Background: an optimization exercise with open tools, aiming at a short achievable clock period and few clock cycles. Do not read the settings as production practice. At most, simulation tests tie the RTL to the original design; equivalence was not proved. Some runs may be left out. An edit can pass the tests and still lose a function that they never use. Only the layout flow was run in runs 4, 5 and 8; the RTL was not checked for function there. Power figures rest on the tool's default switching activity, not on a simulated workload.

### design.v
module cpu(clk,reset,o_mem_addr,o_mem_rd,i_mem_rddata,
		   o_mem_wr,o_mem_wrdata, i_mem_wait,i_mem_rddatavalid);
	input clk;
	input reset;
	input [15:0] i_mem_rddata;
	input i_mem_wait, i_mem_rddatavalid;
	output logic [15:0] o_mem_addr;
	output logic [15:0] o_mem_wrdata;
	output logic o_mem_wr;
	output logic o_mem_rd;
	localparam logic [1:0] S_FETCH = 2'd0;  
	localparam logic [1:0] S_IWAIT = 2'd1;  
	localparam logic [1:0] S_LWAIT = 2'd2;  
	localparam logic [1:0] S_RETRY = 2'd3;  
	logic [1:0] state;
	logic [15:0] areg;    
	logic [15:0] pcn;     
	logic [15:0] sdata;   
	logic [15:0] fres;    
	logic [2:0] dest;     
	logic rkind;          
	logic [7:0][15:0] rf;
	wire [15:0] ins = i_mem_rddata;
	wire exec = (state == S_IWAIT) & i_mem_rddatavalid;
	wire [4:0] op = ins[4:0];
	wire [2:0] rx = ins[7:5];
	wire [2:0] ry = ins[10:8];
	wire [15:0] ra = rf[rx];
	wire [15:0] rb = rf[ry];
	wire [15:0] imm8s = {{8{ins[15]}}, ins[15:8]};
	wire [15:0] boff = {{4{ins[15]}}, ins[15:5], 1'b0};
	wire fz = (fres == 16'd0);
	wire fn = fres[15];
	wire is_br = op[3];
	wire is_ldst = ~op[3] & ~op[4] & op[2];
	wire taken = is_br & (op[2] | (op[1:0] == 2'b00) | (op[0] & fz) | (op[1] & fn));
	wire [15:0] tgt = pcn + boff;
	wire [15:0] nxt = taken ? (op[4] ? tgt : ra) : pcn;
	wire sub = op[1];
	wire [15:0] opb = op[4] ? imm8s : rb;
	wire [15:0] alu = sub ? ra - opb : ra + opb;
	always_comb begin
		o_mem_rd = 1'b0;
		o_mem_wr = 1'b0;
		o_mem_addr = areg;
		o_mem_wrdata = (state == S_RETRY) ? sdata : ra;
		case (state)
			S_FETCH: o_mem_rd = 1'b1;
			S_IWAIT: if (i_mem_rddatavalid) begin
				if (is_ldst) begin
					o_mem_addr = rb;
					o_mem_rd = ~op[0];
					o_mem_wr = op[0];
				end else begin
					o_mem_addr = nxt;
					o_mem_rd = 1'b1;
				end
			end
			S_LWAIT: o_mem_rd = i_mem_rddatavalid;
			S_RETRY: begin
				o_mem_rd = rkind;
				o_mem_wr = ~rkind;
			end
		endcase
		if (reset) begin
			o_mem_rd = 1'b0;
			o_mem_wr = 1'b0;
		end
	end
	always_ff @(posedge clk or posedge reset) begin
		if (reset) begin
			state <= S_FETCH;
			areg <= 16'd0;
			pcn <= 16'd2;
			sdata <= 16'd0;
			fres <= 16'd1;  
			dest <= 3'd0;
			rkind <= 1'b0;
			rf <= '0;
		end else begin
			case (state)
				S_FETCH: if (!i_mem_wait) state <= S_IWAIT;
				S_IWAIT: if (i_mem_rddatavalid) begin
					if (is_ldst) begin
						dest <= rx;
						if (!i_mem_wait) begin
							areg <= pcn;
							pcn <= pcn + 16'd2;
							state <= op[0] ? S_FETCH : S_LWAIT;
						end else begin
							areg <= rb;
							sdata <= ra;
							rkind <= ~op[0];
							state <= S_RETRY;
						end
					end else begin
						areg <= nxt;
						pcn <= nxt + 16'd2;
						state <= i_mem_wait ? S_FETCH : S_IWAIT;
						if (!op[3]) begin
							if (op[4] & op[2]) rf[rx] <= {ins[15:8], ra[7:0]};      
							else if (op[1:0] == 2'b00) rf[rx] <= op[4] ? imm8s : rb;  
							else begin
								if (op[1:0] != 2'b11) rf[rx] <= alu;                  
								fres <= alu;                                           
							end
						end else if (op[2]) rf[7] <= pcn;                           
					end
				end
				S_LWAIT: if (i_mem_rddatavalid) begin
					rf[dest] <= i_mem_rddata;
					state <= i_mem_wait ? S_FETCH : S_IWAIT;
				end
				S_RETRY: if (!i_mem_wait) begin
					areg <= pcn;
					pcn <= pcn + 16'd2;
					state <= rkind ? S_LWAIT : S_FETCH;
				end
			endcase
		end
	end
endmodule
### run.sh
#!/bin/bash
# synth_recipe.tcl (not shown) runs the flow's synth.tcl, then flattens the netlist and writes it again
# the make line also repeats each setting of config.mk as NAME=value (left out here)
make -C /OpenROAD-flow-scripts/flow DESIGN_CONFIG=/design/flow/config.mk WORK_HOME=/design/flow/orfs CLKGATE_MAP_FILE= SYNTH_SCRIPT=/design/flow/synth_recipe.tcl finish
### config.mk
export PLATFORM = sky130hd
export DESIGN_NAME = cpu
export DESIGN_NICKNAME = cpu
export VERILOG_FILES = /design/flow/design.v
export SDC_FILE = /design/flow/constraint.sdc
export NUM_CORES = 4
export LEC_CHECK = 0
export CAP_MARGIN = 20
export CORE_MARGIN = 2
export CORE_UTILIZATION = 40
export PLACE_DENSITY = 0.6
export SLEW_MARGIN = 20
### constraint.sdc
create_clock -name core_clock -period 6.0 [get_ports {clk}]
set_input_delay 1.2000 -clock core_clock [delete_from_list [all_inputs] [get_ports {clk}]]
set_output_delay 1.2000 -clock core_clock [all_outputs]
set_load 0.01 [all_outputs]
Fig. 1: run 1, M2 wires
Scale: 2 px per µm.
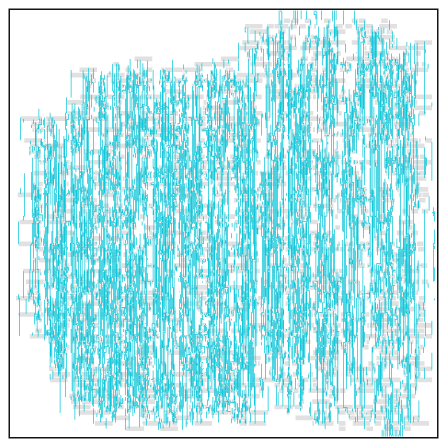
longest straight run: 92.2 µm
main direction: vertical
wire length on this layer: 35.8 mm

Fig. 2: run 1, wiring by layer
Scale: 2 px per µm.
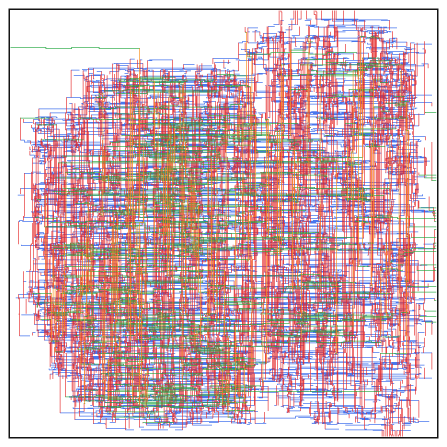
[metal 1] blue | wire length: 32.7 mm
[metal 4] orange | wire length: 5,690 µm
[metal 3] green | wire length: 9,750 µm
[metal 2] red | wire length: 35.8 mm

Fig. 3: run 1, pin map
Scale: 2 px per µm. Pins as bars across the die edge, other pins in grey.
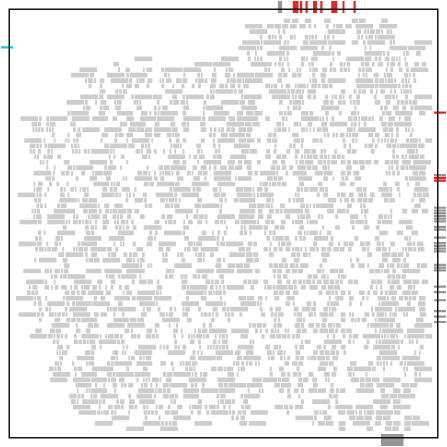
[o_mem_addr] red | pins: 16 | direction: output | edge: 13 top, 3 right
[clk] cyan | pins: 1 | direction: input | edge: left
Die Width: 213 µm
IO buf count: 53
die height: 213 µm

Fig. 4: run 1, congestion heat map
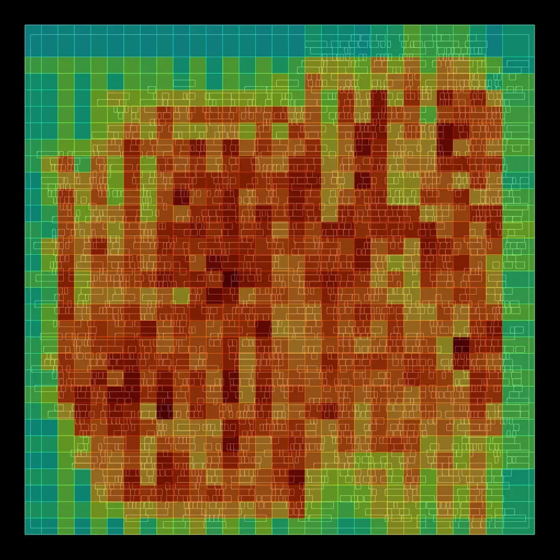
M2 GR Usage: 0.553
WL/cell: 28.7 µm
GRT Max-Usage Layer: met2

==> results.json, run 1 <==
{
  "dp_hpwl_um": 60200,
  "cts.repair.resized": 1,
  "ant_nets": 0,
  "grt_antenna_before_repair": 2,
  "synth.largest_area_cell": "dfrtp_1",
  "switching_share": 0.513,
  "seq_cells": 198,
  "power.leakage_nw": 8.19,
  "postCtsHoldBufs": 0,
  "synth_xor_area_frac": 0.0215,
  "crit_family": "compound AO/OA/AOI/OAI gates",
  "grt_max_degree": 156,
  "slew_viol_final": 0,
  "grt_pass1_wl_um": 122000,
  "grt_overflow": 0,
  "worstPathMaxFanout": 2,
  "drtIter0Drc": 3179,
  "pg_clk_mw": 1.36,
  "place_area_um2": 19900,
  "power.total_mw": 11.7,
  "top_power_group": "combinational cells",
  "grt_pass1_vias": 18700,
  "seq_share": 0.241,
  "slew_headroom": 0.176,
  "path_class": "primary input to primary output",
  "min_to": "fres[2]",
  "synth_top_family_by_area": "compound AO/OA/AOI/OAI gates",
  "synth-async-reset-ratio": 1.00,
  "cap_violations": 0,
  "m1WireLength_um": 32700,
  "root_buffer": "clkbuf_16",
  "start_util": 0.407,
  "drc": 0,
  "vias_per_cell": 6.80,
  "place_congestion": 1.05,
  "diodes": 2,
  "finalSetupViolations": 0,
  "synth_seq_cells": 198,
  "p_comb_frac": 0.657,
  "yosys_warnings": 1,
  "crit_cells": 14,
  "irDropWorstVdd_uv": 329,
  "seq_cell_power_mw": 2.66,
  "fin_crit_sh": 0.977,
  "path_clk_slew_ns": 0.07,
  "rsz0062_at_grt": "true",
  "synth_compound_area_frac": 0.302,
  "fillerInstances": 4246,
  "hold_violations": 0,
  "htreeDepth": 4,
  "p_int_mw": 5.71,
  "status": "timing/DRC/antenna clean",
  "stdcell_count": 2920,
  "drt-pass1-iter-count": 6,
  "multi_input_area_share": 0.571,
  "buffers": 280,
  "io_pins": 54,
  "critPathLaunch": "i_mem_rddata[7]",
  "p_seq_frac": 0.227,
  "synth-edff-count": 0,
  "holdWs_ns": 0.479,
  "synth.distinct_cells": 83,
  "fin_area_um2": 20500,
  "startpoint_type": "primary input",
  "numCtsBuffers": 17,
  "largest_class": "multi-input combinational cells",
  "wl_met3_um": 9750,
  "wl_um": 83900,
  "dr.max_layer_used": "met4",
  "setup_tns_ns": 0,
  "crit_chain": "clkdlybuf4s50_1 > ha_1 > a211oi_2 > o21ai_1 > a221oi_2 > o21a_1 > o21ai_0 > xnor2_1 > mux2i_1 > a21oi_1 > buf_4 > mux2i_1 > o21ai_0 > clkdlybuf4s50_1",
  "cp_data_arrival_time_ns": 4.66,
  "grt_usage": 0.370,
  "period_needed_ns": 5.86,
  "synth.mux.area_fraction": 0.116,
  "use_met1": 0.482,
  "synthFlopType": "dfrtp_1",
  "pre_cts_ws_ns": -0.235,
  "min_path_type": "flip-flop to flip-flop",
  "cp-end-kind": "primary output",
  "fin_util": 0.476,
  "clock_latency_ns": 0.52,
  "die-area_um2": 45600,
  "power_switching_mw": 6.02,
  "multi_input_cells": 1777,
  "fin_skew_ns": 0.0185,
  "numPlacedInstances": 2889,
  "synth.top_cell.area_share": 0.279,
  "num_vias": 19800,
  "setup_slack_ns": 0.140,
  "critPathCapture": "o_mem_addr[15]",
  "inv_count": 49,
  "fmax_ghz": 0.171,
  "n_tap_cell": 585,
  "syn_inst": 2196,
  "syn_avg_cell_area_um2": 7.99,
  "reg2reg_from": "rf[81]",
  "layout.nets": 2394,
  "reg2reg_to": "rf[93]",
  "holdPathStages": 2,
  "regArea_um2": 4960,
  "synth-simple-area-share": 0.187,
  "buf_share": 0.111,
  "cp_num_buf_inv": 3,
  "worstMarginPinSlew_ns": 1.23,
  "n_clock_buffer": 19,
  "globalRouteMet3Util": 0.0931,
  "p_clk_frac": 0.116,
  "reg2reg_depth": 16,
  "cts_max_path_buffers": 2,
  "cp_slowest_cell": "clkdlybuf4s50_1",
  "clkSinkCount": 198,
  "area_growth_pct": 17.1,
  "synth_area_um2": 17600,
  "post_cts_buffers": 0,
  "multi_input_area_um2": 11700,
  "hp-start": "fres[2]",
  "rrSetupSlack_ns": 1.06,
  "yosys-top-cells-area": "dfrtp_1 (28%), mux4_2 (6.3%), o21ai_0 (6.3%)",
  "syn-num-nets": 2267,
  "cellPowerDensity_nw_per_um2": 571,
  "fp-row-count": 76,
  "p_comb_mw": 7.71,
  "clock_area_frac": 0.0309,
  "yosysSeqAreaShare": 0.282,
  "drive_above_1_share": 0.177,
  "max_stage_delay_ns": 0.60,
  "synthAdderAreaFrac": 0.0372,
  "wl_met2_um": 35800,
  "worst-endpoint-required_ns": 4.80,
  "core_um2": 43200,
  "cts_tree": "built"
}
Testbench counts for the RTL of run 1, summed over its fixed seeds: cycles 29,402.
## run 1: state kept, by name, summed over array words and instances (netlist names)
register  flops
rf          128
areg         16
fres         16
pcn          16
sdata        16
dest          3
state         2
rkind         1
## run 1: synth_stat cells, types with 24 or more instances
cell type,number
nor2_1,284
nand2_1,254
o21ai_0,220
dfrtp_1,196
a21oi_1,165
clkbuf_1,133
a221oi_1,81
a22oi_1,72
mux2_2,53
o22ai_1,53
ha_1,49
mux4_2,49
inv_1,47
a211oi_1,42
nand3_1,38
nand2b_1,28
mux2i_1,25
a31oi_1,24
## run 1: cells in the final DEF, fill, tap and decap left out, drive strengths merged, types with 51 or more instances in the layout
cell type  count
a22oi         73
o21ai        225
nor2         284
a221oi        82
mux2          57
o22ai         54
buf          231
nand2        254
a21oi        165
inv           51
dfrtp        196
## run 1: worst register-to-register path, cell delays in order (launching register included)
cell	delay, ns
dfrtp_1	0.51
mux4_2	0.50
mux2_2	0.29
o21ai_0	0.27
ha_1	0.29
a21oi_1	0.26
ha_1	0.18
nor2b_1	0.11
o21ai_0	0.11
a21boi_0	0.28
o21ai_1	0.13
a21oi_1	0.42
a21oi_1	0.17
xnor2_1	0.17
a21oi_1	0.75
nor4_1	0.11
o221a_2	0.26
==> run 2: changes to the inputs <==
--- a/design.v
+++ b/design.v
@@ -17,8 +17,17 @@
 	logic [15:0] pcn;     
 	logic [15:0] sdata;   
-	logic [15:0] fres;    
 	logic [2:0] dest;     
 	logic rkind;          
 	logic [7:0][15:0] rf;
+	logic pv;
+	logic [2:0] pd;
+	logic [15:0] pa, pb;
+	logic pci;
+	wire [15:0] psum = pa + pb + {15'd0, pci};
+	logic [15:0] fa, fb;
+	logic fci;
+	wire [15:0] fsum = fa + fb + {15'd0, fci};
+	wire fz = &((fa ^ fb) ~^ {fa[14:0] | fb[14:0], fci});
+	wire fn = fsum[15];
 	wire [15:0] ins = i_mem_rddata;
 	wire exec = (state == S_IWAIT) & i_mem_rddatavalid;
@@ -26,18 +35,17 @@
 	wire [2:0] rx = ins[7:5];
 	wire [2:0] ry = ins[10:8];
-	wire [15:0] ra = rf[rx];
-	wire [15:0] rb = rf[ry];
+	wire [15:0] ra = (pv && pd == rx) ? psum : rf[rx];
+	wire [15:0] rb = (pv && pd == ry) ? psum : rf[ry];
 	wire [15:0] imm8s = {{8{ins[15]}}, ins[15:8]};
 	wire [15:0] boff = {{4{ins[15]}}, ins[15:5], 1'b0};
-	wire fz = (fres == 16'd0);
-	wire fn = fres[15];
 	wire is_br = op[3];
 	wire is_ldst = ~op[3] & ~op[4] & op[2];
+	wire is_mvhi = ~op[3] & op[4] & op[2];
+	wire is_arith = ~op[3] & ~op[2] & (op[1:0] != 2'b00);
 	wire taken = is_br & (op[2] | (op[1:0] == 2'b00) | (op[0] & fz) | (op[1] & fn));
 	wire [15:0] tgt = pcn + boff;
 	wire [15:0] nxt = taken ? (op[4] ? tgt : ra) : pcn;
-	wire sub = op[1];
 	wire [15:0] opb = op[4] ? imm8s : rb;
-	wire [15:0] alu = sub ? ra - opb : ra + opb;
+	wire [15:0] opb_x = op[1] ? ~opb : opb;
 	always_comb begin
 		o_mem_rd = 1'b0;
@@ -47,13 +55,8 @@
 		case (state)
 			S_FETCH: o_mem_rd = 1'b1;
-			S_IWAIT: if (i_mem_rddatavalid) begin
-				if (is_ldst) begin
-					o_mem_addr = rb;
-					o_mem_rd = ~op[0];
-					o_mem_wr = op[0];
-				end else begin
-					o_mem_addr = nxt;
-					o_mem_rd = 1'b1;
-				end
+			S_IWAIT: begin
+				o_mem_addr = is_ldst ? rb : nxt;
+				o_mem_rd = i_mem_rddatavalid & ~(is_ldst & op[0]);
+				o_mem_wr = i_mem_rddatavalid & is_ldst & op[0];
 			end
 			S_LWAIT: o_mem_rd = i_mem_rddatavalid;
@@ -74,9 +77,18 @@
 			pcn <= 16'd2;
 			sdata <= 16'd0;
-			fres <= 16'd1;  
 			dest <= 3'd0;
 			rkind <= 1'b0;
 			rf <= '0;
+			pv <= 1'b0;
+			pd <= 3'd0;
+			pa <= 16'd0;
+			pb <= 16'd0;
+			pci <= 1'b0;
+			fa <= 16'd1;  
+			fb <= 16'd0;
+			fci <= 1'b0;
 		end else begin
+			if (pv) rf[pd] <= psum;
+			pv <= 1'b0;
 			case (state)
 				S_FETCH: if (!i_mem_wait) state <= S_IWAIT;
@@ -98,16 +110,34 @@
 						pcn <= nxt + 16'd2;
 						state <= i_mem_wait ? S_FETCH : S_IWAIT;
-						if (!op[3]) begin
-							if (op[4] & op[2]) rf[rx] <= {ins[15:8], ra[7:0]};      
-							else if (op[1:0] == 2'b00) rf[rx] <= op[4] ? imm8s : rb;  
-							else begin
-								if (op[1:0] != 2'b11) rf[rx] <= alu;                  
-								fres <= alu;                                           
-							end
-						end else if (op[2]) rf[7] <= pcn;                           
+						pd <= rx;
+						pb <= 16'd0;
+						pci <= 1'b0;
+						if (is_br) begin
+							pa <= pcn;                      
+							pd <= 3'd7;
+							pv <= op[2];
+						end else if (is_mvhi) begin
+							pa <= {ins[15:8], ra[7:0]};
+							pv <= 1'b1;
+						end else if (!is_arith) begin
+							pa <= op[4] ? imm8s : rb;       
+							pv <= 1'b1;
+						end else begin
+							pa <= ra;                       
+							pb <= opb_x;
+							pci <= op[1];
+							pv <= (op[1:0] != 2'b11);
+							fa <= ra;
+							fb <= opb_x;
+							fci <= op[1];
+						end
 					end
 				end
 				S_LWAIT: if (i_mem_rddatavalid) begin
-					rf[dest] <= i_mem_rddata;
+					pv <= 1'b1;
+					pd <= dest;
+					pa <= i_mem_rddata;
+					pb <= 16'd0;
+					pci <= 1'b0;
 					state <= i_mem_wait ? S_FETCH : S_IWAIT;
 				end
--- a/config.mk
+++ b/config.mk
@@ -6,7 +6,9 @@
 export NUM_CORES = 4
 export LEC_CHECK = 0
+export ABC_CLOCK_PERIOD_IN_PS = 4000
 export CAP_MARGIN = 20
 export CORE_MARGIN = 2
 export CORE_UTILIZATION = 40
 export PLACE_DENSITY = 0.6
+export SETUP_SLACK_MARGIN = 2.0
 export SLEW_MARGIN = 20
Fig. 5: run 2, M2 wires
Scale: 2 px per µm.
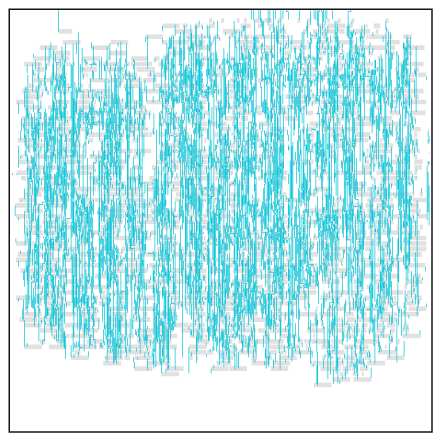
longest straight run: 89.2 µm
nets with wire on the layer: 1,722
wire length on this layer: 28.5 mm

Fig. 6: run 2, wire density map
Scale: 2 px per µm. The die is cut into 21 by 21 equal tiles; black is low, pale yellow is high, scaled to the fullest tile. Values are wire area over tile area, all layers added.
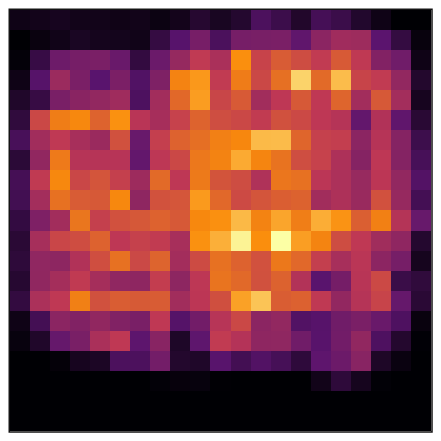
tiles over half the peak: 35%
fullest tile: 0.69
nearly empty tiles: 15%
mean over tiles: 0.25
densest ninth of the die: centre

Fig. 7: run 2, wiring by layer
Scale: 2 px per µm.
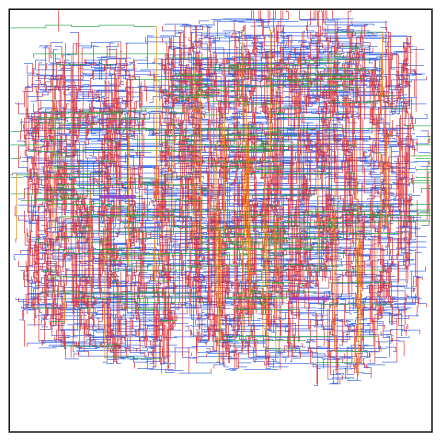
[metal 1] blue | wire length: 27.9 mm
[metal 4] orange | wire length: 3,280 µm
[metal 3] green | wire length: 5,270 µm
[metal 2] red | wire length: 28.5 mm
[metal 5] purple | wire length: 35.0 µm
Routed WL: 65,000 µm
WL/cell: 25.4 µm
routed via count: 15,800
GRT Util Overall: 0.294

==> run 2 against run 1 <==
Compared with the run above:
- combinational power fell by 23%
- utilization rose by 3.6 points
- final cell count fell by 12%
- hold slack improved by 0.0020 ns
- worst setup slack improved by 0.88 ns
- via count fell by 20%
- critical path depth did not move
- synthesized cell count fell by 16%
- fmax rose by 18%
- die area fell by 2.7%
- non-clock buffer count fell by 48
- critical endpoint is now o_mem_addr[6]
- highest routed layer is now met5
==> results.json, run 2 <==
{
  "status": "timing/DRC/antenna clean",
  "top_power_group": "combinational cells",
  "synth_seq_cells": 252,
  "setup_slack_ns": 1.02,
  "pg_clk_mw": 1.88,
  "layout.nets": 2088,
  "slew_viol_final": 0,
  "synth_xor_area_frac": 0.0375,
  "core_um2": 42000,
  "synth.mux.area_fraction": 0.123,
  "hold_violations": 0,
  "largest_reg_flops": 128,
  "ant_nets": 0,
  "grt_max_degree": 132,
  "p_comb_frac": 0.561,
  "rrSetupSlack_ns": 2.10,
  "root_buffer": "clkbuf_16",
  "fin_area_um2": 21500,
  "syn_avg_cell_area_um2": 9.26,
  "synth_compound_area_frac": 0.221,
  "cp_slowest_cell": "fa_2",
  "die_y_um": 211,
  "use_met1": 0.411,
  "numPlacedInstances": 2401,
  "place_congestion": 0.972,
  "reg2reg_to": "pcn[15]",
  "m1WireLength_um": 27900,
  "cp-end-kind": "primary output",
  "slew_headroom": 0.274,
  "cts_max_path_buffers": 3,
  "grt_antenna_before_repair": 3,
  "seq_cell_power_mw": 2.76,
  "min_path_type": "flip-flop to flip-flop",
  "crit_cells": 14,
  "cts_tree": "built",
  "die-area_um2": 44300,
  "p_clk_frac": 0.178,
  "largest_register": "rf",
  "path_class": "flip-flop to primary output",
  "irDropWorstVdd_uv": 282,
  "syn-num-nets": 1938,
  "clkSinkCount": 252,
  "cellPowerDensity_nw_per_um2": 491,
  "cap_violations": 0,
  "place_area_um2": 18700,
  "synth.top_cell.area_share": 0.366,
  "setup_tns_ns": 0,
  "dr.max_layer_used": "met5",
  "power.leakage_nw": 9.17,
  "period_needed_ns": 4.98,
  "path_clk_slew_ns": 0.06,
  "drtIter0Drc": 1839,
  "dp_hpwl_um": 45600,
  "max_stage_delay_ns": 0.45,
  "fin_util": 0.512,
  "wl_met3_um": 5270,
  "fmax_ghz": 0.201,
  "switching_share": 0.444,
  "numCtsBuffers": 29,
  "busiest_layer": "met2"
}
Testbench counts for the RTL of run 2, summed over its fixed seeds: cycles 29,402.
[run 2: cell types whose count changed in the layout (fill, tap and decap cells not counted), moves of 28 or more]
| cell | before | now |
|---|---|---|
| nand2_1 | 254 | 282 |
| buf_6 | 0 | 41 |
| clkdlybuf4s50_1 | 49 | 4 |
| dfrtp_1 | 196 | 250 |
| a211oi_1 | 39 | 10 |
| a221oi_1 | 80 | 8 |
| o22ai_1 | 53 | 10 |
| nor2_1 | 284 | 106 |
| a21oi_1 | 165 | 84 |
| mux2_2 | 53 | 14 |
| buf_4 | 221 | 121 |
| a22oi_1 | 72 | 9 |
| a22o_1 | 13 | 65 |
[run 2: cell type report]
type / count / area, µm² / area share
diodes: 2 / 5.00 / 0.000233
clock buffers: 46 / 870 / 0.0404
clock inverters: 8 / 133 / 0.00616
inverters: 60 / 234 / 0.0109
multi-input cells: 1419 / 11100 / 0.518
flip-flops and latches: 252 / 6310 / 0.293
well taps: 539 / 674 / 0.0313
repair buffers: 232 / 2150 / 0.100
[run 2: what timing repair did]
action                                  in CTS  in global routing
pin swaps                                   58                 56
hold endpoints to repair                     0                  0
buffers inserted                            68                 28
resized for setup                          320                 76
endpoints found under the setup margin      35                 39
gates cloned                                 5                  0
## Run 3: files that changed since run 2, shown whole
removed: run.sh
==> design.v <==
module cpu(clk,reset,o_mem_addr,o_mem_rd,i_mem_rddata,
		   o_mem_wr,o_mem_wrdata, i_mem_wait,i_mem_rddatavalid);
	input clk;
	input reset;
	input [15:0] i_mem_rddata;
	input i_mem_wait, i_mem_rddatavalid;
	output logic [15:0] o_mem_addr;
	output logic [15:0] o_mem_wrdata;
	output logic o_mem_wr;
	output logic o_mem_rd;
	integer k;
	logic [7:0][15:0] rf;
	logic [15:0] areg;      
	logic mq_v, mq_ld;
	logic [2:0] mq_dst;
	logic [15:0] mq_addr, mq_data;
	logic [1:0] qn;
	logic [2:0] q_ld, q_kill, q_pt;
	logic [2:0][2:0] q_dst;
	logic [2:0][15:0] q_pc, q_pr;
	logic [1:0] ibn;
	logic [2:0] ib_pt, ib_w7, ib_fs;
	logic [2:0][15:0] ib_ins, ib_pc, ib_pcn, ib_tgt, ib_pr;
	logic [7:0] btb_v;
	logic [7:0][15:0] btb_tag;
	logic [7:0][15:0] btb_tgt;
	logic [2:0] btb_ptr;
	logic pv;
	logic [2:0] pd;
	logic [15:0] pa, pb;
	logic pci;
	wire [15:0] psum = pa + pb + {15'd0, pci};
	logic [15:0] fa, fb;
	logic fci;
	wire [15:0] fsum = fa + fb + {15'd0, fci};
	wire fz = &((fa ^ fb) ~^ {fa[14:0] | fb[14:0], fci});
	wire fn = fsum[15];
	logic fok;    
	logic mok;    
	logic [1:0] nfr;  
	logic [7:0] bm;
	logic [15:0] btgt;
	always_comb begin
		btgt = 16'd0;
		for (k = 0; k < 8; k++) begin
			bm[k] = btb_v[k] & (btb_tag[k] == areg);
			btgt = btgt | ({16{bm[k]}} & btb_tgt[k]);
		end
	end
	wire bhit = |bm;
	wire [15:0] aseq = areg + 16'd2;
	wire [15:0] npred = bhit ? btgt : aseq;
	logic [7:0] xm;
	logic [2:0] xi;
	always_comb begin
		xi = btb_ptr;
		for (k = 0; k < 8; k++) begin
			xm[k] = btb_v[k] & (btb_tag[k] == ib_pc[0]);
			if (xm[k]) xi = k[2:0];
		end
	end
	wire xhit = |xm;
	always_comb begin
		o_mem_addr = mq_v ? mq_addr : areg;
		o_mem_wrdata = mq_data;
		o_mem_rd = ~reset & (mq_v ? mq_ld & mok : fok);
		o_mem_wr = ~reset & mq_v & ~mq_ld;
	end
	wire acc = ~i_mem_wait;
	wire issue_m = mq_v & acc & (~mq_ld | mok);
	wire issue_f = ~mq_v & fok & acc;
	wire [15:0] ins = ib_ins[0];
	wire [15:0] pcn = ib_pcn[0];
	wire [4:0] op = ins[4:0];
	wire [2:0] rx = ins[7:5];
	wire [2:0] ry = ins[10:8];
	wire [15:0] ra = (pv && pd == rx) ? psum : rf[rx];
	wire [15:0] rb = (pv && pd == ry) ? psum : rf[ry];
	wire [15:0] imm8s = {{8{ins[15]}}, ins[15:8]};
	wire is_br = op[3];
	wire is_ldst = ~op[3] & ~op[4] & op[2];
	wire is_mvhi = ~op[3] & op[4] & op[2];
	wire is_arith = ~op[3] & ~op[2] & (op[1:0] != 2'b00);
	wire taken = is_br & (op[2] | (op[1:0] == 2'b00) | (op[0] & fz) | (op[1] & fn));
	wire use_rx = ~(op[4] & op[3]);
	wire use_ry = ~op[4] & ~op[3];
	wire use_r7 = op[3] & op[2];
	logic hazard;
	always_comb begin
		hazard = mq_v & (is_ldst | (mq_ld & ((use_rx & mq_dst == rx) | (use_ry & mq_dst == ry) | (use_r7 & mq_dst == 3'd7))));
		for (k = 0; k < 3; k++)
			if (k < qn && q_ld[k] &&
			    ((use_rx && q_dst[k] == rx) || (use_ry && q_dst[k] == ry) || (use_r7 && q_dst[k] == 3'd7)))
				hazard = 1'b1;
	end
	wire go = (ibn != 2'd0) & ~hazard;
	wire [15:0] ex_nk = ~ib_pr[0];
	wire [15:0] ex_s = pa ^ pb ^ ex_nk;
	wire [15:0] ex_t = {((pa & pb) | (pa & ex_nk) | (pb & ex_nk)), pci};
	wire ex_eq = &((ex_s ^ ex_t) ~^ {ex_s[14:0] | ex_t[14:0], 1'b1});
	logic [7:0] eqr;
	always_comb
		for (k = 0; k < 8; k++) eqr[k] = (rf[k] == ib_pr[0]);
	wire eq_ra = (pv && pd == rx) ? ex_eq : eqr[rx];
	wire pt = ib_pt[0];
	wire [15:0] pr = ib_pr[0];
	wire [15:0] tgt = ib_tgt[0];
	wire [15:0] bt = op[4] ? tgt : ra;            
	wire pred_ok = taken ? (pt & (op[4] ? (pr == tgt) : eq_ra)) : ~pt;
	wire redirect = go & ~pred_ok;
	wire [15:0] actual = taken ? bt : pcn;
	wire [15:0] opb = op[4] ? imm8s : rb;
	wire [15:0] opb_x = op[1] ? ~opb : opb;
	wire rv = i_mem_rddatavalid & (qn != 2'd0);
	wire r_raw = rv & ~q_ld[0];
	wire r_ins = r_raw & ~q_kill[0] & ~redirect;
	wire [4:0] r_op = i_mem_rddata[4:0];
	wire [2:0] r_rx = i_mem_rddata[7:5];
	wire r_jdir = r_op[4] & r_op[3] & (r_op[2] | (r_op[1:0] == 2'b00));
	wire r_jr7 = ~r_op[4] & r_op[3] & (r_op[2] | (r_op[1:0] == 2'b00)) & (r_rx == 3'd7);
	wire [15:0] r7v = (pv && pd == 3'd7) ? psum : rf[7];
	logic r7_busy;
	always_comb begin
		r7_busy = mq_v & mq_ld & (mq_dst == 3'd7);
		for (k = 0; k < 3; k++) begin
			if (k < ibn && ib_w7[k]) r7_busy = 1'b1;
			if (k < qn && q_ld[k] && q_dst[k] == 3'd7) r7_busy = 1'b1;
		end
	end
	wire [15:0] d_nk = ~q_pr[0];
	wire [15:0] d_s = pa ^ pb ^ d_nk;
	wire [15:0] d_t = {((pa & pb) | (pa & d_nk) | (pb & d_nk)), pci};
	wire d_eq = &((d_s ^ d_t) ~^ {d_s[14:0] | d_t[14:0], 1'b1});
	wire r7_pred_ok = q_pt[0] & ((pv && pd == 3'd7) ? d_eq : (rf[7] == q_pr[0]));
	logic fl_busy;
	always_comb begin
		fl_busy = 1'b0;
		for (k = 0; k < 3; k++)
			if (k < ibn && ib_fs[k]) fl_busy = 1'b1;
	end
	wire r_cond = r_op[4] & r_op[3] & ~r_op[2] & (r_op[1] ^ r_op[0]);
	wire r_taken = (r_op[0] & fz) | (r_op[1] & fn);
	wire dd_cond = r_cond & ~fl_busy & (r_taken ^ q_pt[0]);
	wire r_fs = ~r_op[3] & ~(~r_op[4] & r_op[2]) & ~(r_op[4] & r_op[2]) & (r_op[1:0] != 2'b00);
	wire dd_dir = r_jdir & ~q_pt[0];
	wire dd_r7 = r_jr7 & ~r7_busy & ~r7_pred_ok;
	wire d_dir = r_ins & dd_dir;
	wire d_r7 = r_ins & dd_r7;
	wire d_cond = r_ins & dd_cond;
	wire d_redirect = d_dir | d_r7 | d_cond;
	wire [15:0] d_tgt = dd_r7 ? r7v : (dd_dir | r_taken) ? r_tgt : r_pcn;
	wire r_w7 = (r_op[3] & r_op[2]) |
	            (~r_op[3] & (r_rx == 3'd7) & (r_op[1:0] != 2'b11 | r_op[2]) & ~(~r_op[4] & r_op[2] & r_op[0]));
	wire [15:0] r_boff = {{4{i_mem_rddata[15]}}, i_mem_rddata[15:5], 1'b0};
	wire [15:0] r_pcn = q_pc[0] + 16'd2;
	wire [15:0] r_tgt = r_pcn + r_boff;
	logic [1:0] qn_t, ibn_t, nfr_t;
	logic mq_v_t, le2;
	always_ff @(posedge clk or posedge reset) begin
		if (reset) begin
			rf <= '0;
			areg <= 16'd0;
			mq_v <= 1'b0;
			fok <= 1'b1;
			mok <= 1'b1;
			nfr <= 2'd0;
			mq_ld <= 1'b0;
			mq_dst <= 3'd0;
			mq_addr <= 16'd0;
			mq_data <= 16'd0;
			qn <= 2'd0;
			q_ld <= '0;
			q_kill <= '0;
			q_pt <= '0;
			q_dst <= '0;
			q_pc <= '0;
			q_pr <= '0;
			ibn <= 2'd0;
			ib_pt <= '0;
			ib_w7 <= '0;
			ib_fs <= '0;
			ib_ins <= '0;
			ib_pc <= '0;
			ib_pcn <= '0;
			ib_tgt <= '0;
			ib_pr <= '0;
			btb_v <= '0;
			btb_ptr <= 3'd0;
			pv <= 1'b0;
			pd <= 3'd0;
			pa <= 16'd0;
			pb <= 16'd0;
			pci <= 1'b0;
			fa <= 16'd1;  
			fb <= 16'd0;
			fci <= 1'b0;
		end else begin
			if (pv) rf[pd] <= psum;
			if (rv & q_ld[0]) rf[q_dst[0]] <= i_mem_rddata;
			pv <= 1'b0;
			qn_t = qn;
			if (rv) begin
				for (k = 0; k < 2; k++) begin
					q_ld[k] <= q_ld[k+1];
					q_kill[k] <= q_kill[k+1];
					q_pt[k] <= q_pt[k+1];
					q_dst[k] <= q_dst[k+1];
					q_pc[k] <= q_pc[k+1];
					q_pr[k] <= q_pr[k+1];
				end
				qn_t = qn - 2'd1;
			end
			if (issue_m & mq_ld) begin
				q_ld[qn_t] <= 1'b1;
				q_dst[qn_t] <= mq_dst;
				qn_t = qn_t + 2'd1;
			end else if (issue_f) begin
				q_ld[qn_t] <= 1'b0;
				q_kill[qn_t] <= 1'b0;
				q_pc[qn_t] <= areg;
				q_pr[qn_t] <= npred;
				q_pt[qn_t] <= bhit;
				qn_t = qn_t + 2'd1;
			end
			qn <= qn_t;
			if (redirect | d_redirect) q_kill <= '1;
			if (issue_m) mq_v <= 1'b0;
			if (issue_f) areg <= npred;
			ibn_t = ibn;
			if (go) begin
				for (k = 0; k < 2; k++) begin
					ib_ins[k] <= ib_ins[k+1];
					ib_pt[k] <= ib_pt[k+1];
					ib_w7[k] <= ib_w7[k+1];
					ib_fs[k] <= ib_fs[k+1];
					ib_pc[k] <= ib_pc[k+1];
					ib_pcn[k] <= ib_pcn[k+1];
					ib_tgt[k] <= ib_tgt[k+1];
					ib_pr[k] <= ib_pr[k+1];
				end
				ibn_t = ibn - 2'd1;
			end
			if (r_raw) begin
				ib_ins[ibn_t] <= i_mem_rddata;
				ib_pc[ibn_t] <= q_pc[0];
				ib_pcn[ibn_t] <= r_pcn;
				ib_tgt[ibn_t] <= r_tgt;
				ib_pr[ibn_t] <= (dd_dir | dd_r7 | dd_cond) ? d_tgt : q_pr[0];
				ib_pt[ibn_t] <= dd_cond ? r_taken : (q_pt[0] | dd_dir | dd_r7);
				ib_fs[ibn_t] <= r_fs;
				ib_w7[ibn_t] <= r_w7;
			end
			if (r_raw & ~q_kill[0]) ibn_t = ibn_t + 2'd1;
			ibn <= redirect ? 2'd0 : ibn_t;
			nfr_t = nfr + {1'b0, issue_f} - {1'b0, r_raw};
			nfr <= nfr_t;
			mq_v_t = (mq_v & ~issue_m) | (go & is_ldst);
			case ({nfr_t, ibn_t})
				4'b00_00, 4'b00_01, 4'b00_10, 4'b01_00, 4'b01_01, 4'b10_00: le2 = 1'b1;
				default: le2 = 1'b0;
			endcase
			fok <= ~mq_v_t & (qn_t != 2'd3) & (redirect ? (nfr_t != 2'd3) : le2);
			mok <= (qn_t != 2'd3);
			if (d_redirect) areg <= d_tgt;
			if (go) begin
				if (redirect) begin
					areg <= actual;
				end
				if (is_br) begin
					if (taken | xhit) begin
						btb_v[xi] <= taken;
						btb_tag[xi] <= ib_pc[0];
						btb_tgt[xi] <= bt;
					end
					if (taken & ~xhit) btb_ptr <= btb_ptr + 3'd1;
				end
				if (is_ldst) begin
					mq_v <= 1'b1;
					mq_ld <= ~op[0];
					mq_dst <= rx;
					mq_addr <= rb;
					mq_data <= ra;
				end
				pd <= rx;
				pb <= 16'd0;
				pci <= 1'b0;
				if (is_br) begin
					pa <= pcn;                      
					pd <= 3'd7;
					pv <= op[2];
				end else if (is_ldst) begin
					pa <= pcn;
				end else if (is_mvhi) begin
					pa <= {ins[15:8], ra[7:0]};
					pv <= 1'b1;
				end else if (!is_arith) begin
					pa <= op[4] ? imm8s : rb;       
					pv <= 1'b1;
				end else begin
					pa <= ra;                       
					pb <= opb_x;
					pci <= op[1];
					pv <= (op[1:0] != 2'b11);
					fa <= ra;
					fb <= opb_x;
					fci <= op[1];
				end
			end
		end
	end
endmodule
==> flow/run.sh <==
#!/bin/bash
set -euo pipefail
bash standard.sh MATCH_CELL_FOOTPRINT=0 finish > flow_make.log 2>&1
==> standard.sh <==
#!/bin/bash
# synth_recipe.tcl (not shown) runs the flow's synth.tcl, then flattens the netlist and writes it again
# the make line also repeats each setting of config.mk as NAME=value (left out here)
make -C /OpenROAD-flow-scripts/flow DESIGN_CONFIG=/design/flow/config.mk WORK_HOME=/design/flow/orfs CLKGATE_MAP_FILE= SYNTH_SCRIPT=/design/flow/synth_recipe.tcl "${@:-finish}"
==> config.mk <==
export PLATFORM = sky130hd
export DESIGN_NAME = cpu
export DESIGN_NICKNAME = cpu
export VERILOG_FILES = /design/flow/design.v
export SDC_FILE = /design/flow/constraint.sdc
export NUM_CORES = 4
export LEC_CHECK = 0
export ABC_CLOCK_PERIOD_IN_PS = 3000
export CAP_MARGIN = 20
export CORE_MARGIN = 2
export CORE_UTILIZATION = 40
export PLACE_DENSITY = 0.6
export SETUP_SLACK_MARGIN = 2.4
export SLEW_MARGIN = 20
export TNS_END_PERCENT = 10
Fig. 8: run 3, M2 wires
Scale: 1 px per µm.
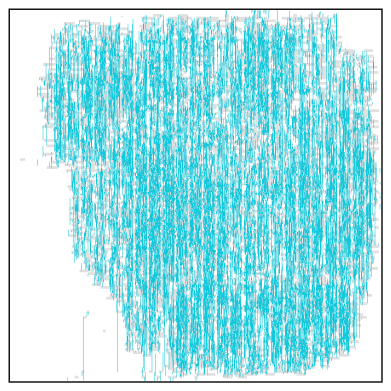
main direction: vertical
share of all routed wire: 40%
M2 GR Usage: 0.490
routed via count: 49,900
Routed WL: 258,000 µm

Fig. 9: run 3, congestion heat map
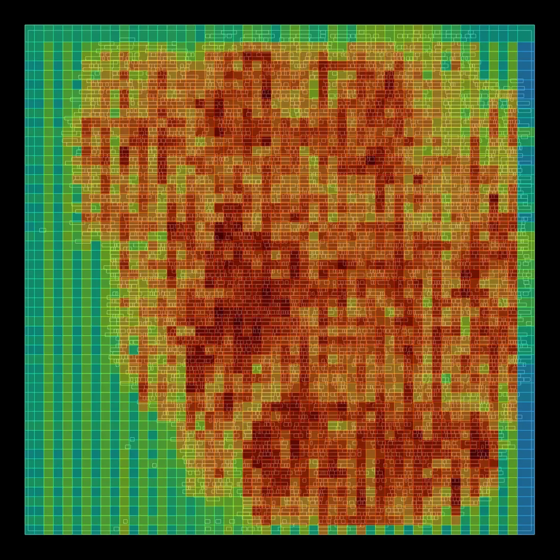
Final Util: 0.491
met3 Use GR: 0.148

Fig. 10: run 3, wire density map
Scale: 1 px per µm. The die is cut into 37 by 37 equal tiles; black is low, pale yellow is high, scaled to the fullest tile. Values are wire area over tile area, all layers added.
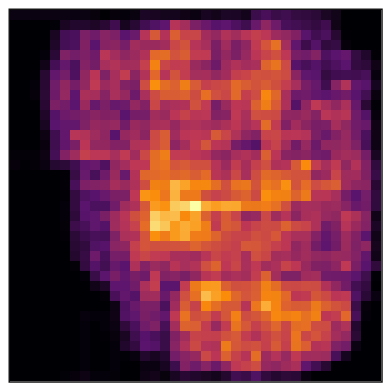
tiles over half the peak: 27%
densest ninth of the die: centre
fullest tile: 1.0
emptiest ninth of the die: lower left
WL/cell: 35.0 µm
GRT Util Overall: 0.359

==> run 3 against run 2 <==
Compared with the run above:
- first-iteration DRC count rose to 4.5 times the previous value
- combinational power rose to 4.8 times the previous value
- largest cell class unchanged
- critical endpoint is now ib_pr[8]
- die area rose to 3.1 times the previous value
- flip-flop and latch count up 637
- final area rose to 3.0 times the previous value
- global-route usage up 6.4 points
- fmax up 23%
- clock power rose to 3.4 times the previous value
- via count rose to 3.2 times the previous value
==> results.json, run 3 <==
{
  "status": "timing/DRC/antenna clean",
  "io_pins": 54,
  "cp_data_arrival_time_ns": 4.69,
  "pre_cts_ws_ns": 0.566,
  "m1WireLength_um": 99000,
  "switching_share": 0.507,
  "yosys-top-cells-area": "dfrtp_1 (29%), edfxtp_1 (14%), xnor2_1 (6.0%)",
  "critPathLaunch": "rf[121]",
  "fillerInstances": 12000,
  "power_switching_mw": 23.5,
  "fin_area_um2": 65600,
  "clkSinkCount": 889,
  "rrSetupSlack_ns": 1.95,
  "cap_violations": 0,
  "layout.nets": 5668,
  "finalSetupViolations": 0,
  "clock_latency_ns": 0.76,
  "cellPowerDensity_nw_per_um2": 705,
  "cts_max_path_buffers": 3,
  "core_um2": 134000,
  "min_to": "ib_pcn[39]",
  "grt_pass1_vias": 45800,
  "synth_compound_area_frac": 0.184,
  "busiest_layer": "met2",
  "slew_viol_final": 0,
  "reg_top3": "btb_tag x128, btb_tgt x128, rf x128",
  "fmax_ghz": 0.247,
  "rsz0062_at_grt": "true",
  "synth.top_cell.area_share": 0.292,
  "p_clk_frac": 0.138,
  "synthFlopType": "dfrtp_1",
  "grt_antenna_before_repair": 23,
  "wl_met2_um": 103000,
  "cts_tree": "built",
  "synth_top_family_by_area": "compound AO/OA/AOI/OAI gates",
  "place_congestion": 1.07,
  "setup_tns_ns": 0,
  "min_path_type": "flip-flop to flip-flop",
  "dp_hpwl_um": 178000,
  "synth_seq_cells": 889,
  "power.total_mw": 46.3,
  "grt_pass1_wl_um": 353000,
  "fin_crit_sh": 0.675,
  "path_clk_slew_ns": 0.06,
  "numCtsBuffers": 101,
  "pg_clk_mw": 6.37,
  "hold_violations": 0,
  "synth-async-reset-ratio": 0.712,
  "path_class": "flip-flop to flip-flop",
  "irDropWorstVdd_uv": 655,
  "drt-pass1-iter-count": 10,
  "syn-num-nets": 5433,
  "synth_xor_area_frac": 0.0932,
  "grt_max_degree": 98,
  "start_util": 0.404,
  "top_power_group": "combinational cells",
  "final_common_cell": "dfrtp_1",
  "startpoint_type": "flip-flop",
  "place_area_um2": 57300,
  "seq_cell_power_mw": 11.6,
  "grt_overflow": 0,
  "drc": 0,
  "worstMarginPinSlew_ns": 1.32,
  "final_cell_mix": "dfrtp_1 (557), nand2_1 (408), buf_4 (372)",
  "die-area_um2": 138000,
  "critPathCapture": "ib_pr[8]",
  "synth-edff-count": 256,
  "htreeDepth": 3,
  "p_int_mw": 22.8,
  "setup_slack_ns": 1.95,
  "wl_met3_um": 39900,
  "yosys_warnings": 1,
  "p_comb_frac": 0.611,
  "vias_per_cell": 6.78,
  "synth.largest_area_cell": "dfrtp_1",
  "slew_headroom": 0.117,
  "syn_avg_cell_area_um2": 10.3,
  "synth_area_um2": 53900,
  "reg2reg_depth": 11,
  "reg2reg_to": "ib_pr[8]",
  "holdPathStages": 2,
  "synth-simple-area-share": 0.109,
  "yosysMostFrequentCell": "dfrtp_1",
  "synth_commonest_cells": "dfrtp_1 (630), nand2_1 (425), xnor2_1 (372), o21ai_0 (329), mux2i_1 (278)",
  "synth.mux.area_fraction": 0.0902,
  "p_seq_frac": 0.252,
  "hp-start": "ib_pcn[39]",
  "period_needed_ns": 4.05,
  "yosysSeqAreaShare": 0.436,
  "ant_nets": 0,
  "numPlacedInstances": 6913,
  "syn_inst": 5255,
  "fp-row-count": 134,
  "worst-endpoint-required_ns": 6.64,
  "port_buffers": 53,
  "drtIter0Drc": 8364,
  "use_met1": 0.487,
  "stdcell_count": 7354,
  "holdWs_ns": 0.478
}
Testbench counts for the RTL of run 3, summed over its fixed seeds: cycles 32,975.
-- run 3: cell types whose count changed after synthesis, moves of 187 or more --
cell	delta
edfxtp_1	+256
clkbuf_1	+187
o22ai_1	+256
xnor2_1	+338
dfrtp_1	+380
mux2i_1	+238
-- run 3: what timing repair did --
item | 4_1_cts | 5_1_grt
endpoints found under the setup margin | 1032 | 1005
resized for setup | 289 | 391
pin swaps | 95 | 110
gates cloned | 14 | 11
buffers inserted | 76 | 139
-- run 3: critical path: stages, from the launching register on --
cell and delay (ns):
dfrtp_1 0.60, xor2_1 0.25, nor4_1 0.31, nand3_1 0.15, nor4_2 1.05, or2_4 0.35, buf_12 0.16, buf_6 0.13
o31ai_2 0.08, o211ai_1 0.41, o21ai_2 0.25, o22ai_1 0.21
-- run 3: area by class of cell --
| class | instances | area, µm² | area share |
|---|---|---|---|
| repair buffers | 544 | 5260 | 0.0802 |
| inverters | 201 | 782 | 0.0119 |
| clock buffers | 142 | 2860 | 0.0436 |
| clock inverters | 39 | 437 | 0.00666 |
| multi-input cells | 3753 | 30300 | 0.463 |
| diodes | 18 | 45.0 | 0.000687 |
| flip-flops and latches | 889 | 23700 | 0.361 |
| well taps | 1768 | 2210 | 0.0337 |
--- run 4 (changed files replaced; the others as in run 3) ---
==> design.v <==
module cpu(clk,reset,o_mem_addr,o_mem_rd,i_mem_rddata,
		   o_mem_wr,o_mem_wrdata, i_mem_wait,i_mem_rddatavalid);
	input clk;
	input reset;
	input [15:0] i_mem_rddata;
	input i_mem_wait, i_mem_rddatavalid;
	output logic [15:0] o_mem_addr;
	output logic [15:0] o_mem_wrdata;
	output logic o_mem_wr;
	output logic o_mem_rd;
	integer k;
	logic [7:0][15:0] rf;
	logic [15:0] areg;      
	logic mq_v, mq_ld;
	logic [2:0] mq_dst;
	logic [15:0] mq_addr, mq_data;
	logic [1:0] qn;
	logic [2:0] q_ld, q_kill, q_pt;
	logic [2:0][2:0] q_dst;
	logic [2:0][15:0] q_pc, q_pcn, q_pr;
	wire [2:0] q_val = {qn == 2'd3, qn >= 2'd2, qn != 2'd0};
	wire h_ld = q_ld[0];
	wire h_kill = q_kill[0];
	wire h_pt = q_pt[0];
	wire [2:0] h_dst = q_dst[0];
	wire [15:0] h_pc = q_pc[0];
	wire [15:0] h_pcn = q_pcn[0];
	wire [15:0] h_pr = q_pr[0];
	logic [2:0] ibn;
	logic [3:0] ib_pt, ib_w7, ib_fs;
	logic [3:0][15:0] ib_ins, ib_pc, ib_pcn, ib_tgt, ib_pr;
	logic [7:0] btb_v;
	logic [7:0][15:0] btb_tag;
	logic [7:0][15:0] btb_tgt;
	logic [2:0] btb_ptr;
	logic pv;
	logic [2:0] pd;
	logic [15:0] pa, pb;
	logic pci;
	wire [15:0] psum = pa + pb + {15'd0, pci};
	logic [15:0] fa, fb;
	logic fci;
	wire [15:0] fsum = fa + fb + {15'd0, fci};
	wire fz = &((fa ^ fb) ~^ {fa[14:0] | fb[14:0], fci});
	wire fn = fsum[15];
	logic fok;    
	logic mok;    
	logic [1:0] nfr;  
	logic [7:0] bm;
	logic [15:0] btgt;
	always_comb begin
		btgt = 16'd0;
		for (k = 0; k < 8; k++) begin
			bm[k] = btb_v[k] & (btb_tag[k] == areg);
			btgt = btgt | ({16{bm[k]}} & btb_tgt[k]);
		end
	end
	wire bhit = |bm;
	wire [15:0] aseq = areg + 16'd2;
	wire [15:0] npred = bhit ? btgt : aseq;
	logic [7:0] xm, xw;
	always_comb
		for (k = 0; k < 8; k++)
			xm[k] = btb_v[k] & (btb_tag[k] == ib_pc[0]);
	wire xhit = |xm;
	always_comb
		for (k = 0; k < 8; k++)
			xw[k] = xhit ? xm[k] : (btb_ptr == k[2:0]);
	always_comb begin
		o_mem_addr = mq_v ? mq_addr : areg;
		o_mem_wrdata = mq_data;
		o_mem_rd = ~reset & (mq_v ? mq_ld & mok : fok);
		o_mem_wr = ~reset & mq_v & ~mq_ld;
	end
	wire acc = ~i_mem_wait;
	wire issue_m = mq_v & acc & (~mq_ld | mok);
	wire issue_f = ~mq_v & fok & acc;
	wire [15:0] ins = ib_ins[0];
	wire [15:0] pcn = ib_pcn[0];
	wire [4:0] op = ins[4:0];
	wire [2:0] rx = ins[7:5];
	wire [2:0] ry = ins[10:8];
	logic fw_rx, fw_ry;   
	wire [15:0] ra = fw_rx ? psum : rf[rx];
	wire [15:0] rb = fw_ry ? psum : rf[ry];
	wire [15:0] imm8s = {{8{ins[15]}}, ins[15:8]};
	wire is_br = op[3];
	wire is_ldst = ~op[3] & ~op[4] & op[2];
	wire is_mvhi = ~op[3] & op[4] & op[2];
	wire is_arith = ~op[3] & ~op[2] & (op[1:0] != 2'b00);
	wire taken = is_br & (op[2] | (op[1:0] == 2'b00) | (op[0] & fz) | (op[1] & fn));
	wire use_rx = ~(op[4] & op[3]);
	wire use_ry = ~op[4] & ~op[3];
	wire use_r7 = op[3] & op[2];
	logic hazard;
	always_comb begin
		hazard = mq_v & (is_ldst | (mq_ld & ((use_rx & mq_dst == rx) | (use_ry & mq_dst == ry) | (use_r7 & mq_dst == 3'd7))));
		for (k = 0; k < 3; k++)
			if (q_val[k] && q_ld[k] &&
			    ((use_rx && q_dst[k] == rx) || (use_ry && q_dst[k] == ry) || (use_r7 && q_dst[k] == 3'd7)))
				hazard = 1'b1;
	end
	wire go = (ibn != 3'd0) & ~hazard;
	wire [15:0] ex_nk = ~ib_pr[0];
	wire [15:0] ex_s = pa ^ pb ^ ex_nk;
	wire [15:0] ex_t = {((pa & pb) | (pa & ex_nk) | (pb & ex_nk)), pci};
	wire ex_eq = &((ex_s ^ ex_t) ~^ {ex_s[14:0] | ex_t[14:0], 1'b1});
	logic [7:0] eqr;
	always_comb
		for (k = 0; k < 8; k++) eqr[k] = (rf[k] == ib_pr[0]);
	wire eq_ra = fw_rx ? ex_eq : eqr[rx];
	wire pt = ib_pt[0];
	wire [15:0] pr = ib_pr[0];
	wire [15:0] tgt = ib_tgt[0];
	wire [15:0] bt = op[4] ? tgt : ra;            
	wire pred_ok = taken ? (pt & (op[4] ? (pr == tgt) : eq_ra)) : ~pt;
	wire redirect = go & ~pred_ok;
	wire [15:0] actual = taken ? bt : pcn;
	wire [15:0] opb = op[4] ? imm8s : rb;
	wire [15:0] opb_x = op[1] ? ~opb : opb;
	wire rv = i_mem_rddatavalid & (qn != 2'd0);
	wire r_raw = rv & ~h_ld;
	wire r_ins = r_raw & ~h_kill & ~redirect;
	wire [4:0] r_op = i_mem_rddata[4:0];
	wire [2:0] r_rx = i_mem_rddata[7:5];
	wire r_jdir = r_op[4] & r_op[3] & (r_op[2] | (r_op[1:0] == 2'b00));
	wire r_jr7 = ~r_op[4] & r_op[3] & (r_op[2] | (r_op[1:0] == 2'b00)) & (r_rx == 3'd7);
	wire [15:0] r7v = (pv && pd == 3'd7) ? psum : rf[7];
	logic r7_busy;
	always_comb begin
		r7_busy = mq_v & mq_ld & (mq_dst == 3'd7);
		for (k = 0; k < 4; k++)
			if (k < ibn && ib_w7[k]) r7_busy = 1'b1;
		for (k = 0; k < 3; k++)
			if (q_val[k] && q_ld[k] && q_dst[k] == 3'd7) r7_busy = 1'b1;
	end
	wire [15:0] d_nk = ~h_pr;
	wire [15:0] d_s = pa ^ pb ^ d_nk;
	wire [15:0] d_t = {((pa & pb) | (pa & d_nk) | (pb & d_nk)), pci};
	wire d_eq = &((d_s ^ d_t) ~^ {d_s[14:0] | d_t[14:0], 1'b1});
	wire r7_pred_ok = h_pt & ((pv && pd == 3'd7) ? d_eq : (rf[7] == h_pr));
	logic fl_busy;
	always_comb begin
		fl_busy = 1'b0;
		for (k = 0; k < 4; k++)
			if (k < ibn && ib_fs[k]) fl_busy = 1'b1;
	end
	wire r_cond = r_op[4] & r_op[3] & ~r_op[2] & (r_op[1] ^ r_op[0]);
	wire r_taken = (r_op[0] & fz) | (r_op[1] & fn);
	wire dd_cond = r_cond & ~fl_busy & (r_taken ^ h_pt);
	wire r_fs = ~r_op[3] & ~(~r_op[4] & r_op[2]) & ~(r_op[4] & r_op[2]) & (r_op[1:0] != 2'b00);
	wire dd_dir = r_jdir & ~h_pt;
	wire dd_r7 = r_jr7 & ~r7_busy & ~r7_pred_ok;
	wire d_dir = r_ins & dd_dir;
	wire d_r7 = r_ins & dd_r7;
	wire d_cond = r_ins & dd_cond;
	wire d_redirect = d_dir | d_r7 | d_cond;
	wire [15:0] d_tgt = dd_r7 ? r7v : (dd_dir | r_taken) ? r_tgt : r_pcn;
	wire r_w7 = (r_op[3] & r_op[2]) |
	            (~r_op[3] & (r_rx == 3'd7) & (r_op[1:0] != 2'b11 | r_op[2]) & ~(~r_op[4] & r_op[2] & r_op[0]));
	wire [15:0] r_boff = {{4{i_mem_rddata[15]}}, i_mem_rddata[15:5], 1'b0};
	wire [15:0] r_pcn = h_pcn;
	wire [15:0] r_tgt = r_pcn + r_boff;
	logic [2:0] ibn_t;
	wire x_pw = is_br ? op[2] : (is_mvhi | (~is_ldst & (op[1:0] != 2'b11)));
	wire [2:0] x_pd = is_br ? 3'd7 : rx;
	wire [15:0] nx_ins = (ibn >= 3'd2) ? ib_ins[1] : i_mem_rddata;
	logic mq_v_t;
	wire push = issue_f | (issue_m & mq_ld);
	wire [2:0] s0 = {1'b0, nfr} + ibn - {2'b0, go};
	wire r_kill = r_raw & h_kill;
	wire le_ok = issue_f ? (r_kill ? (s0 <= 3'd3) : (s0 <= 3'd2)) : (r_kill ? (s0 <= 3'd4) : (s0 <= 3'd3));
	wire nf_ok = issue_f ? (r_raw ? (nfr <= 2'd2) : (nfr <= 2'd1)) : (r_raw | (nfr <= 2'd2));
	wire q_ok = push ? (rv ? (qn <= 2'd2) : (qn <= 2'd1)) : (rv | (qn <= 2'd2));
	always_ff @(posedge clk or posedge reset) begin
		if (reset) begin
			rf <= '0;
			areg <= 16'd0;
			mq_v <= 1'b0;
			fok <= 1'b1;
			mok <= 1'b1;
			nfr <= 2'd0;
			mq_ld <= 1'b0;
			mq_dst <= 3'd0;
			mq_addr <= 16'd0;
			mq_data <= 16'd0;
			qn <= 2'd0;
			q_ld <= '0;
			q_kill <= '0;
			q_pt <= '0;
			q_dst <= '0;
			q_pc <= '0;
			q_pcn <= '0;
			q_pr <= '0;
			ibn <= 3'd0;
			ib_pt <= '0;
			ib_w7 <= '0;
			ib_fs <= '0;
			ib_ins <= '0;
			ib_pc <= '0;
			ib_pcn <= '0;
			ib_tgt <= '0;
			ib_pr <= '0;
			btb_v <= '0;
			btb_ptr <= 3'd0;
			pv <= 1'b0;
			fw_rx <= 1'b0;
			fw_ry <= 1'b0;
			pd <= 3'd0;
			pa <= 16'd0;
			pb <= 16'd0;
			pci <= 1'b0;
			fa <= 16'd1;  
			fb <= 16'd0;
			fci <= 1'b0;
		end else begin
			if (pv) rf[pd] <= psum;
			if (rv & h_ld) rf[h_dst] <= i_mem_rddata;
			pv <= 1'b0;
			fw_rx <= go & x_pw & (x_pd == nx_ins[7:5]);
			fw_ry <= go & x_pw & (x_pd == nx_ins[10:8]);
			for (k = 0; k < 3; k++) begin
				if (push & (rv ? (qn == k[1:0] + 2'd1) : (qn == k[1:0]))) begin
					q_ld[k] <= ~issue_f;
					q_kill[k] <= 1'b0;
					q_dst[k] <= mq_dst;
					q_pc[k] <= areg;
					q_pcn[k] <= aseq;
					q_pr[k] <= npred;
					q_pt[k] <= bhit;
				end else if (rv && k < 2) begin
					q_ld[k] <= q_ld[k+1];
					q_kill[k] <= q_kill[k+1];
					q_dst[k] <= q_dst[k+1];
					q_pc[k] <= q_pc[k+1];
					q_pcn[k] <= q_pcn[k+1];
					q_pr[k] <= q_pr[k+1];
					q_pt[k] <= q_pt[k+1];
				end
			end
			qn <= qn + {1'b0, push} - {1'b0, rv};
			if (redirect | d_redirect) q_kill <= '1;
			if (issue_m) mq_v <= 1'b0;
			if (issue_f) areg <= npred;
			ibn_t = ibn;
			if (go) begin
				for (k = 0; k < 3; k++) begin
					ib_ins[k] <= ib_ins[k+1];
					ib_pt[k] <= ib_pt[k+1];
					ib_w7[k] <= ib_w7[k+1];
					ib_fs[k] <= ib_fs[k+1];
					ib_pc[k] <= ib_pc[k+1];
					ib_pcn[k] <= ib_pcn[k+1];
					ib_tgt[k] <= ib_tgt[k+1];
					ib_pr[k] <= ib_pr[k+1];
				end
				ibn_t = ibn - 3'd1;
			end
			if (r_raw) begin
				ib_ins[ibn_t] <= i_mem_rddata;
				ib_pc[ibn_t] <= h_pc;
				ib_pcn[ibn_t] <= r_pcn;
				ib_tgt[ibn_t] <= r_tgt;
				ib_pr[ibn_t] <= (dd_dir | dd_r7 | dd_cond) ? d_tgt : h_pr;
				ib_pt[ibn_t] <= dd_cond ? r_taken : (h_pt | dd_dir | dd_r7);
				ib_fs[ibn_t] <= r_fs;
				ib_w7[ibn_t] <= r_w7;
			end
			if (r_raw & ~h_kill) ibn_t = ibn_t + 3'd1;
			ibn <= redirect ? 3'd0 : ibn_t;
			nfr <= nfr + {1'b0, issue_f} - {1'b0, r_raw};
			mq_v_t = (mq_v & ~issue_m) | (go & is_ldst);
			fok <= ~mq_v_t & q_ok & (redirect ? nf_ok : le_ok);
			mok <= q_ok;
			if (d_redirect) areg <= d_tgt;
			if (go) begin
				if (redirect) begin
					areg <= actual;
				end
				if (is_br) begin
					for (k = 0; k < 8; k++)
						if (xw[k] & (taken | xhit)) begin
							btb_v[k] <= taken;
							btb_tag[k] <= ib_pc[0];
							btb_tgt[k] <= bt;
						end
					if (taken & ~xhit) btb_ptr <= btb_ptr + 3'd1;
				end
				if (is_ldst) begin
					mq_v <= 1'b1;
					mq_ld <= ~op[0];
					mq_dst <= rx;
					mq_addr <= rb;
					mq_data <= ra;
				end
				pd <= rx;
				pb <= 16'd0;
				pci <= 1'b0;
				if (is_br) begin
					pa <= pcn;                      
					pd <= 3'd7;
					pv <= op[2];
				end else if (is_ldst) begin
					pa <= pcn;
				end else if (is_mvhi) begin
					pa <= {ins[15:8], ra[7:0]};
					pv <= 1'b1;
				end else if (!is_arith) begin
					pa <= op[4] ? imm8s : rb;       
					pv <= 1'b1;
				end else begin
					pa <= ra;                       
					pb <= opb_x;
					pci <= op[1];
					pv <= (op[1:0] != 2'b11);
					fa <= ra;
					fb <= opb_x;
					fci <= op[1];
				end
			end
		end
	end
endmodule
==> flow/run.sh <==
#!/bin/bash
set -euo pipefail
bash standard.sh MATCH_CELL_FOOTPRINT=0 "BUFFER_PORTS_ARGS=-buffer_cell sky130_fd_sc_hd__buf_4" finish > flow_make.log 2>&1
==> config.mk <==
export PLATFORM = sky130hd
export DESIGN_NAME = cpu
export DESIGN_NICKNAME = cpu
export VERILOG_FILES = /design/flow/design.v
export SDC_FILE = /design/flow/constraint.sdc
export NUM_CORES = 4
export LEC_CHECK = 0
export ABC_CLOCK_PERIOD_IN_PS = 3000
export CAP_MARGIN = 20
export CORE_MARGIN = 2
export CORE_UTILIZATION = 40
export PLACE_DENSITY = 0.6
export SETUP_SLACK_MARGIN = 3.0
export SLEW_MARGIN = 20
export TNS_END_PERCENT = 30
Fig. 11: run 4, M2 wires
Scale: 1 px per µm.
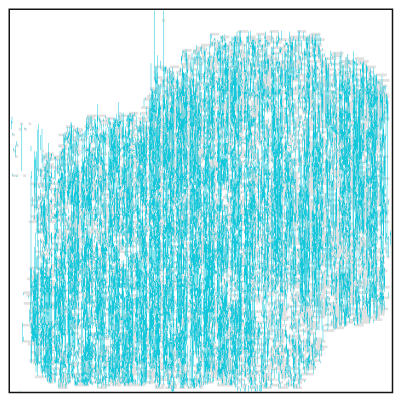
longest straight run: 152 µm
share of all routed wire: 42%
routed via count: 49,700
Routed WL: 250,000 µm
M2 GR Usage: 0.467

Fig. 12: run 4, congestion heat map
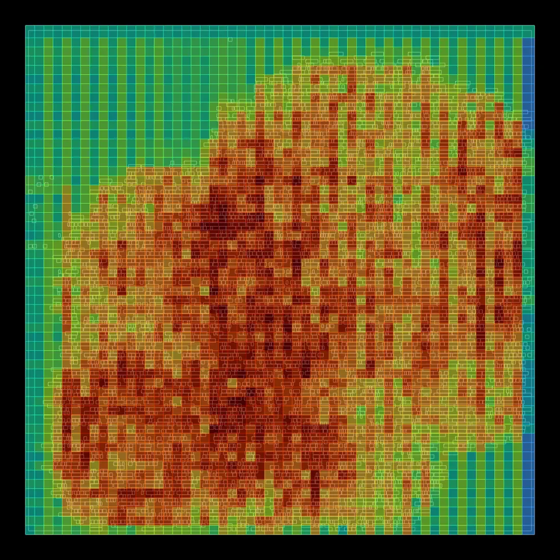
Final Util: 0.512
WL/cell: 32.3 µm
met3 Use GR: 0.0789
met1 usage: 0.441
GRT Util Overall: 0.321

Fig. 13: run 4, pin map
Scale: 1 px per µm. Pins as bars across the die edge, other pins in grey.
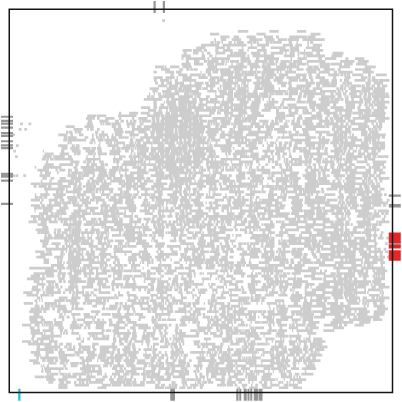
[o_mem_addr] red | pins: 16 | direction: output | edge: right
[clk] cyan | pins: 1 | direction: input | edge: bottom
all pins by edge: 21 right, 17 bottom, 14 left, 2 top
die height: 382 µm
Die Width: 382 µm

==> run 4 against run 3 <==
Compared with the run above:
- sequential share of layout area increased by 1.1 points
- sequential power increased by 13%
- die area increased by 5.8%
- via count decreased by 0.42%
- synthesized cell count increased by 3.2%
- utilization increased by 2.1 points
- final cell count increased by 5.4%
- count of clock-buffer cells in the layout increased by 24
- routed wire length decreased by 2.8%
- non-clock buffer count increased by 64
- power increased by 11%
==> results.json, run 4 <==
{
  "status": "timing/DRC/antenna clean",
  "p_clk_frac": 0.143,
  "cap_violations": 0,
  "crit_family": "compound AO/OA/AOI/OAI gates",
  "largest_class": "multi-input combinational cells",
  "vias_per_cell": 6.41,
  "grt_max_degree": 152,
  "syn-num-nets": 5599,
  "p_int_mw": 26.5,
  "reg2reg_from": "q_pr[13]",
  "drtIter0Drc": 6775,
  "yosys_warnings": 8,
  "seq_share": 0.372,
  "crit_chain": "inv_2 > fa_1 > inv_1 > ha_1 > xnor2_1 > nor4_2 > nand4_1 > o22ai_4 > buf_4 > or2_4 > a211oi_1 > a31oi_1 > a21oi_1 > o22ai_1",
  "yosysMostFrequentCell": "dfrtp_1",
  "worstMarginPinSlew_ns": 1.21,
  "area_growth_pct": 26.8,
  "seq_cells": 1020,
  "clkSinkCount": 1020,
  "postCtsHoldBufs": 0,
  "synth_commonest_cells": "dfrtp_1 (761), nand2_1 (577), mux2i_1 (357), o21ai_0 (344), xor2_1 (303)",
  "slew_headroom": 0.190,
  "multi_input_cells": 3854,
  "final_cell_mix": "dfrtp_1 (688), nand2_1 (542), buf_4 (388)",
  "synth.largest_area_cell": "dfrtp_1",
  "cts.repair.resized": 423,
  "io_pins": 54,
  "worst-endpoint-required_ns": 6.66,
  "top_power_group": "combinational cells",
  "die-area_um2": 146000,
  "synthFlopType": "dfrtp_1",
  "grt_pass1_wl_um": 341000,
  "max_stage_delay_ns": 0.59,
  "n_clock_buffer": 166,
  "reg2reg_depth": 14,
  "synth-edff-count": 256,
  "start_util": 0.403,
  "drt-pass1-iter-count": 8,
  "switching_share": 0.482,
  "regArea_um2": 26900,
  "drc": 0,
  "power.total_mw": 51.2,
  "buffers": 608,
  "place_area_um2": 59800,
  "root_buffer": "clkbuf_16",
  "numCtsBuffers": 112,
  "seq_cell_power_mw": 13.1,
  "synth.distinct_cells": 101,
  "cp-end-kind": "flip-flop",
  "grt_pass1_vias": 46100,
  "fmax_ghz": 0.248,
  "fin_crit_sh": 0.673,
  "drive_above_1_share": 0.268,
  "clock_area_frac": 0.0534,
  "p_comb_frac": 0.601,
  "synth_seq_cells": 1020,
  "final_common_cell": "dfrtp_1",
  "synth.top_cell.area_share": 0.334,
  "yosysSeqAreaShare": 0.470,
  "post_cts_buffers": 125,
  "stdcell_count": 7752,
  "port_buffers": 53,
  "power.leakage_nw": 29.8,
  "core_um2": 142000,
  "numPlacedInstances": 7147,
  "crit_cells": 14,
  "dp_hpwl_um": 159000,
  "fp-row-count": 138,
  "diodes": 4,
  "p_comb_mw": 30.8,
  "path_clk_slew_ns": 0.07,
  "yosys-top-cells-area": "dfrtp_1 (33%), edfxtp_1 (13%), mux2i_1 (6.3%)",
  "n_tap_cell": 1890,
  "power_switching_mw": 24.6,
  "cp_data_arrival_time_ns": 4.70,
  "layout.nets": 5940,
  "setup_tns_ns": 0,
  "p_seq_frac": 0.255,
  "cts_tree": "built",
  "pg_clk_mw": 7.34,
  "cp_slowest_cell": "a211oi_1",
  "fillerInstances": 12400,
  "synth_area_um2": 57100,
  "min_path_type": "flip-flop to flip-flop",
  "hp-start": "q_pcn[34]",
  "reg_top3": "btb_tag x128, btb_tgt x128, rf x128",
  "synth-async-reset-ratio": 0.749,
  "grt_overflow": 0,
  "multi_input_area_um2": 31700,
  "cp_num_buf_inv": 3,
  "hold_violations": 0,
  "buf_share": 0.0948,
  "irDropWorstVdd_uv": 522,
  "startpoint_type": "flip-flop",
  "finalSetupViolations": 0,
  "cellPowerDensity_nw_per_um2": 707,
  "pre_cts_ws_ns": 0.977,
  "fin_area_um2": 72400,
  "rrSetupSlack_ns": 1.96,
  "htreeDepth": 3,
  "holdWs_ns": 0.474,
  "ant_nets": 0,
  "inv_count": 166,
  "setup_slack_ns": 1.96,
  "reg2reg_to": "ib_pr[26]",
  "multi_input_area_share": 0.438,
  "slew_viol_final": 0,
  "clock_latency_ns": 0.81,
  "holdPathStages": 2,
  "fin_skew_ns": 0.0754,
  "place_congestion": 0.994,
  "grt_antenna_before_repair": 5,
  "worstPathMaxFanout": 5,
  "cts_max_path_buffers": 3,
  "path_class": "flip-flop to flip-flop",
  "min_to": "q_pcn[34]",
  "syn_inst": 5421,
  "rsz0062_at_grt": "true",
  "period_needed_ns": 4.04,
  "syn_avg_cell_area_um2": 10.5
}
==> run 4: cell count changes after synthesis, moves of 38 or more <==
cell	change
a21oi_1	+94
a22o_1	-154
a22oi_1	-53
clkbuf_1	-38
dfrtp_1	+131
mux2i_1	+79
nand2_1	+152
o22ai_1	-47
xnor2_1	-118
xor2_1	+101
==> run 4: worst max path at each step <==
stage                     from   endpoint  slack, ns
2_1_floorplan            reset    areg[0]      -5.80
3_3_place_gp   i_mem_rddata[0]  ib_pr[62]       0.99
3_5_place_dp         ib_ins[3]  ib_pr[61]       0.98
4_1_cts                  pa[2]    areg[1]       2.09
5_1_grt                q_pr[4]   areg[10]       2.00
6_report              q_pr[13]  ib_pr[26]       1.96
==> run 4: kinds of logic (layout without fill, tap and decap cells) <==
family,count (synthesis),in the layout,synth area share
muxes,472,472,0.0979
and+or+nand+nor,1324,1336,0.110
other,0,4,0
adders and majority gates,159,159,0.0394
buffers and inverters,560,984,0.0431
DFF,1020,1020,0.470
xor gates and xnor gates,558,558,0.0857
AOI/OAI and AO/OA,1328,1329,0.154
==> run 4: layer usage <==
metal,global-route usage,wire (µm)
met1,0.441,97900
met2,0.467,106000
met3,0.0789,28900
met4,0.168,17300
met5,0,57
==> run 5: changes to the inputs <==
--- a/design.v
+++ b/design.v
@@ -102,8 +102,6 @@
 	end
 	wire go = (ibn != 3'd0) & ~hazard;
-	wire [15:0] ex_nk = ~ib_pr[0];
-	wire [15:0] ex_s = pa ^ pb ^ ex_nk;
-	wire [15:0] ex_t = {((pa & pb) | (pa & ex_nk) | (pb & ex_nk)), pci};
-	wire ex_eq = &((ex_s ^ ex_t) ~^ {ex_s[14:0] | ex_t[14:0], 1'b1});
+	logic pz;   
+	wire ex_eq = pz & (pa == ib_pr[0]);
 	logic [7:0] eqr;
 	always_comb
@@ -126,5 +124,6 @@
 	wire r_jdir = r_op[4] & r_op[3] & (r_op[2] | (r_op[1:0] == 2'b00));
 	wire r_jr7 = ~r_op[4] & r_op[3] & (r_op[2] | (r_op[1:0] == 2'b00)) & (r_rx == 3'd7);
-	wire [15:0] r7v = (pv && pd == 3'd7) ? psum : rf[7];
+	wire [15:0] r7v = rf[7];
+	wire r7_pend = pv & (pd == 3'd7);
 	logic r7_busy;
 	always_comb begin
@@ -135,9 +134,5 @@
 			if (q_val[k] && q_ld[k] && q_dst[k] == 3'd7) r7_busy = 1'b1;
 	end
-	wire [15:0] d_nk = ~h_pr;
-	wire [15:0] d_s = pa ^ pb ^ d_nk;
-	wire [15:0] d_t = {((pa & pb) | (pa & d_nk) | (pb & d_nk)), pci};
-	wire d_eq = &((d_s ^ d_t) ~^ {d_s[14:0] | d_t[14:0], 1'b1});
-	wire r7_pred_ok = h_pt & ((pv && pd == 3'd7) ? d_eq : (rf[7] == h_pr));
+	wire r7_pred_ok = h_pt & (rf[7] == h_pr);
 	logic fl_busy;
 	always_comb begin
@@ -151,5 +146,5 @@
 	wire r_fs = ~r_op[3] & ~(~r_op[4] & r_op[2]) & ~(r_op[4] & r_op[2]) & (r_op[1:0] != 2'b00);
 	wire dd_dir = r_jdir & ~h_pt;
-	wire dd_r7 = r_jr7 & ~r7_busy & ~r7_pred_ok;
+	wire dd_r7 = r_jr7 & ~r7_busy & ~r7_pend & ~r7_pred_ok;
 	wire d_dir = r_ins & dd_dir;
 	wire d_r7 = r_ins & dd_r7;
@@ -168,7 +163,10 @@
 	logic mq_v_t;
 	wire push = issue_f | (issue_m & mq_ld);
-	wire [2:0] s0 = {1'b0, nfr} + ibn - {2'b0, go};
+	wire [2:0] s1 = {1'b0, nfr} + ibn;    
+	wire [2:0] s0 = {1'b0, nfr} + ibn - 3'd1;
 	wire r_kill = r_raw & h_kill;
-	wire le_ok = issue_f ? (r_kill ? (s0 <= 3'd3) : (s0 <= 3'd2)) : (r_kill ? (s0 <= 3'd4) : (s0 <= 3'd3));
+	wire le_ok0 = issue_f ? (r_kill ? (s1 <= 3'd3) : (s1 <= 3'd2)) : (r_kill ? (s1 <= 3'd4) : (s1 <= 3'd3));
+	wire le_ok1 = issue_f ? (r_kill ? (s0 <= 3'd3) : (s0 <= 3'd2)) : (r_kill ? (s0 <= 3'd4) : (s0 <= 3'd3));
+	wire le_ok = go ? le_ok1 : le_ok0;
 	wire nf_ok = issue_f ? (r_raw ? (nfr <= 2'd2) : (nfr <= 2'd1)) : (r_raw | (nfr <= 2'd2));
 	wire q_ok = push ? (rv ? (qn <= 2'd2) : (qn <= 2'd1)) : (rv | (qn <= 2'd2));
@@ -205,4 +203,5 @@
 			btb_ptr <= 3'd0;
 			pv <= 1'b0;
+			pz <= 1'b1;
 			fw_rx <= 1'b0;
 			fw_ry <= 1'b0;
@@ -257,14 +256,15 @@
 				ibn_t = ibn - 3'd1;
 			end
-			if (r_raw) begin
-				ib_ins[ibn_t] <= i_mem_rddata;
-				ib_pc[ibn_t] <= h_pc;
-				ib_pcn[ibn_t] <= r_pcn;
-				ib_tgt[ibn_t] <= r_tgt;
-				ib_pr[ibn_t] <= (dd_dir | dd_r7 | dd_cond) ? d_tgt : h_pr;
-				ib_pt[ibn_t] <= dd_cond ? r_taken : (h_pt | dd_dir | dd_r7);
-				ib_fs[ibn_t] <= r_fs;
-				ib_w7[ibn_t] <= r_w7;
-			end
+			for (k = 0; k < 4; k++)
+				if (r_raw & (go ? (ibn == k[2:0] + 3'd1) : (ibn == k[2:0]))) begin
+					ib_ins[k] <= i_mem_rddata;
+					ib_pc[k] <= h_pc;
+					ib_pcn[k] <= r_pcn;
+					ib_tgt[k] <= r_tgt;
+					ib_pr[k] <= (dd_dir | dd_r7 | dd_cond) ? d_tgt : h_pr;
+					ib_pt[k] <= dd_cond ? r_taken : (h_pt | dd_dir | dd_r7);
+					ib_fs[k] <= r_fs;
+					ib_w7[k] <= r_w7;
+				end
 			if (r_raw & ~h_kill) ibn_t = ibn_t + 3'd1;
 			ibn <= redirect ? 3'd0 : ibn_t;
@@ -297,4 +297,5 @@
 				pb <= 16'd0;
 				pci <= 1'b0;
+				pz <= ~is_arith | is_br | is_ldst | is_mvhi;
 				if (is_br) begin
 					pa <= pcn;                      
Fig. 14: run 5, pin map
Scale: 1 px per µm. Pins as bars across the die edge, other pins in grey.
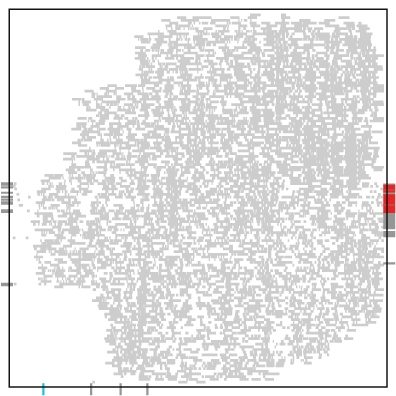
[o_mem_addr] red | pins: 16 | direction: output | edge: right
[clk] cyan | pins: 1 | direction: input | edge: bottom
all pins by edge: 38 right, 12 left, 4 bottom

Fig. 15: run 5, congestion heat map
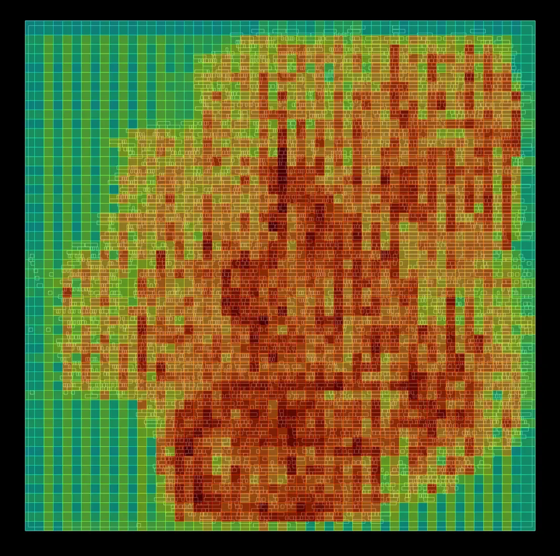
met1 usage: 0.439
M2 GR Usage: 0.445
WL/cell: 29.8 µm
Final Util: 0.493

Fig. 16: run 5, M2 wires
Scale: 1 px per µm.
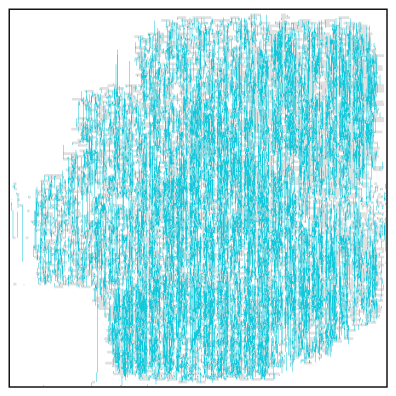
share of all routed wire: 41%
main direction: vertical
wire length on this layer: 95.1 mm

==> run 5 against run 4 <==
Compared with the run above:
- synthesized cell count increased by 5.3%
- via count decreased by 1.8%
- clock skew decreased by 0.0034 ns
- final cell count increased by 0.44%
- sequential share of layout area increased by 2.3 points
- register-to-register slack improved by 0.53 ns
- utilization decreased by 1.9 points
- clock power decreased by 2%
- still clean on timing, DRC and antenna
- worst setup slack improved by 0.53 ns
==> results.json, run 5 <==
{
  "place_congestion": 0.977,
  "clock_latency_ns": 0.80,
  "busiest_layer": "met2",
  "port_buffers": 53,
  "io_pins": 54,
  "reg_top3": "btb_tag x128, btb_tgt x128, rf x128",
  "fp-row-count": 136,
  "fmax_ghz": 0.285,
  "area_growth_pct": 22.2,
  "crit_family": "simple AND/OR/NAND/NOR gates",
  "grt_usage": 0.318,
  "hold_violations": 0,
  "numCtsBuffers": 111,
  "seq_share": 0.395,
  "crit_chain": "buf_12 > xnor2_1 > nand3_1 > or3_1 > o22ai_1 > nor4_2 > o22ai_1 > a211o_1 > a22oi_2 > a21oi_2",
  "synthAdderAreaFrac": 0.0228,
  "startpoint_type": "flip-flop",
  "stdcell_count": 7786,
  "yosys-top-cells-area": "dfrtp_1 (34%), edfxtp_1 (14%), nand2_1 (7.5%)",
  "worstPathMaxFanout": 10,
  "drt-pass1-iter-count": 8,
  "grt_max_degree": 178,
  "synth.mux.area_fraction": 0.0753,
  "diodes": 1,
  "largest_class": "multi-input combinational cells",
  "synth.top_cell.area_share": 0.340,
  "fin_crit_sh": 0.585,
  "cts_tree": "built",
  "setup_slack_ns": 2.49,
  "power.total_mw": 46.6,
  "yosysSeqAreaShare": 0.481,
  "post_cts_buffers": 170,
  "syn_inst": 5707,
  "multi_input_area_share": 0.432,
  "buffers": 509,
  "yosys_warnings": 8,
  "cts.repair.resized": 530,
  "synth.largest_area_cell": "dfrtp_1",
  "cp-end-kind": "flip-flop",
  "dieWidth_um": 376,
  "worst-endpoint-required_ns": 6.68,
  "cp_data_arrival_time_ns": 4.19,
  "cellPowerDensity_nw_per_um2": 688,
  "root_buffer": "clkbuf_16",
  "drive_above_1_share": 0.214,
  "holdWs_ns": 0.473,
  "crit_top_cell": "o22ai_1",
  "synth-edff-count": 256,
  "layout.nets": 6010,
  "path_class": "flip-flop to flip-flop",
  "power.leakage_nw": 27.9,
  "status": "timing/DRC/antenna clean",
  "seq_cells": 1013,
  "final_common_cell": "nand2_1",
  "slew_headroom": 0.204,
  "synth-async-reset-ratio": 0.747,
  "place_area_um2": 57800,
  "max_stage_delay_ns": 0.74,
  "grt_pass1_vias": 45900,
  "worstMarginPinSlew_ns": 1.19,
  "period_needed_ns": 3.51,
  "buf_share": 0.0779,
  "cap_violations": 0,
  "die_y_um": 376,
  "irDropWorstVdd_uv": 517,
  "finalSetupViolations": 0,
  "globalRouteMet3Util": 0.112,
  "synth_xor_area_frac": 0.0863,
  "fin_skew_ns": 0.0720,
  "clock_area_frac": 0.0563,
  "synth_seq_cells": 1013,
  "grt_pass1_wl_um": 330000,
  "die-area_um2": 142000,
  "synth_area_um2": 55400,
  "path_clk_slew_ns": 0.07,
  "regArea_um2": 26800,
  "syn-num-nets": 5824,
  "cp_slowest_cell": "nor4_2",
  "cts_max_path_buffers": 3,
  "fillerInstances": 12400,
  "vias_per_cell": 6.27,
  "n_clock_buffer": 164,
  "drtIter0Drc": 6822,
  "wl_um": 232000,
  "multi_input_area_um2": 29300,
  "synth.distinct_cells": 95,
  "fin_area_um2": 67700,
  "slew_viol_final": 0,
  "synth_compound_area_frac": 0.133,
  "setup_tns_ns": 0,
  "dp_hpwl_um": 145000,
  "final_cell_mix": "nand2_1 (1,094), dfrtp_1 (689), buf_4 (356)",
  "drc": 0,
  "start_util": 0.403,
  "cp_num_buf_inv": 1,
  "inv_count": 92,
  "core_um2": 137000,
  "postCtsHoldBufs": 0,
  "synth_commonest_cells": "nand2_1 (1,110), dfrtp_1 (753), o21ai_0 (374), xor2_1 (320), nor2_1 (287)",
  "syn_avg_cell_area_um2": 9.71,
  "clkSinkCount": 1013
}
==> run 5: cell count changes after synthesis, sizes merged, moves of 45 or more <==
cell    delta
clkbuf    +49
o22ai     -47
o32ai     -45
a31oi    +106
nand2    +532
a22o      -66
mux2i    -144
nor2      +96
inv       -74
a21oi     -47
==> run 5: worst paths after layout <==
check | to | from | depth (start not counted) | slack (ns)
max | areg[3] | areg[9] | 10 | 2.49
min | ib_pc[51] | ib_pc[51] | 2 | 0.47
max reg2reg | areg[3] | areg[9] | 10 | 2.49
min reg2reg | ib_pc[51] | ib_pc[51] | 2 | 0.47
max in group asynchronous | ib_ins[3] | reset | 4 | 3.49
min in group asynchronous | btb_ptr[2] | reset | 3 | 0.70
==> run 5: report_power, final <==
group	internal, mW	leakage (nW)	switching, mW	total (mW)
Clock	4.10	1.87	3.12	7.22
Combinational	9.90	14.3	16.0	25.9
Sequential	9.96	11.7	3.51	13.5
Total	24.0	27.9	22.6	46.6
==> run 5: metal layers <==
metal  part of all wire  up-vias
li1                   -    20700
met1               0.40    24200
met2               0.41     3191
met3               0.14      674
met4              0.054        6
met5            0.00094        -
==> run 6: changes to the inputs <==
--- a/design.v
+++ b/design.v
@@ -38,9 +38,12 @@
 	logic [15:0] pa, pb;
 	logic pci;
-	wire [15:0] psum = pa + pb + {15'd0, pci};
+	wire [16:0] psum17 = {pa, 1'b1} + {pb, pci};    
+	wire [15:0] psum = psum17[16:1];
 	logic [15:0] fa, fb;
 	logic fci;
-	wire [15:0] fsum = fa + fb + {15'd0, fci};
-	wire fz = &((fa ^ fb) ~^ {fa[14:0] | fb[14:0], fci});
+	logic [15:0] ft, fu;    
+	wire [16:0] fsum17 = {fa, 1'b1} + {fb, fci};
+	wire [15:0] fsum = fsum17[16:1];
+	wire fz = &(ft ~^ {fu[14:0], fci});
 	wire fn = fsum[15];
 	logic fok;    
@@ -59,8 +62,10 @@
 	wire [15:0] aseq = areg + 16'd2;
 	wire [15:0] npred = bhit ? btgt : aseq;
+	logic u_v, u_taken;
+	logic [15:0] u_pc, u_bt;
 	logic [7:0] xm, xw;
 	always_comb
 		for (k = 0; k < 8; k++)
-			xm[k] = btb_v[k] & (btb_tag[k] == ib_pc[0]);
+			xm[k] = btb_v[k] & (btb_tag[k] == u_pc);
 	wire xhit = |xm;
 	always_comb
@@ -141,7 +146,8 @@
 			if (k < ibn && ib_fs[k]) fl_busy = 1'b1;
 	end
-	wire r_cond = r_op[4] & r_op[3] & ~r_op[2] & (r_op[1] ^ r_op[0]);
-	wire r_taken = (r_op[0] & fz) | (r_op[1] & fn);
+	wire r_cond = r_op[4] & r_op[3] & ~r_op[2] & ~r_op[1] & r_op[0];
+	wire r_taken = fz;
 	wire dd_cond = r_cond & ~fl_busy & (r_taken ^ h_pt);
+	wire dd_back = r_op[4] & r_op[3] & ~r_op[2] & (r_op[1] ^ r_op[0]) & (fl_busy | r_op[1]) & i_mem_rddata[15] & ~h_pt;
 	wire r_fs = ~r_op[3] & ~(~r_op[4] & r_op[2]) & ~(r_op[4] & r_op[2]) & (r_op[1:0] != 2'b00);
 	wire dd_dir = r_jdir & ~h_pt;
@@ -150,6 +156,7 @@
 	wire d_r7 = r_ins & dd_r7;
 	wire d_cond = r_ins & dd_cond;
-	wire d_redirect = d_dir | d_r7 | d_cond;
-	wire [15:0] d_tgt = dd_r7 ? r7v : (dd_dir | r_taken) ? r_tgt : r_pcn;
+	wire d_back = r_ins & dd_back;
+	wire d_redirect = d_dir | d_r7 | d_cond | d_back;
+	wire [15:0] d_tgt = dd_r7 ? r7v : (dd_dir | dd_back | r_taken) ? r_tgt : r_pcn;
 	wire r_w7 = (r_op[3] & r_op[2]) |
 	            (~r_op[3] & (r_rx == 3'd7) & (r_op[1:0] != 2'b11 | r_op[2]) & ~(~r_op[4] & r_op[2] & r_op[0]));
@@ -202,4 +209,8 @@
 			btb_v <= '0;
 			btb_ptr <= 3'd0;
+			u_v <= 1'b0;
+			u_taken <= 1'b0;
+			u_pc <= 16'd0;
+			u_bt <= 16'd0;
 			pv <= 1'b0;
 			pz <= 1'b1;
@@ -212,4 +223,6 @@
 			fa <= 16'd1;  
 			fb <= 16'd0;
+			ft <= 16'd1;
+			fu <= 16'd1;
 			fci <= 1'b0;
 		end else begin
@@ -262,6 +275,6 @@
 					ib_pcn[k] <= r_pcn;
 					ib_tgt[k] <= r_tgt;
-					ib_pr[k] <= (dd_dir | dd_r7 | dd_cond) ? d_tgt : h_pr;
-					ib_pt[k] <= dd_cond ? r_taken : (h_pt | dd_dir | dd_r7);
+					ib_pr[k] <= (dd_dir | dd_r7 | dd_cond | dd_back) ? d_tgt : h_pr;
+					ib_pt[k] <= dd_cond ? r_taken : (h_pt | dd_dir | dd_r7 | dd_back);
 					ib_fs[k] <= r_fs;
 					ib_w7[k] <= r_w7;
@@ -274,17 +287,21 @@
 			mok <= q_ok;
 			if (d_redirect) areg <= d_tgt;
+			u_v <= go & is_br;
+			u_taken <= taken;
+			u_pc <= ib_pc[0];
+			u_bt <= bt;
+			if (u_v) begin
+				for (k = 0; k < 8; k++)
+					if (xw[k] & (u_taken | xhit)) begin
+						btb_v[k] <= u_taken;
+						btb_tag[k] <= u_pc;
+						btb_tgt[k] <= u_bt;
+					end
+				if (u_taken & ~xhit) btb_ptr <= btb_ptr + 3'd1;
+			end
 			if (go) begin
 				if (redirect) begin
 					areg <= actual;
 				end
-				if (is_br) begin
-					for (k = 0; k < 8; k++)
-						if (xw[k] & (taken | xhit)) begin
-							btb_v[k] <= taken;
-							btb_tag[k] <= ib_pc[0];
-							btb_tgt[k] <= bt;
-						end
-					if (taken & ~xhit) btb_ptr <= btb_ptr + 3'd1;
-				end
 				if (is_ldst) begin
 					mq_v <= 1'b1;
@@ -317,4 +334,6 @@
 					fa <= ra;
 					fb <= opb_x;
+					ft <= ra ^ opb_x;
+					fu <= ra | opb_x;
 					fci <= op[1];
 				end
Fig. 17: run 6, M2 wires
Scale: 1 px per µm.
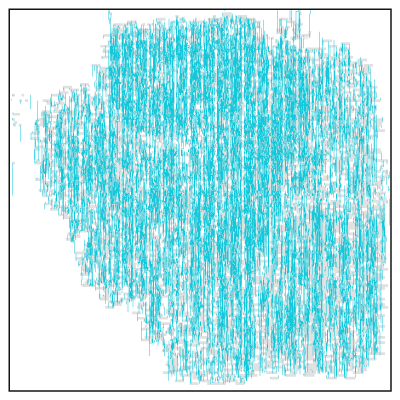
share of all routed wire: 41%
main direction: vertical
longest straight run: 121 µm
Routed WL: 236,000 µm
M2 GR Usage: 0.422
routed via count: 49,100

Fig. 18: run 6, congestion heat map
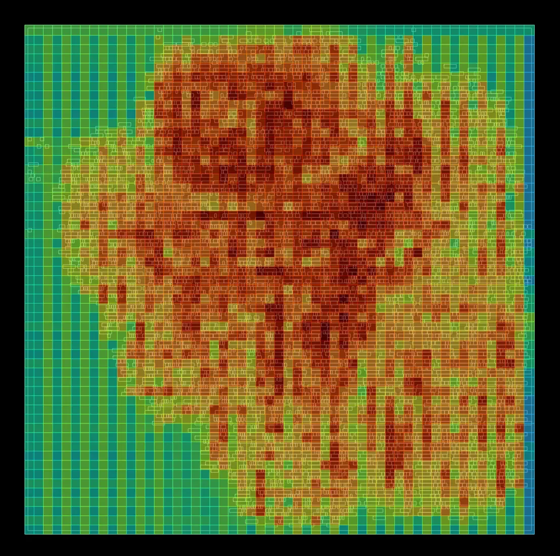
met1 usage: 0.416
WL/cell: 29.9 µm

Fig. 19: run 6, pin map
Scale: 1 px per µm. Pins as bars across the die edge, other pins in grey.
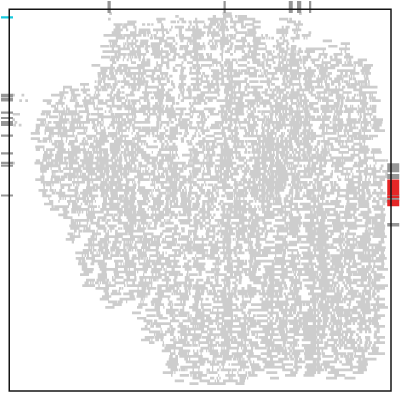
[o_mem_addr] red | pins: 16 | direction: output | edge: right
[clk] cyan | pins: 1 | direction: input | edge: left
all pins by edge: 30 right, 15 left, 9 top

==> run 6 against run 5 <==
Compared with the run above:
- area after synthesis grew 2.2%
- clock skew grew 0.015 ns
- critical path type unchanged
- hold slack lost 0.10 ns
- highest routed layer unchanged
==> results.json, run 6 <==
{
  "status": "timing/DRC/antenna clean",
  "reg_top3": "btb_tag x128, btb_tgt x128, rf x128",
  "post_cts_buffers": 191,
  "cts.repair.resized": 463,
  "top_power_group": "combinational cells",
  "drc": 0,
  "power_switching_mw": 23.5,
  "rsz0062_at_grt": "true",
  "cts_tree": "built",
  "cp_slowest_cell": "dfrtp_2",
  "port_buffers": 53,
  "p_seq_frac": 0.283,
  "crit_chain": "buf_8 > inv_1 > and3_2 > nand2_2 > nand3_4 > buf_12 > xnor2_4 > or4_4 > buf_12 > clkbuf_16 > nor2_1 > a31oi_1",
  "clkSinkCount": 1078,
  "fillerInstances": 12400,
  "min_path_type": "flip-flop to flip-flop",
  "grt_usage": 0.300,
  "vias_per_cell": 6.22,
  "crit_top_cell": "buf_12",
  "holdWs_ns": 0.370,
  "hp-start": "ib_pc[2]",
  "final_common_cell": "nand2_1",
  "synth.distinct_cells": 93,
  "yosys-top-cells-area": "dfrtp_1 (36%), edfxtp_1 (14%), nand2_1 (6.4%)",
  "layout.nets": 6014,
  "multi_input_area_um2": 29300,
  "numPlacedInstances": 7257,
  "rrSetupSlack_ns": 2.69,
  "yosysSeqAreaShare": 0.499,
  "switching_share": 0.473,
  "power.leakage_nw": 29.5,
  "synth-async-reset-ratio": 0.763,
  "postCtsHoldBufs": 0,
  "cellPowerDensity_nw_per_um2": 697,
  "grt_antenna_before_repair": 15,
  "place_area_um2": 59100,
  "fin_area_um2": 71300,
  "finalSetupViolations": 0,
  "p_comb_mw": 28.1,
  "fp-row-count": 138,
  "syn-num-nets": 5684,
  "slew_headroom": 0.258,
  "worst-endpoint-required_ns": 6.62,
  "synth_xor_area_frac": 0.0830,
  "critPathCapture": "ib_ins[39]",
  "synth-simple-area-share": 0.145,
  "period_needed_ns": 3.31,
  "fin_crit_sh": 0.551,
  "drive_above_1_share": 0.250,
  "fin_skew_ns": 0.0871,
  "synthAdderAreaFrac": 0.0213,
  "cp_num_buf_inv": 5,
  "pre_cts_ws_ns": 1.36,
  "reg2reg_from": "ib_ins[3]",
  "cts_max_path_buffers": 3,
  "syn_inst": 5570,
  "syn_avg_cell_area_um2": 10.2,
  "seq_cell_power_mw": 14.1,
  "path_class": "flip-flop to flip-flop",
  "die-area_um2": 145000,
  "pg_clk_mw": 7.51,
  "io_pins": 54,
  "regArea_um2": 28500,
  "setup_slack_ns": 2.69,
  "p_int_mw": 26.2,
  "synth.largest_area_cell": "dfrtp_1",
  "crit_cells": 12,
  "synth.top_cell.area_share": 0.360,
  "grt_max_degree": 187,
  "core_um2": 141000,
  "slew_viol_final": 0,
  "numCtsBuffers": 117,
  "start_util": 0.402,
  "synth_top_family_by_area": "simple AND/OR/NAND/NOR gates",
  "area_growth_pct": 25.8,
  "grt_pass1_vias": 44800,
  "startpoint_type": "flip-flop",
  "reg2reg_to": "ib_ins[39]",
  "holdPathStages": 0,
  "drt-pass1-iter-count": 10,
  "dp_hpwl_um": 142000,
  "cp_data_arrival_time_ns": 3.93,
  "die_y_um": 380,
  "clock_latency_ns": 0.81,
  "worstMarginPinSlew_ns": 1.11,
  "synthFlopType": "dfrtp_1",
  "synth_area_um2": 56600,
  "path_clk_slew_ns": 0.06,
  "cp-end-kind": "flip-flop",
  "stdcell_count": 7896,
  "worstPathMaxFanout": 13,
  "hold_violations": 0,
  "synth.mux.area_fraction": 0.0900,
  "htreeDepth": 3,
  "synth_compound_area_frac": 0.125,
  "grt_overflow": 0,
  "yosysMostFrequentCell": "nand2_1",
  "synth_seq_cells": 1078,
  "min_to": "u_pc[2]",
  "final_cell_mix": "nand2_1 (951), dfrtp_1 (733), buf_4 (413)",
  "dieWidth_um": 380,
  "cap_violations": 0,
  "reg2reg_depth": 12,
  "root_buffer": "clkbuf_16",
  "p_comb_frac": 0.565,
  "yosys_warnings": 8,
  "drtIter0Drc": 7401,
  "synth_commonest_cells": "nand2_1 (972), dfrtp_1 (816), xnor2_1 (363), nor2_1 (362), o21ai_0 (269)",
  "crit_family": "simple AND/OR/NAND/NOR gates",
  "fmax_ghz": 0.302,
  "synth-edff-count": 256,
  "max_stage_delay_ns": 0.58,
  "grt_pass1_wl_um": 321000,
  "p_clk_frac": 0.151,
  "irDropWorstVdd_uv": 647,
  "ant_nets": 0,
  "place_congestion": 0.968,
  "critPathLaunch": "ib_ins[3]"
}
Testbench counts for the RTL of run 6, summed over its fixed seeds: cycles 32,654.
run 6: area by class of cell:
cell class,count,area share
antenna,4,0.000140
clock buffer,168,0.0464
clock inverter,53,0.00943
inverter,63,0.00378
multi-input combinational,4032,0.412
sequential,1078,0.399
tap,1890,0.0332
timing repair buffer,608,0.0960
run 6: through the flow:
step                setup TNS (ns)  power, mW   util
CTS                              0       44.7  0.476
global route                     0       51.2  0.505
detailed placement               0       34.0  0.419
finish                           0       49.7  0.505
floorplan                 -7792.23       25.8      -
global placement                 0       33.7  0.419
run 6: kinds of logic (layout without fill, tap and decap cells):
family                   count (synthesis)  after routing
other                                    0              4
multiplexers                           408            408
flip-flops                            1078           1078
XOR/XNOR                               537            537
adder cells (fa/ha/maj)                 95             95
buffers and inverters                  476            892
AND/OR/NAND/NOR                       1859           1871
AO/OA/AOI/OAI                         1117           1121
run 6: layer usage:
layer | up-vias | share of wire | GRT usage
li1 | 20500 | - | -
met1 | 24500 | 0.39 | 0.416
met2 | 3309 | 0.41 | 0.422
met3 | 772 | 0.14 | 0.101
met4 | 24 | 0.060 | 0.139
met5 | - | 0.0039 | 0.00827
==> run 7: changes to the inputs <==
--- a/design.v
+++ b/design.v
@@ -48,4 +48,6 @@
 	wire fn = fsum[15];
 	logic fok;    
+	logic [15:0] oa;   
+	logic ord, owr;    
 	logic mok;    
 	logic [1:0] nfr;  
@@ -73,8 +75,8 @@
 			xw[k] = xhit ? xm[k] : (btb_ptr == k[2:0]);
 	always_comb begin
-		o_mem_addr = mq_v ? mq_addr : areg;
+		o_mem_addr = oa;
 		o_mem_wrdata = mq_data;
-		o_mem_rd = ~reset & (mq_v ? mq_ld & mok : fok);
-		o_mem_wr = ~reset & mq_v & ~mq_ld;
+		o_mem_rd = ~reset & ord;
+		o_mem_wr = ~reset & owr;
 	end
 	wire acc = ~i_mem_wait;
@@ -169,4 +171,9 @@
 	wire [15:0] nx_ins = (ibn >= 3'd2) ? ib_ins[1] : i_mem_rddata;
 	logic mq_v_t;
+	wire [15:0] areg_n = redirect ? actual : d_redirect ? d_tgt : issue_f ? npred : areg;
+	wire mqv_n = (mq_v & ~issue_m) | (go & is_ldst);
+	wire mqld_n = (go & is_ldst) ? ~op[0] : mq_ld;
+	wire [15:0] mqa_n = (go & is_ldst) ? rb : mq_addr;
+	wire fok_n = ~mqv_n & q_ok & (redirect ? nf_ok : le_ok);
 	wire push = issue_f | (issue_m & mq_ld);
 	wire [2:0] s1 = {1'b0, nfr} + ibn;    
@@ -184,4 +191,7 @@
 			mq_v <= 1'b0;
 			fok <= 1'b1;
+			oa <= 16'd0;
+			ord <= 1'b1;
+			owr <= 1'b0;
 			mok <= 1'b1;
 			nfr <= 2'd0;
@@ -285,4 +295,7 @@
 			mq_v_t = (mq_v & ~issue_m) | (go & is_ldst);
 			fok <= ~mq_v_t & q_ok & (redirect ? nf_ok : le_ok);
+			oa <= mqv_n ? mqa_n : areg_n;
+			ord <= mqv_n ? (mqld_n & q_ok) : fok_n;
+			owr <= mqv_n & ~mqld_n;
 			mok <= q_ok;
 			if (d_redirect) areg <= d_tgt;
Fig. 20: run 7, wire density map
Scale: 1 px per µm. The die is cut into 38 by 38 equal tiles; black is low, pale yellow is high, scaled to the fullest tile. Values are wire area over tile area, all layers added.
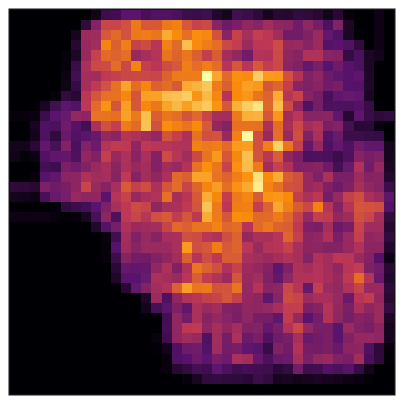
fullest tile: 0.81
nearly empty tiles: 24%
mean over tiles: 0.26
emptiest ninth of the die: lower left
tiles over half the peak: 26%
routed via count: 47,000
GRT Util Overall: 0.293
Routed WL: 226,000 µm
WL/cell: 29.4 µm

Fig. 21: run 7, wiring by layer
Scale: 1 px per µm.
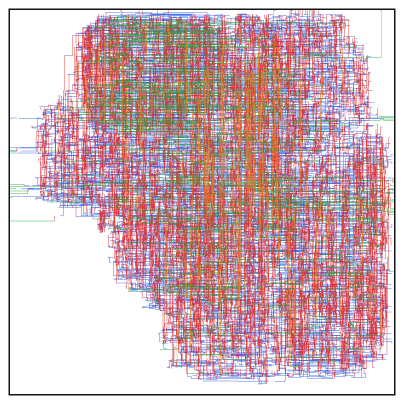
[metal 1] blue | wire length: 91.1 mm
[metal 3] green | wire length: 25.0 mm
[metal 4] orange | wire length: 11,800 µm
[metal 2] red | wire length: 97.6 mm
[metal 5] purple | wire length: 23.9 µm

Fig. 22: run 7, pin map
Scale: 1 px per µm. Pins as bars across the die edge, other pins in grey.
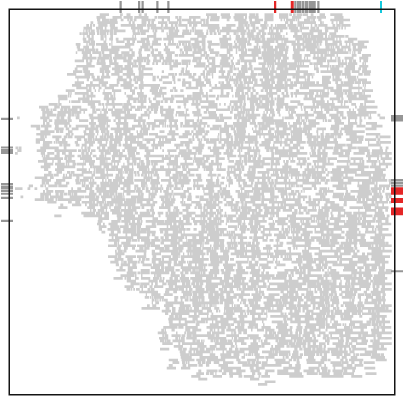
[o_mem_addr] red | pins: 16 | direction: output | edge: 13 right, 3 top
[clk] cyan | pins: 1 | direction: input | edge: top
Die Width: 384 µm
die height: 384 µm

==> run 7 against run 6 <==
Compared with the run above:
- first-iteration DRC count is 16% lower
- die area is 1.9% higher
- still clean on timing, DRC and antenna
- area after synthesis is 2.0% higher
- highest routed layer unchanged
==> results.json, run 7 <==
{
  "core_um2": 143000,
  "slew_viol_final": 0,
  "clock_latency_ns": 0.80,
  "synth.distinct_cells": 97,
  "critPathLaunch": "i_mem_rddata[5]",
  "start_util": 0.403,
  "cp_data_arrival_time_ns": 3.90,
  "holdWs_ns": 0.364,
  "synthFlopType": "dfrtp_1",
  "cap_violations": 0,
  "fmax_ghz": 0.312,
  "max_stage_delay_ns": 0.42,
  "numPlacedInstances": 7118,
  "period_needed_ns": 3.21,
  "clkSinkCount": 1096,
  "yosys_warnings": 8,
  "fin_skew_ns": 0.0456,
  "synth.largest_area_cell": "dfrtp_1",
  "min_to": "u_pc[15]",
  "yosysMostFrequentCell": "dfrtp_1",
  "yosysSeqAreaShare": 0.497,
  "rrSetupSlack_ns": 2.81,
  "vias_per_cell": 6.13,
  "drc": 0,
  "irDropWorstVdd_uv": 381,
  "cts_max_path_buffers": 3,
  "reg_top3": "btb_tag x128, btb_tgt x128, rf x128",
  "drive_above_1_share": 0.256,
  "grt_antenna_before_repair": 8,
  "worstPathMaxFanout": 2,
  "final_common_cell": "dfrtp_1",
  "status": "timing/DRC/antenna clean",
  "reg2reg_depth": 11,
  "drt-pass1-iter-count": 8,
  "place_congestion": 1.01,
  "cts.repair.resized": 657,
  "layout.nets": 5772,
  "syn_inst": 5417,
  "min_path_type": "flip-flop to flip-flop",
  "grt_pass1_vias": 44500,
  "worstMarginPinSlew_ns": 1.13,
  "reg2reg_from": "fb[10]",
  "die-area_um2": 147000,
  "post_cts_buffers": 206,
  "slew_headroom": 0.248,
  "crit_chain": "buf_12 > ha_4 > inv_2 > fa_2 > nor2b_2 > o31a_1 > o2111ai_2 > a2111o_1 > o211a_1 > or3_4 > a31oi_4 > nor2_2 > o32ai_1",
  "fin_util": 0.497,
  "numCtsBuffers": 120,
  "startpoint_type": "primary input",
  "cellPowerDensity_nw_per_um2": 687,
  "synth_compound_area_frac": 0.129,
  "synth.mux.area_fraction": 0.119,
  "syn-num-nets": 5534,
  "synth-edff-count": 256,
  "pre_cts_ws_ns": 1.39,
  "cp_slowest_cell": "a2111o_1",
  "hp-start": "ib_pc[15]",
  "synth_area_um2": 57800,
  "synth_top_family_by_area": "compound AO/OA/AOI/OAI gates",
  "area_growth_pct": 23.4,
  "synth_xor_area_frac": 0.0841,
  "final_cell_mix": "dfrtp_1 (765), nand2_1 (598), o21ai_0 (381)",
  "synth_seq_cells": 1096,
  "finalSetupViolations": 0,
  "crit_family": "compound AO/OA/AOI/OAI gates",
  "fin_crit_sh": 0.535,
  "syn_avg_cell_area_um2": 10.7,
  "ant_nets": 0,
  "port_buffers": 53,
  "setup_slack_ns": 2.79,
  "synth-simple-area-share": 0.112,
  "cp-end-kind": "flip-flop",
  "critPathCapture": "areg[15]",
  "stdcell_count": 7668,
  "fin_area_um2": 71300,
  "grt_overflow": 0,
  "setup_tns_ns": 0,
  "place_area_um2": 60000,
  "path_clk_slew_ns": 0.06,
  "power.leakage_nw": 29.6,
  "reg2reg_to": "oa[12]",
  "fillerInstances": 12600,
  "crit_cells": 13,
  "path_class": "primary input to flip-flop",
  "drtIter0Drc": 6191,
  "grt_pass1_wl_um": 318000,
  "cp_num_buf_inv": 2,
  "synth_commonest_cells": "dfrtp_1 (833), nand2_1 (616), o21ai_0 (448), mux2i_1 (334), xor2_1 (295)",
  "cts_tree": "built",
  "synth.top_cell.area_share": 0.361,
  "rsz0062_at_grt": "true",
  "yosys-top-cells-area": "dfrtp_1 (36%), edfxtp_1 (13%), mux2i_1 (5.8%)",
  "synth-async-reset-ratio": 0.766,
  "io_pins": 54,
  "hold_violations": 0,
  "worst-endpoint-required_ns": 6.70,
  "dp_hpwl_um": 139000,
  "fp-row-count": 139,
  "htreeDepth": 3,
  "synthAdderAreaFrac": 0.0218
}
Testbench counts for the RTL of run 7, summed over its fixed seeds: cycles 32,654.
[run 7: cell count changes after synthesis, moves of 106 or more]
cell | before | now
mux2i_1 | 175 | 334
a31oi_1 | 221 | 15
xnor2_1 | 363 | 257
nand2_1 | 972 | 616
o21ai_0 | 269 | 448
xor2_1 | 174 | 295
[run 7: layer usage]
metal | vias to the layer above | routed length [µm] | global-route usage
li1 | 20000 | - | -
met1 | 23700 | 91100 | 0.406
met2 | 2712 | 97600 | 0.437
met3 | 598 | 25000 | 0.0718
met4 | 4 | 11800 | 0.128
met5 | - | 23 | 0
[run 7: cell type report]
type	instances	area, µm²	area share
Antenna cell	5	12.5	0.000176
Clock buffer	154	3330	0.0467
Clock inverter	73	1050	0.0148
Inverter	76	294	0.00413
Multi-Input combinational cell	3855	29700	0.417
Sequential cell	1096	28900	0.405
Tap cell	1903	2380	0.0334
Timing Repair Buffer	506	5600	0.0786
[run 7: power by group]
| group | total, mW | switching [mW] | internal (mW) | leakage (nW) |
|---|---|---|---|---|
| clock | 8.23 | 3.38 | 4.85 | 2.14 |
| combinational | 26.5 | 15.2 | 11.4 | 14.7 |
| sequential | 14.3 | 3.64 | 10.6 | 12.7 |
| total | 49.0 | 22.2 | 26.8 | 29.6 |
==> run 8: changes to the inputs <==
--- a/design.v
+++ b/design.v
@@ -28,4 +28,5 @@
 	wire [15:0] h_pr = q_pr[0];
 	logic [2:0] ibn;
+	logic [3:0] ib_v;    
 	logic [3:0] ib_pt, ib_w7, ib_fs;
 	logic [3:0][15:0] ib_ins, ib_pc, ib_pcn, ib_tgt, ib_pr;
@@ -100,13 +101,7 @@
 	wire use_ry = ~op[4] & ~op[3];
 	wire use_r7 = op[3] & op[2];
-	logic hazard;
-	always_comb begin
-		hazard = mq_v & (is_ldst | (mq_ld & ((use_rx & mq_dst == rx) | (use_ry & mq_dst == ry) | (use_r7 & mq_dst == 3'd7))));
-		for (k = 0; k < 3; k++)
-			if (q_val[k] && q_ld[k] &&
-			    ((use_rx && q_dst[k] == rx) || (use_ry && q_dst[k] == ry) || (use_r7 && q_dst[k] == 3'd7)))
-				hazard = 1'b1;
-	end
-	wire go = (ibn != 3'd0) & ~hazard;
+	logic [7:0] lp;
+	wire hazard = (mq_v & is_ldst) | (use_rx & lp[rx]) | (use_ry & lp[ry]) | (use_r7 & lp[7]);
+	wire go = ib_v[0] & ~hazard;
 	logic pz;   
 	wire ex_eq = pz & (pa == ib_pr[0]);
@@ -135,9 +130,7 @@
 	logic r7_busy;
 	always_comb begin
-		r7_busy = mq_v & mq_ld & (mq_dst == 3'd7);
+		r7_busy = lp[7];
 		for (k = 0; k < 4; k++)
-			if (k < ibn && ib_w7[k]) r7_busy = 1'b1;
-		for (k = 0; k < 3; k++)
-			if (q_val[k] && q_ld[k] && q_dst[k] == 3'd7) r7_busy = 1'b1;
+			if (ib_v[k] && ib_w7[k]) r7_busy = 1'b1;
 	end
 	wire r7_pred_ok = h_pt & (rf[7] == h_pr);
@@ -146,5 +139,5 @@
 		fl_busy = 1'b0;
 		for (k = 0; k < 4; k++)
-			if (k < ibn && ib_fs[k]) fl_busy = 1'b1;
+			if (ib_v[k] && ib_fs[k]) fl_busy = 1'b1;
 	end
 	wire r_cond = r_op[4] & r_op[3] & ~r_op[2] & ~r_op[1] & r_op[0];
@@ -167,7 +160,8 @@
 	wire [15:0] r_tgt = r_pcn + r_boff;
 	logic [2:0] ibn_t;
+	logic [3:0] ib_vt;
 	wire x_pw = is_br ? op[2] : (is_mvhi | (~is_ldst & (op[1:0] != 2'b11)));
 	wire [2:0] x_pd = is_br ? 3'd7 : rx;
-	wire [15:0] nx_ins = (ibn >= 3'd2) ? ib_ins[1] : i_mem_rddata;
+	wire [15:0] nx_ins = ib_v[1] ? ib_ins[1] : i_mem_rddata;
 	logic mq_v_t;
 	wire [15:0] areg_n = redirect ? actual : d_redirect ? d_tgt : issue_f ? npred : areg;
@@ -192,4 +186,5 @@
 			fok <= 1'b1;
 			oa <= 16'd0;
+			lp <= 8'd0;
 			ord <= 1'b1;
 			owr <= 1'b0;
@@ -209,4 +204,5 @@
 			q_pr <= '0;
 			ibn <= 3'd0;
+			ib_v <= 4'd0;
 			ib_pt <= '0;
 			ib_w7 <= '0;
@@ -239,4 +235,7 @@
 			if (pv) rf[pd] <= psum;
 			if (rv & h_ld) rf[h_dst] <= i_mem_rddata;
+			for (k = 0; k < 8; k++)
+				if (go & is_ldst & ~op[0] & (rx == k[2:0])) lp[k] <= 1'b1;
+				else if (rv & h_ld & (h_dst == k[2:0])) lp[k] <= 1'b0;
 			pv <= 1'b0;
 			fw_rx <= go & x_pw & (x_pd == nx_ins[7:5]);
@@ -280,5 +279,5 @@
 			end
 			for (k = 0; k < 4; k++)
-				if (r_raw & (go ? (ibn == k[2:0] + 3'd1) : (ibn == k[2:0]))) begin
+				if (r_raw & (go ? (ib_v[k] & (k == 3 || !ib_v[(k+1)%4])) : (~ib_v[k] & (k == 0 || ib_v[(k+3)%4])))) begin
 					ib_ins[k] <= i_mem_rddata;
 					ib_pc[k] <= h_pc;
@@ -292,4 +291,7 @@
 			if (r_raw & ~h_kill) ibn_t = ibn_t + 3'd1;
 			ibn <= redirect ? 3'd0 : ibn_t;
+			ib_vt = go ? {1'b0, ib_v[3:1]} : ib_v;
+			if (r_raw & ~h_kill) ib_vt = {ib_vt[2:0], 1'b1};
+			ib_v <= redirect ? 4'd0 : ib_vt;
 			nfr <= nfr + {1'b0, issue_f} - {1'b0, r_raw};
 			mq_v_t = (mq_v & ~issue_m) | (go & is_ldst);
Fig. 23: run 8, M2 wires
Scale: 1 px per µm.
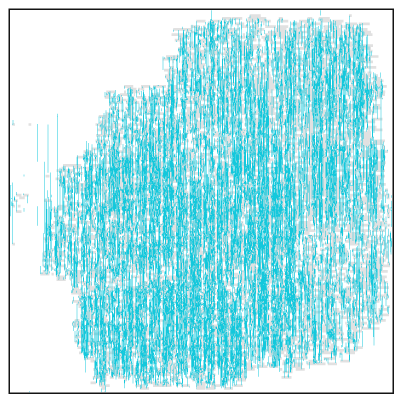
share of all routed wire: 42%
longest straight run: 130 µm
nets with wire on the layer: 4,730

Fig. 24: run 8, pin map
Scale: 1 px per µm. Pins as bars across the die edge, other pins in grey.
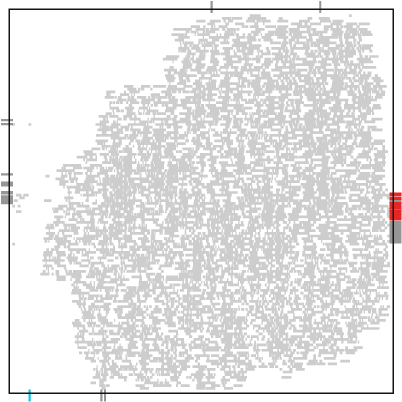
[o_mem_addr] red | pins: 16 | direction: output | edge: right
[clk] cyan | pins: 1 | direction: input | edge: bottom
all pins by edge: 35 right, 14 left, 3 bottom, 2 top
die height: 382 µm
Die Width: 382 µm

Fig. 25: run 8, congestion heat map
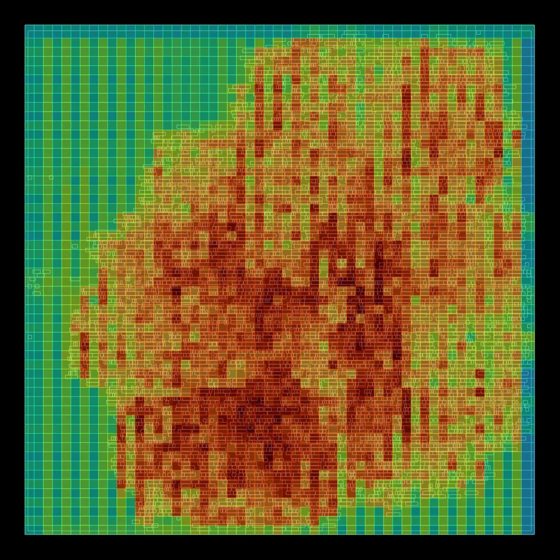
Final Util: 0.495
met1 usage: 0.414

==> run 8 against run 7 <==
Compared with the run above:
- clock power shrank 2%
- hold slack lost 0.035 ns
- die area shrank 0.83%
- critical path depth shrank 3
- clock skew grew 0.0097 ns
- largest power group unchanged
- flip-flop and latch count grew 12
- final area shrank 1.4%
- sequential share of layout area grew 0.99 points
- critical endpoint is now ord
- still clean on timing, DRC and antenna
- non-clock buffer count shrank 32
- register-to-register slack lost 0.04 ns
==> results.json, run 8 <==
{
  "synthFlopType": "dfrtp_1",
  "cp_slowest_cell": "dfrtp_1",
  "drive_above_1_share": 0.228,
  "synth.top_cell.area_share": 0.369,
  "setup_slack_ns": 2.77,
  "synth.largest_area_cell": "dfrtp_1",
  "power_switching_mw": 19.7,
  "yosysMostFrequentCell": "nand2_1",
  "wl_um": 233000,
  "cts.repair.resized": 503,
  "cp_num_buf_inv": 1,
  "cp-end-kind": "flip-flop",
  "synth_xor_area_frac": 0.0800,
  "numPlacedInstances": 7253,
  "fin_crit_sh": 0.539,
  "syn_inst": 5588,
  "m1WireLength_um": 91300,
  "synth_area_um2": 57300,
  "ant_nets": 0,
  "globalRouteMet3Util": 0.0949,
  "p_seq_frac": 0.331,
  "synth.distinct_cells": 93,
  "final_common_cell": "nand2_1",
  "clock_latency_ns": 0.80,
  "rsz0062_at_grt": "true",
  "synth_compound_area_frac": 0.139,
  "io_pins": 54,
  "synth_top_family_by_area": "simple AND/OR/NAND/NOR gates",
  "max_stage_delay_ns": 0.51,
  "crit_chain": "xnor2_1 > nand4_1 > o41ai_4 > nand2_2 > a311oi_4 > buf_4 > o21ai_4 > nand2_4 > mux2_4 > o31a_1",
  "area_growth_pct": 22.6,
  "grt_pass1_vias": 45300,
  "place_area_um2": 59700,
  "clkSinkCount": 1108,
  "wl_met3_um": 29600,
  "dp_hpwl_um": 143000,
  "worstPathMaxFanout": 4,
  "irDropWorstVdd_uv": 332,
  "holdWs_ns": 0.328,
  "root_buffer": "clkbuf_16",
  "finalSetupViolations": 0,
  "wl_per_cell_um": 30.0,
  "grt_pass1_wl_um": 326000,
  "p_comb_mw": 20.8,
  "synth-simple-area-share": 0.146,
  "fillerInstances": 12500,
  "grt_antenna_before_repair": 4,
  "layout.nets": 5889,
  "p_clk_frac": 0.187,
  "setup_tns_ns": 0,
  "pre_cts_ws_ns": 1.39,
  "synth_seq_cells": 1108,
  "grt_overflow": 0,
  "synth-edff-count": 256,
  "top_power_group": "combinational cells",
  "drc": 0,
  "pg_clk_mw": 8.07,
  "core_um2": 142000,
  "htreeDepth": 3,
  "stdcell_count": 7772,
  "fmax_ghz": 0.309,
  "syn-num-nets": 5703,
  "place_congestion": 1.04,
  "drt-pass1-iter-count": 8,
  "yosys-top-cells-area": "dfrtp_1 (37%), edfxtp_1 (13%), nand2_1 (6.4%)",
  "fin_skew_ns": 0.0554,
  "synth.mux.area_fraction": 0.0734,
  "gr-usage-met2": 0.438,
  "cap_violations": 0,
  "slew_viol_final": 0,
  "die-area_um2": 146000,
  "path_clk_slew_ns": 0.06,
  "num_vias": 48800,
  "cp_data_arrival_time_ns": 3.91,
  "cellPowerDensity_nw_per_um2": 615,
  "synth-async-reset-ratio": 0.769,
  "status": "timing/DRC/antenna clean",
  "busiest_layer": "met2",
  "worstMarginPinSlew_ns": 1.16,
  "cts_tree": "built",
  "vias_per_cell": 6.28,
  "final_cell_mix": "nand2_1 (962), dfrtp_1 (761), xnor2_1 (373)",
  "start_util": 0.404,
  "grt_usage": 0.303,
  "worst-endpoint-required_ns": 6.68,
  "period_needed_ns": 3.23,
  "dr.max_layer_used": "met5",
  "drtIter0Drc": 6699,
  "fin_area_um2": 70200,
  "power.leakage_nw": 28.8,
  "yosysSeqAreaShare": 0.507,
  "postCtsHoldBufs": 0,
  "yosys_warnings": 8,
  "seq_cell_power_mw": 14.3,
  "synthAdderAreaFrac": 0.0211,
  "power.total_mw": 43.2,
  "synth_commonest_cells": "nand2_1 (978), dfrtp_1 (845), xnor2_1 (416), o21ai_0 (375), clkbuf_1 (283)",
  "min_path_type": "flip-flop to flip-flop",
  "fp-row-count": 138,
  "path_class": "flip-flop to flip-flop",
  "crit_family": "compound AO/OA/AOI/OAI gates",
  "switching_share": 0.455,
  "numCtsBuffers": 117,
  "cts_max_path_buffers": 3,
  "reg_top3": "btb_tag x128, btb_tgt x128, rf x128",
  "wl_met2_um": 97600,
  "p_int_mw": 23.5,
  "hold_violations": 0,
  "grt_max_degree": 164,
  "port_buffers": 53,
  "slew_headroom": 0.221
}
[run 8: cell types whose count changed after synthesis, sizes merged, moves of 70 or more]
cell	change
mux2	-102
xor2	-189
clkbuf	+76
and3	+96
xnor2	+159
mux2i	-159
o21ai	-70
nand2	+361
a31oi	+80
o22ai	-78
a221o	+86
[run 8: worst paths after layout]
check	startpoint	end	slack, ns	cells after the start
max	ib_tgt[9]	ord	2.77	10
min reg2reg	ib_pc[7]	u_pc[7]	0.33	0
max in group asynchronous	reset	ib_pr[11]	3.14	4
min in group asynchronous	reset	btb_v[3]	0.53	2
max reg2reg	ib_tgt[9]	ord	2.77	10
min	ib_pc[7]	u_pc[7]	0.33	0
[run 8: cell families after synthesis]
group,after synthesis
AOI/OAI and AO/OA,1213
and+or+nand+nor,1847
xor gates and xnor gates,522
muxes,324
buffers and inverters,479
DFF,1108
adders and majority gates,95
[run 8: cell type report]
type	count	area, µm²	area share
Multi-Input combinational cell	4015	29300	0.417
Sequential cell	1108	29200	0.415
Timing Repair Buffer	474	4840	0.0689
Clock buffer	165	3450	0.0492
Tap cell	1890	2360	0.0337
Clock inverter	59	850	0.0121
Inverter	58	249	0.00354
Antenna cell	3	7.51	0.000107

==> screenshots <==
Wiring by layer.
Scale: 1 px per µm.
panel A
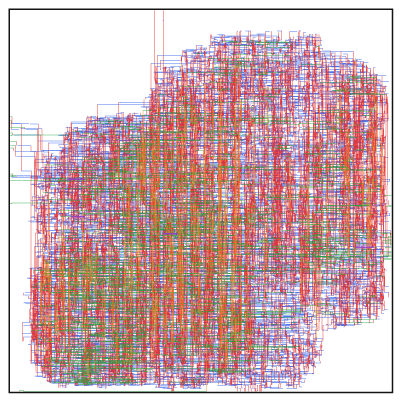
panel B
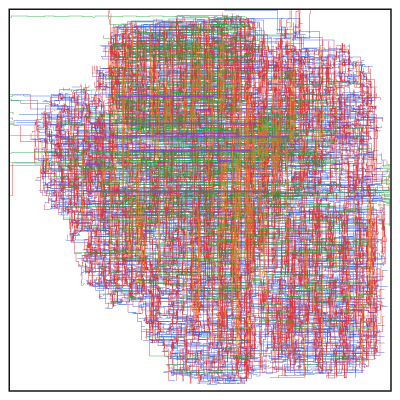
panel C
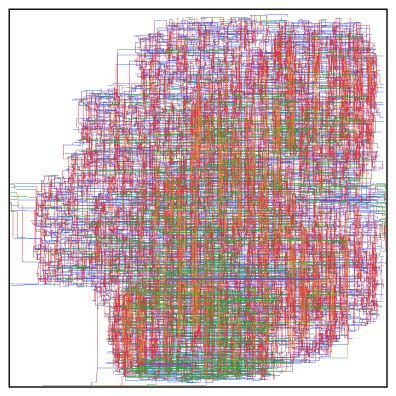
panel D
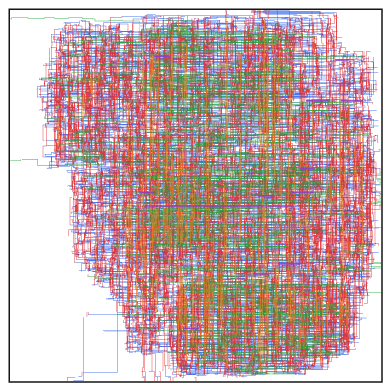
| picture | from |
|---|---|
| panel D | run 3 |
| panel B | run 6 |
| panel C | run 5 |
| panel A | run 4 |


==> screenshots <==
Wire density map.
(a)
Scale: 1 px per µm. The die is cut into 38 by 38 equal tiles; black is low, pale yellow is high, scaled to the fullest tile. Values are wire area over tile area, all layers added.
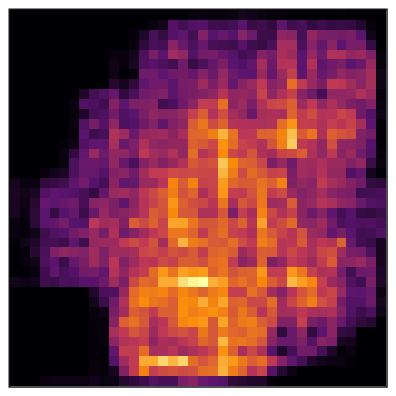
(b)
Scale: 1 px per µm. The die is cut into 38 by 38 equal tiles; black is low, pale yellow is high, scaled to the fullest tile. Values are wire area over tile area, all layers added.
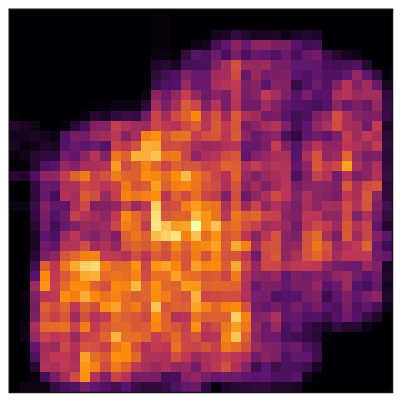
(c)
Scale: 1 px per µm. The die is cut into 38 by 38 equal tiles; black is low, pale yellow is high, scaled to the fullest tile. Values are wire area over tile area, all layers added.
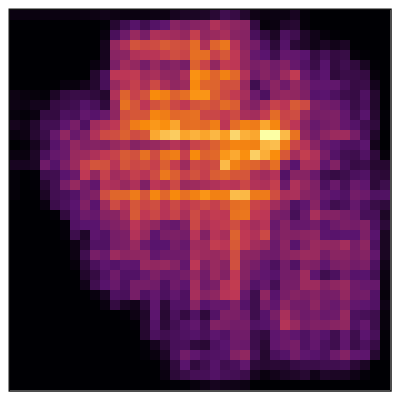
(d)
Scale: 1 px per µm. The die is cut into 38 by 38 equal tiles; black is low, pale yellow is high, scaled to the fullest tile. Values are wire area over tile area, all layers added.
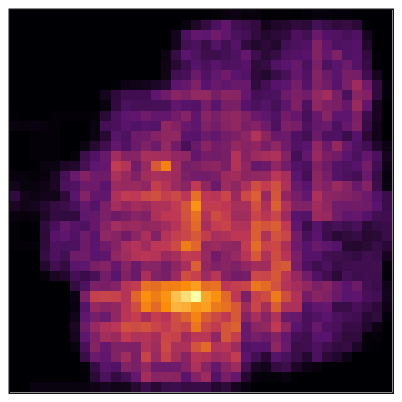
(e)
Scale: 2 px per µm. The die is cut into 21 by 21 equal tiles; black is low, pale yellow is high, scaled to the fullest tile. Values are wire area over tile area, all layers added.
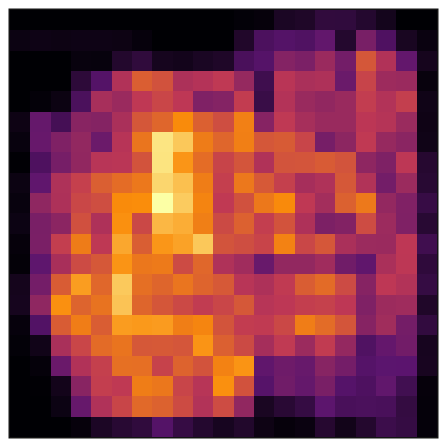
- smallest die: (e)
| from | picture |
|---|---|
| run 6 | (c) |
| run 5 | (a) |
| run 4 | (b) |
| run 8 | (d) |
| run 1 | (e) |

Key to (c):
tiles over half the peak: 16%
densest ninth of the die: centre
mean over tiles: 0.30

what the ideal ports hide:
The results above use ideal ports. As a check the final layouts listed here were re-extracted and re-timed, cells and wires unchanged. Step 1 (the two cells are an assumption about what drives the block):
set clk [get_ports {clk}]
set_driving_cell -lib_cell sky130_fd_sc_hd__clkbuf_16 $clk
set_driving_cell -lib_cell sky130_fd_sc_hd__buf_2 [delete_from_list [all_inputs] $clk]
Step 2 adds t to the input delays and takes it off the output delays; t is the mean of the earliest and latest rising clock arrival at the registers after step 1. Input paths then give back, and output paths get back, about the clock's delay inside the block. Three values: no drivers, after step 1, after step 2; two values: the first two.
run	shift t [ns]	setup slack, ns	worst register clock-pin slew, ns
run 1	0.566	0.140 / 0.112 / -0.299	0.09 / 0.09
run 2	0.637	1.019 / 0.966 / 1.045	0.07 / 0.07
run 3	0.825	1.950 / 1.950 / 1.237	0.07 / 0.07
run 4	0.845	1.964 / 1.964 / 1.332	0.07 / 0.07
run 5	0.841	2.491 / 2.491 / 1.824	0.07 / 0.07
run 6	0.854	2.691 / 2.684 / 1.902	0.07 / 0.07
run 7	0.866	2.792 / 2.809 / 1.950	0.07 / 0.07
run 8	0.849	2.768 / 2.768 / 1.951	0.07 / 0.07
Met with ideal ports but missed after step 2: setup timing in run 1. For run 7, which loses most, drivers alone change the setup slack by +0.017 ns; drivers and shift together by -0.842 ns.
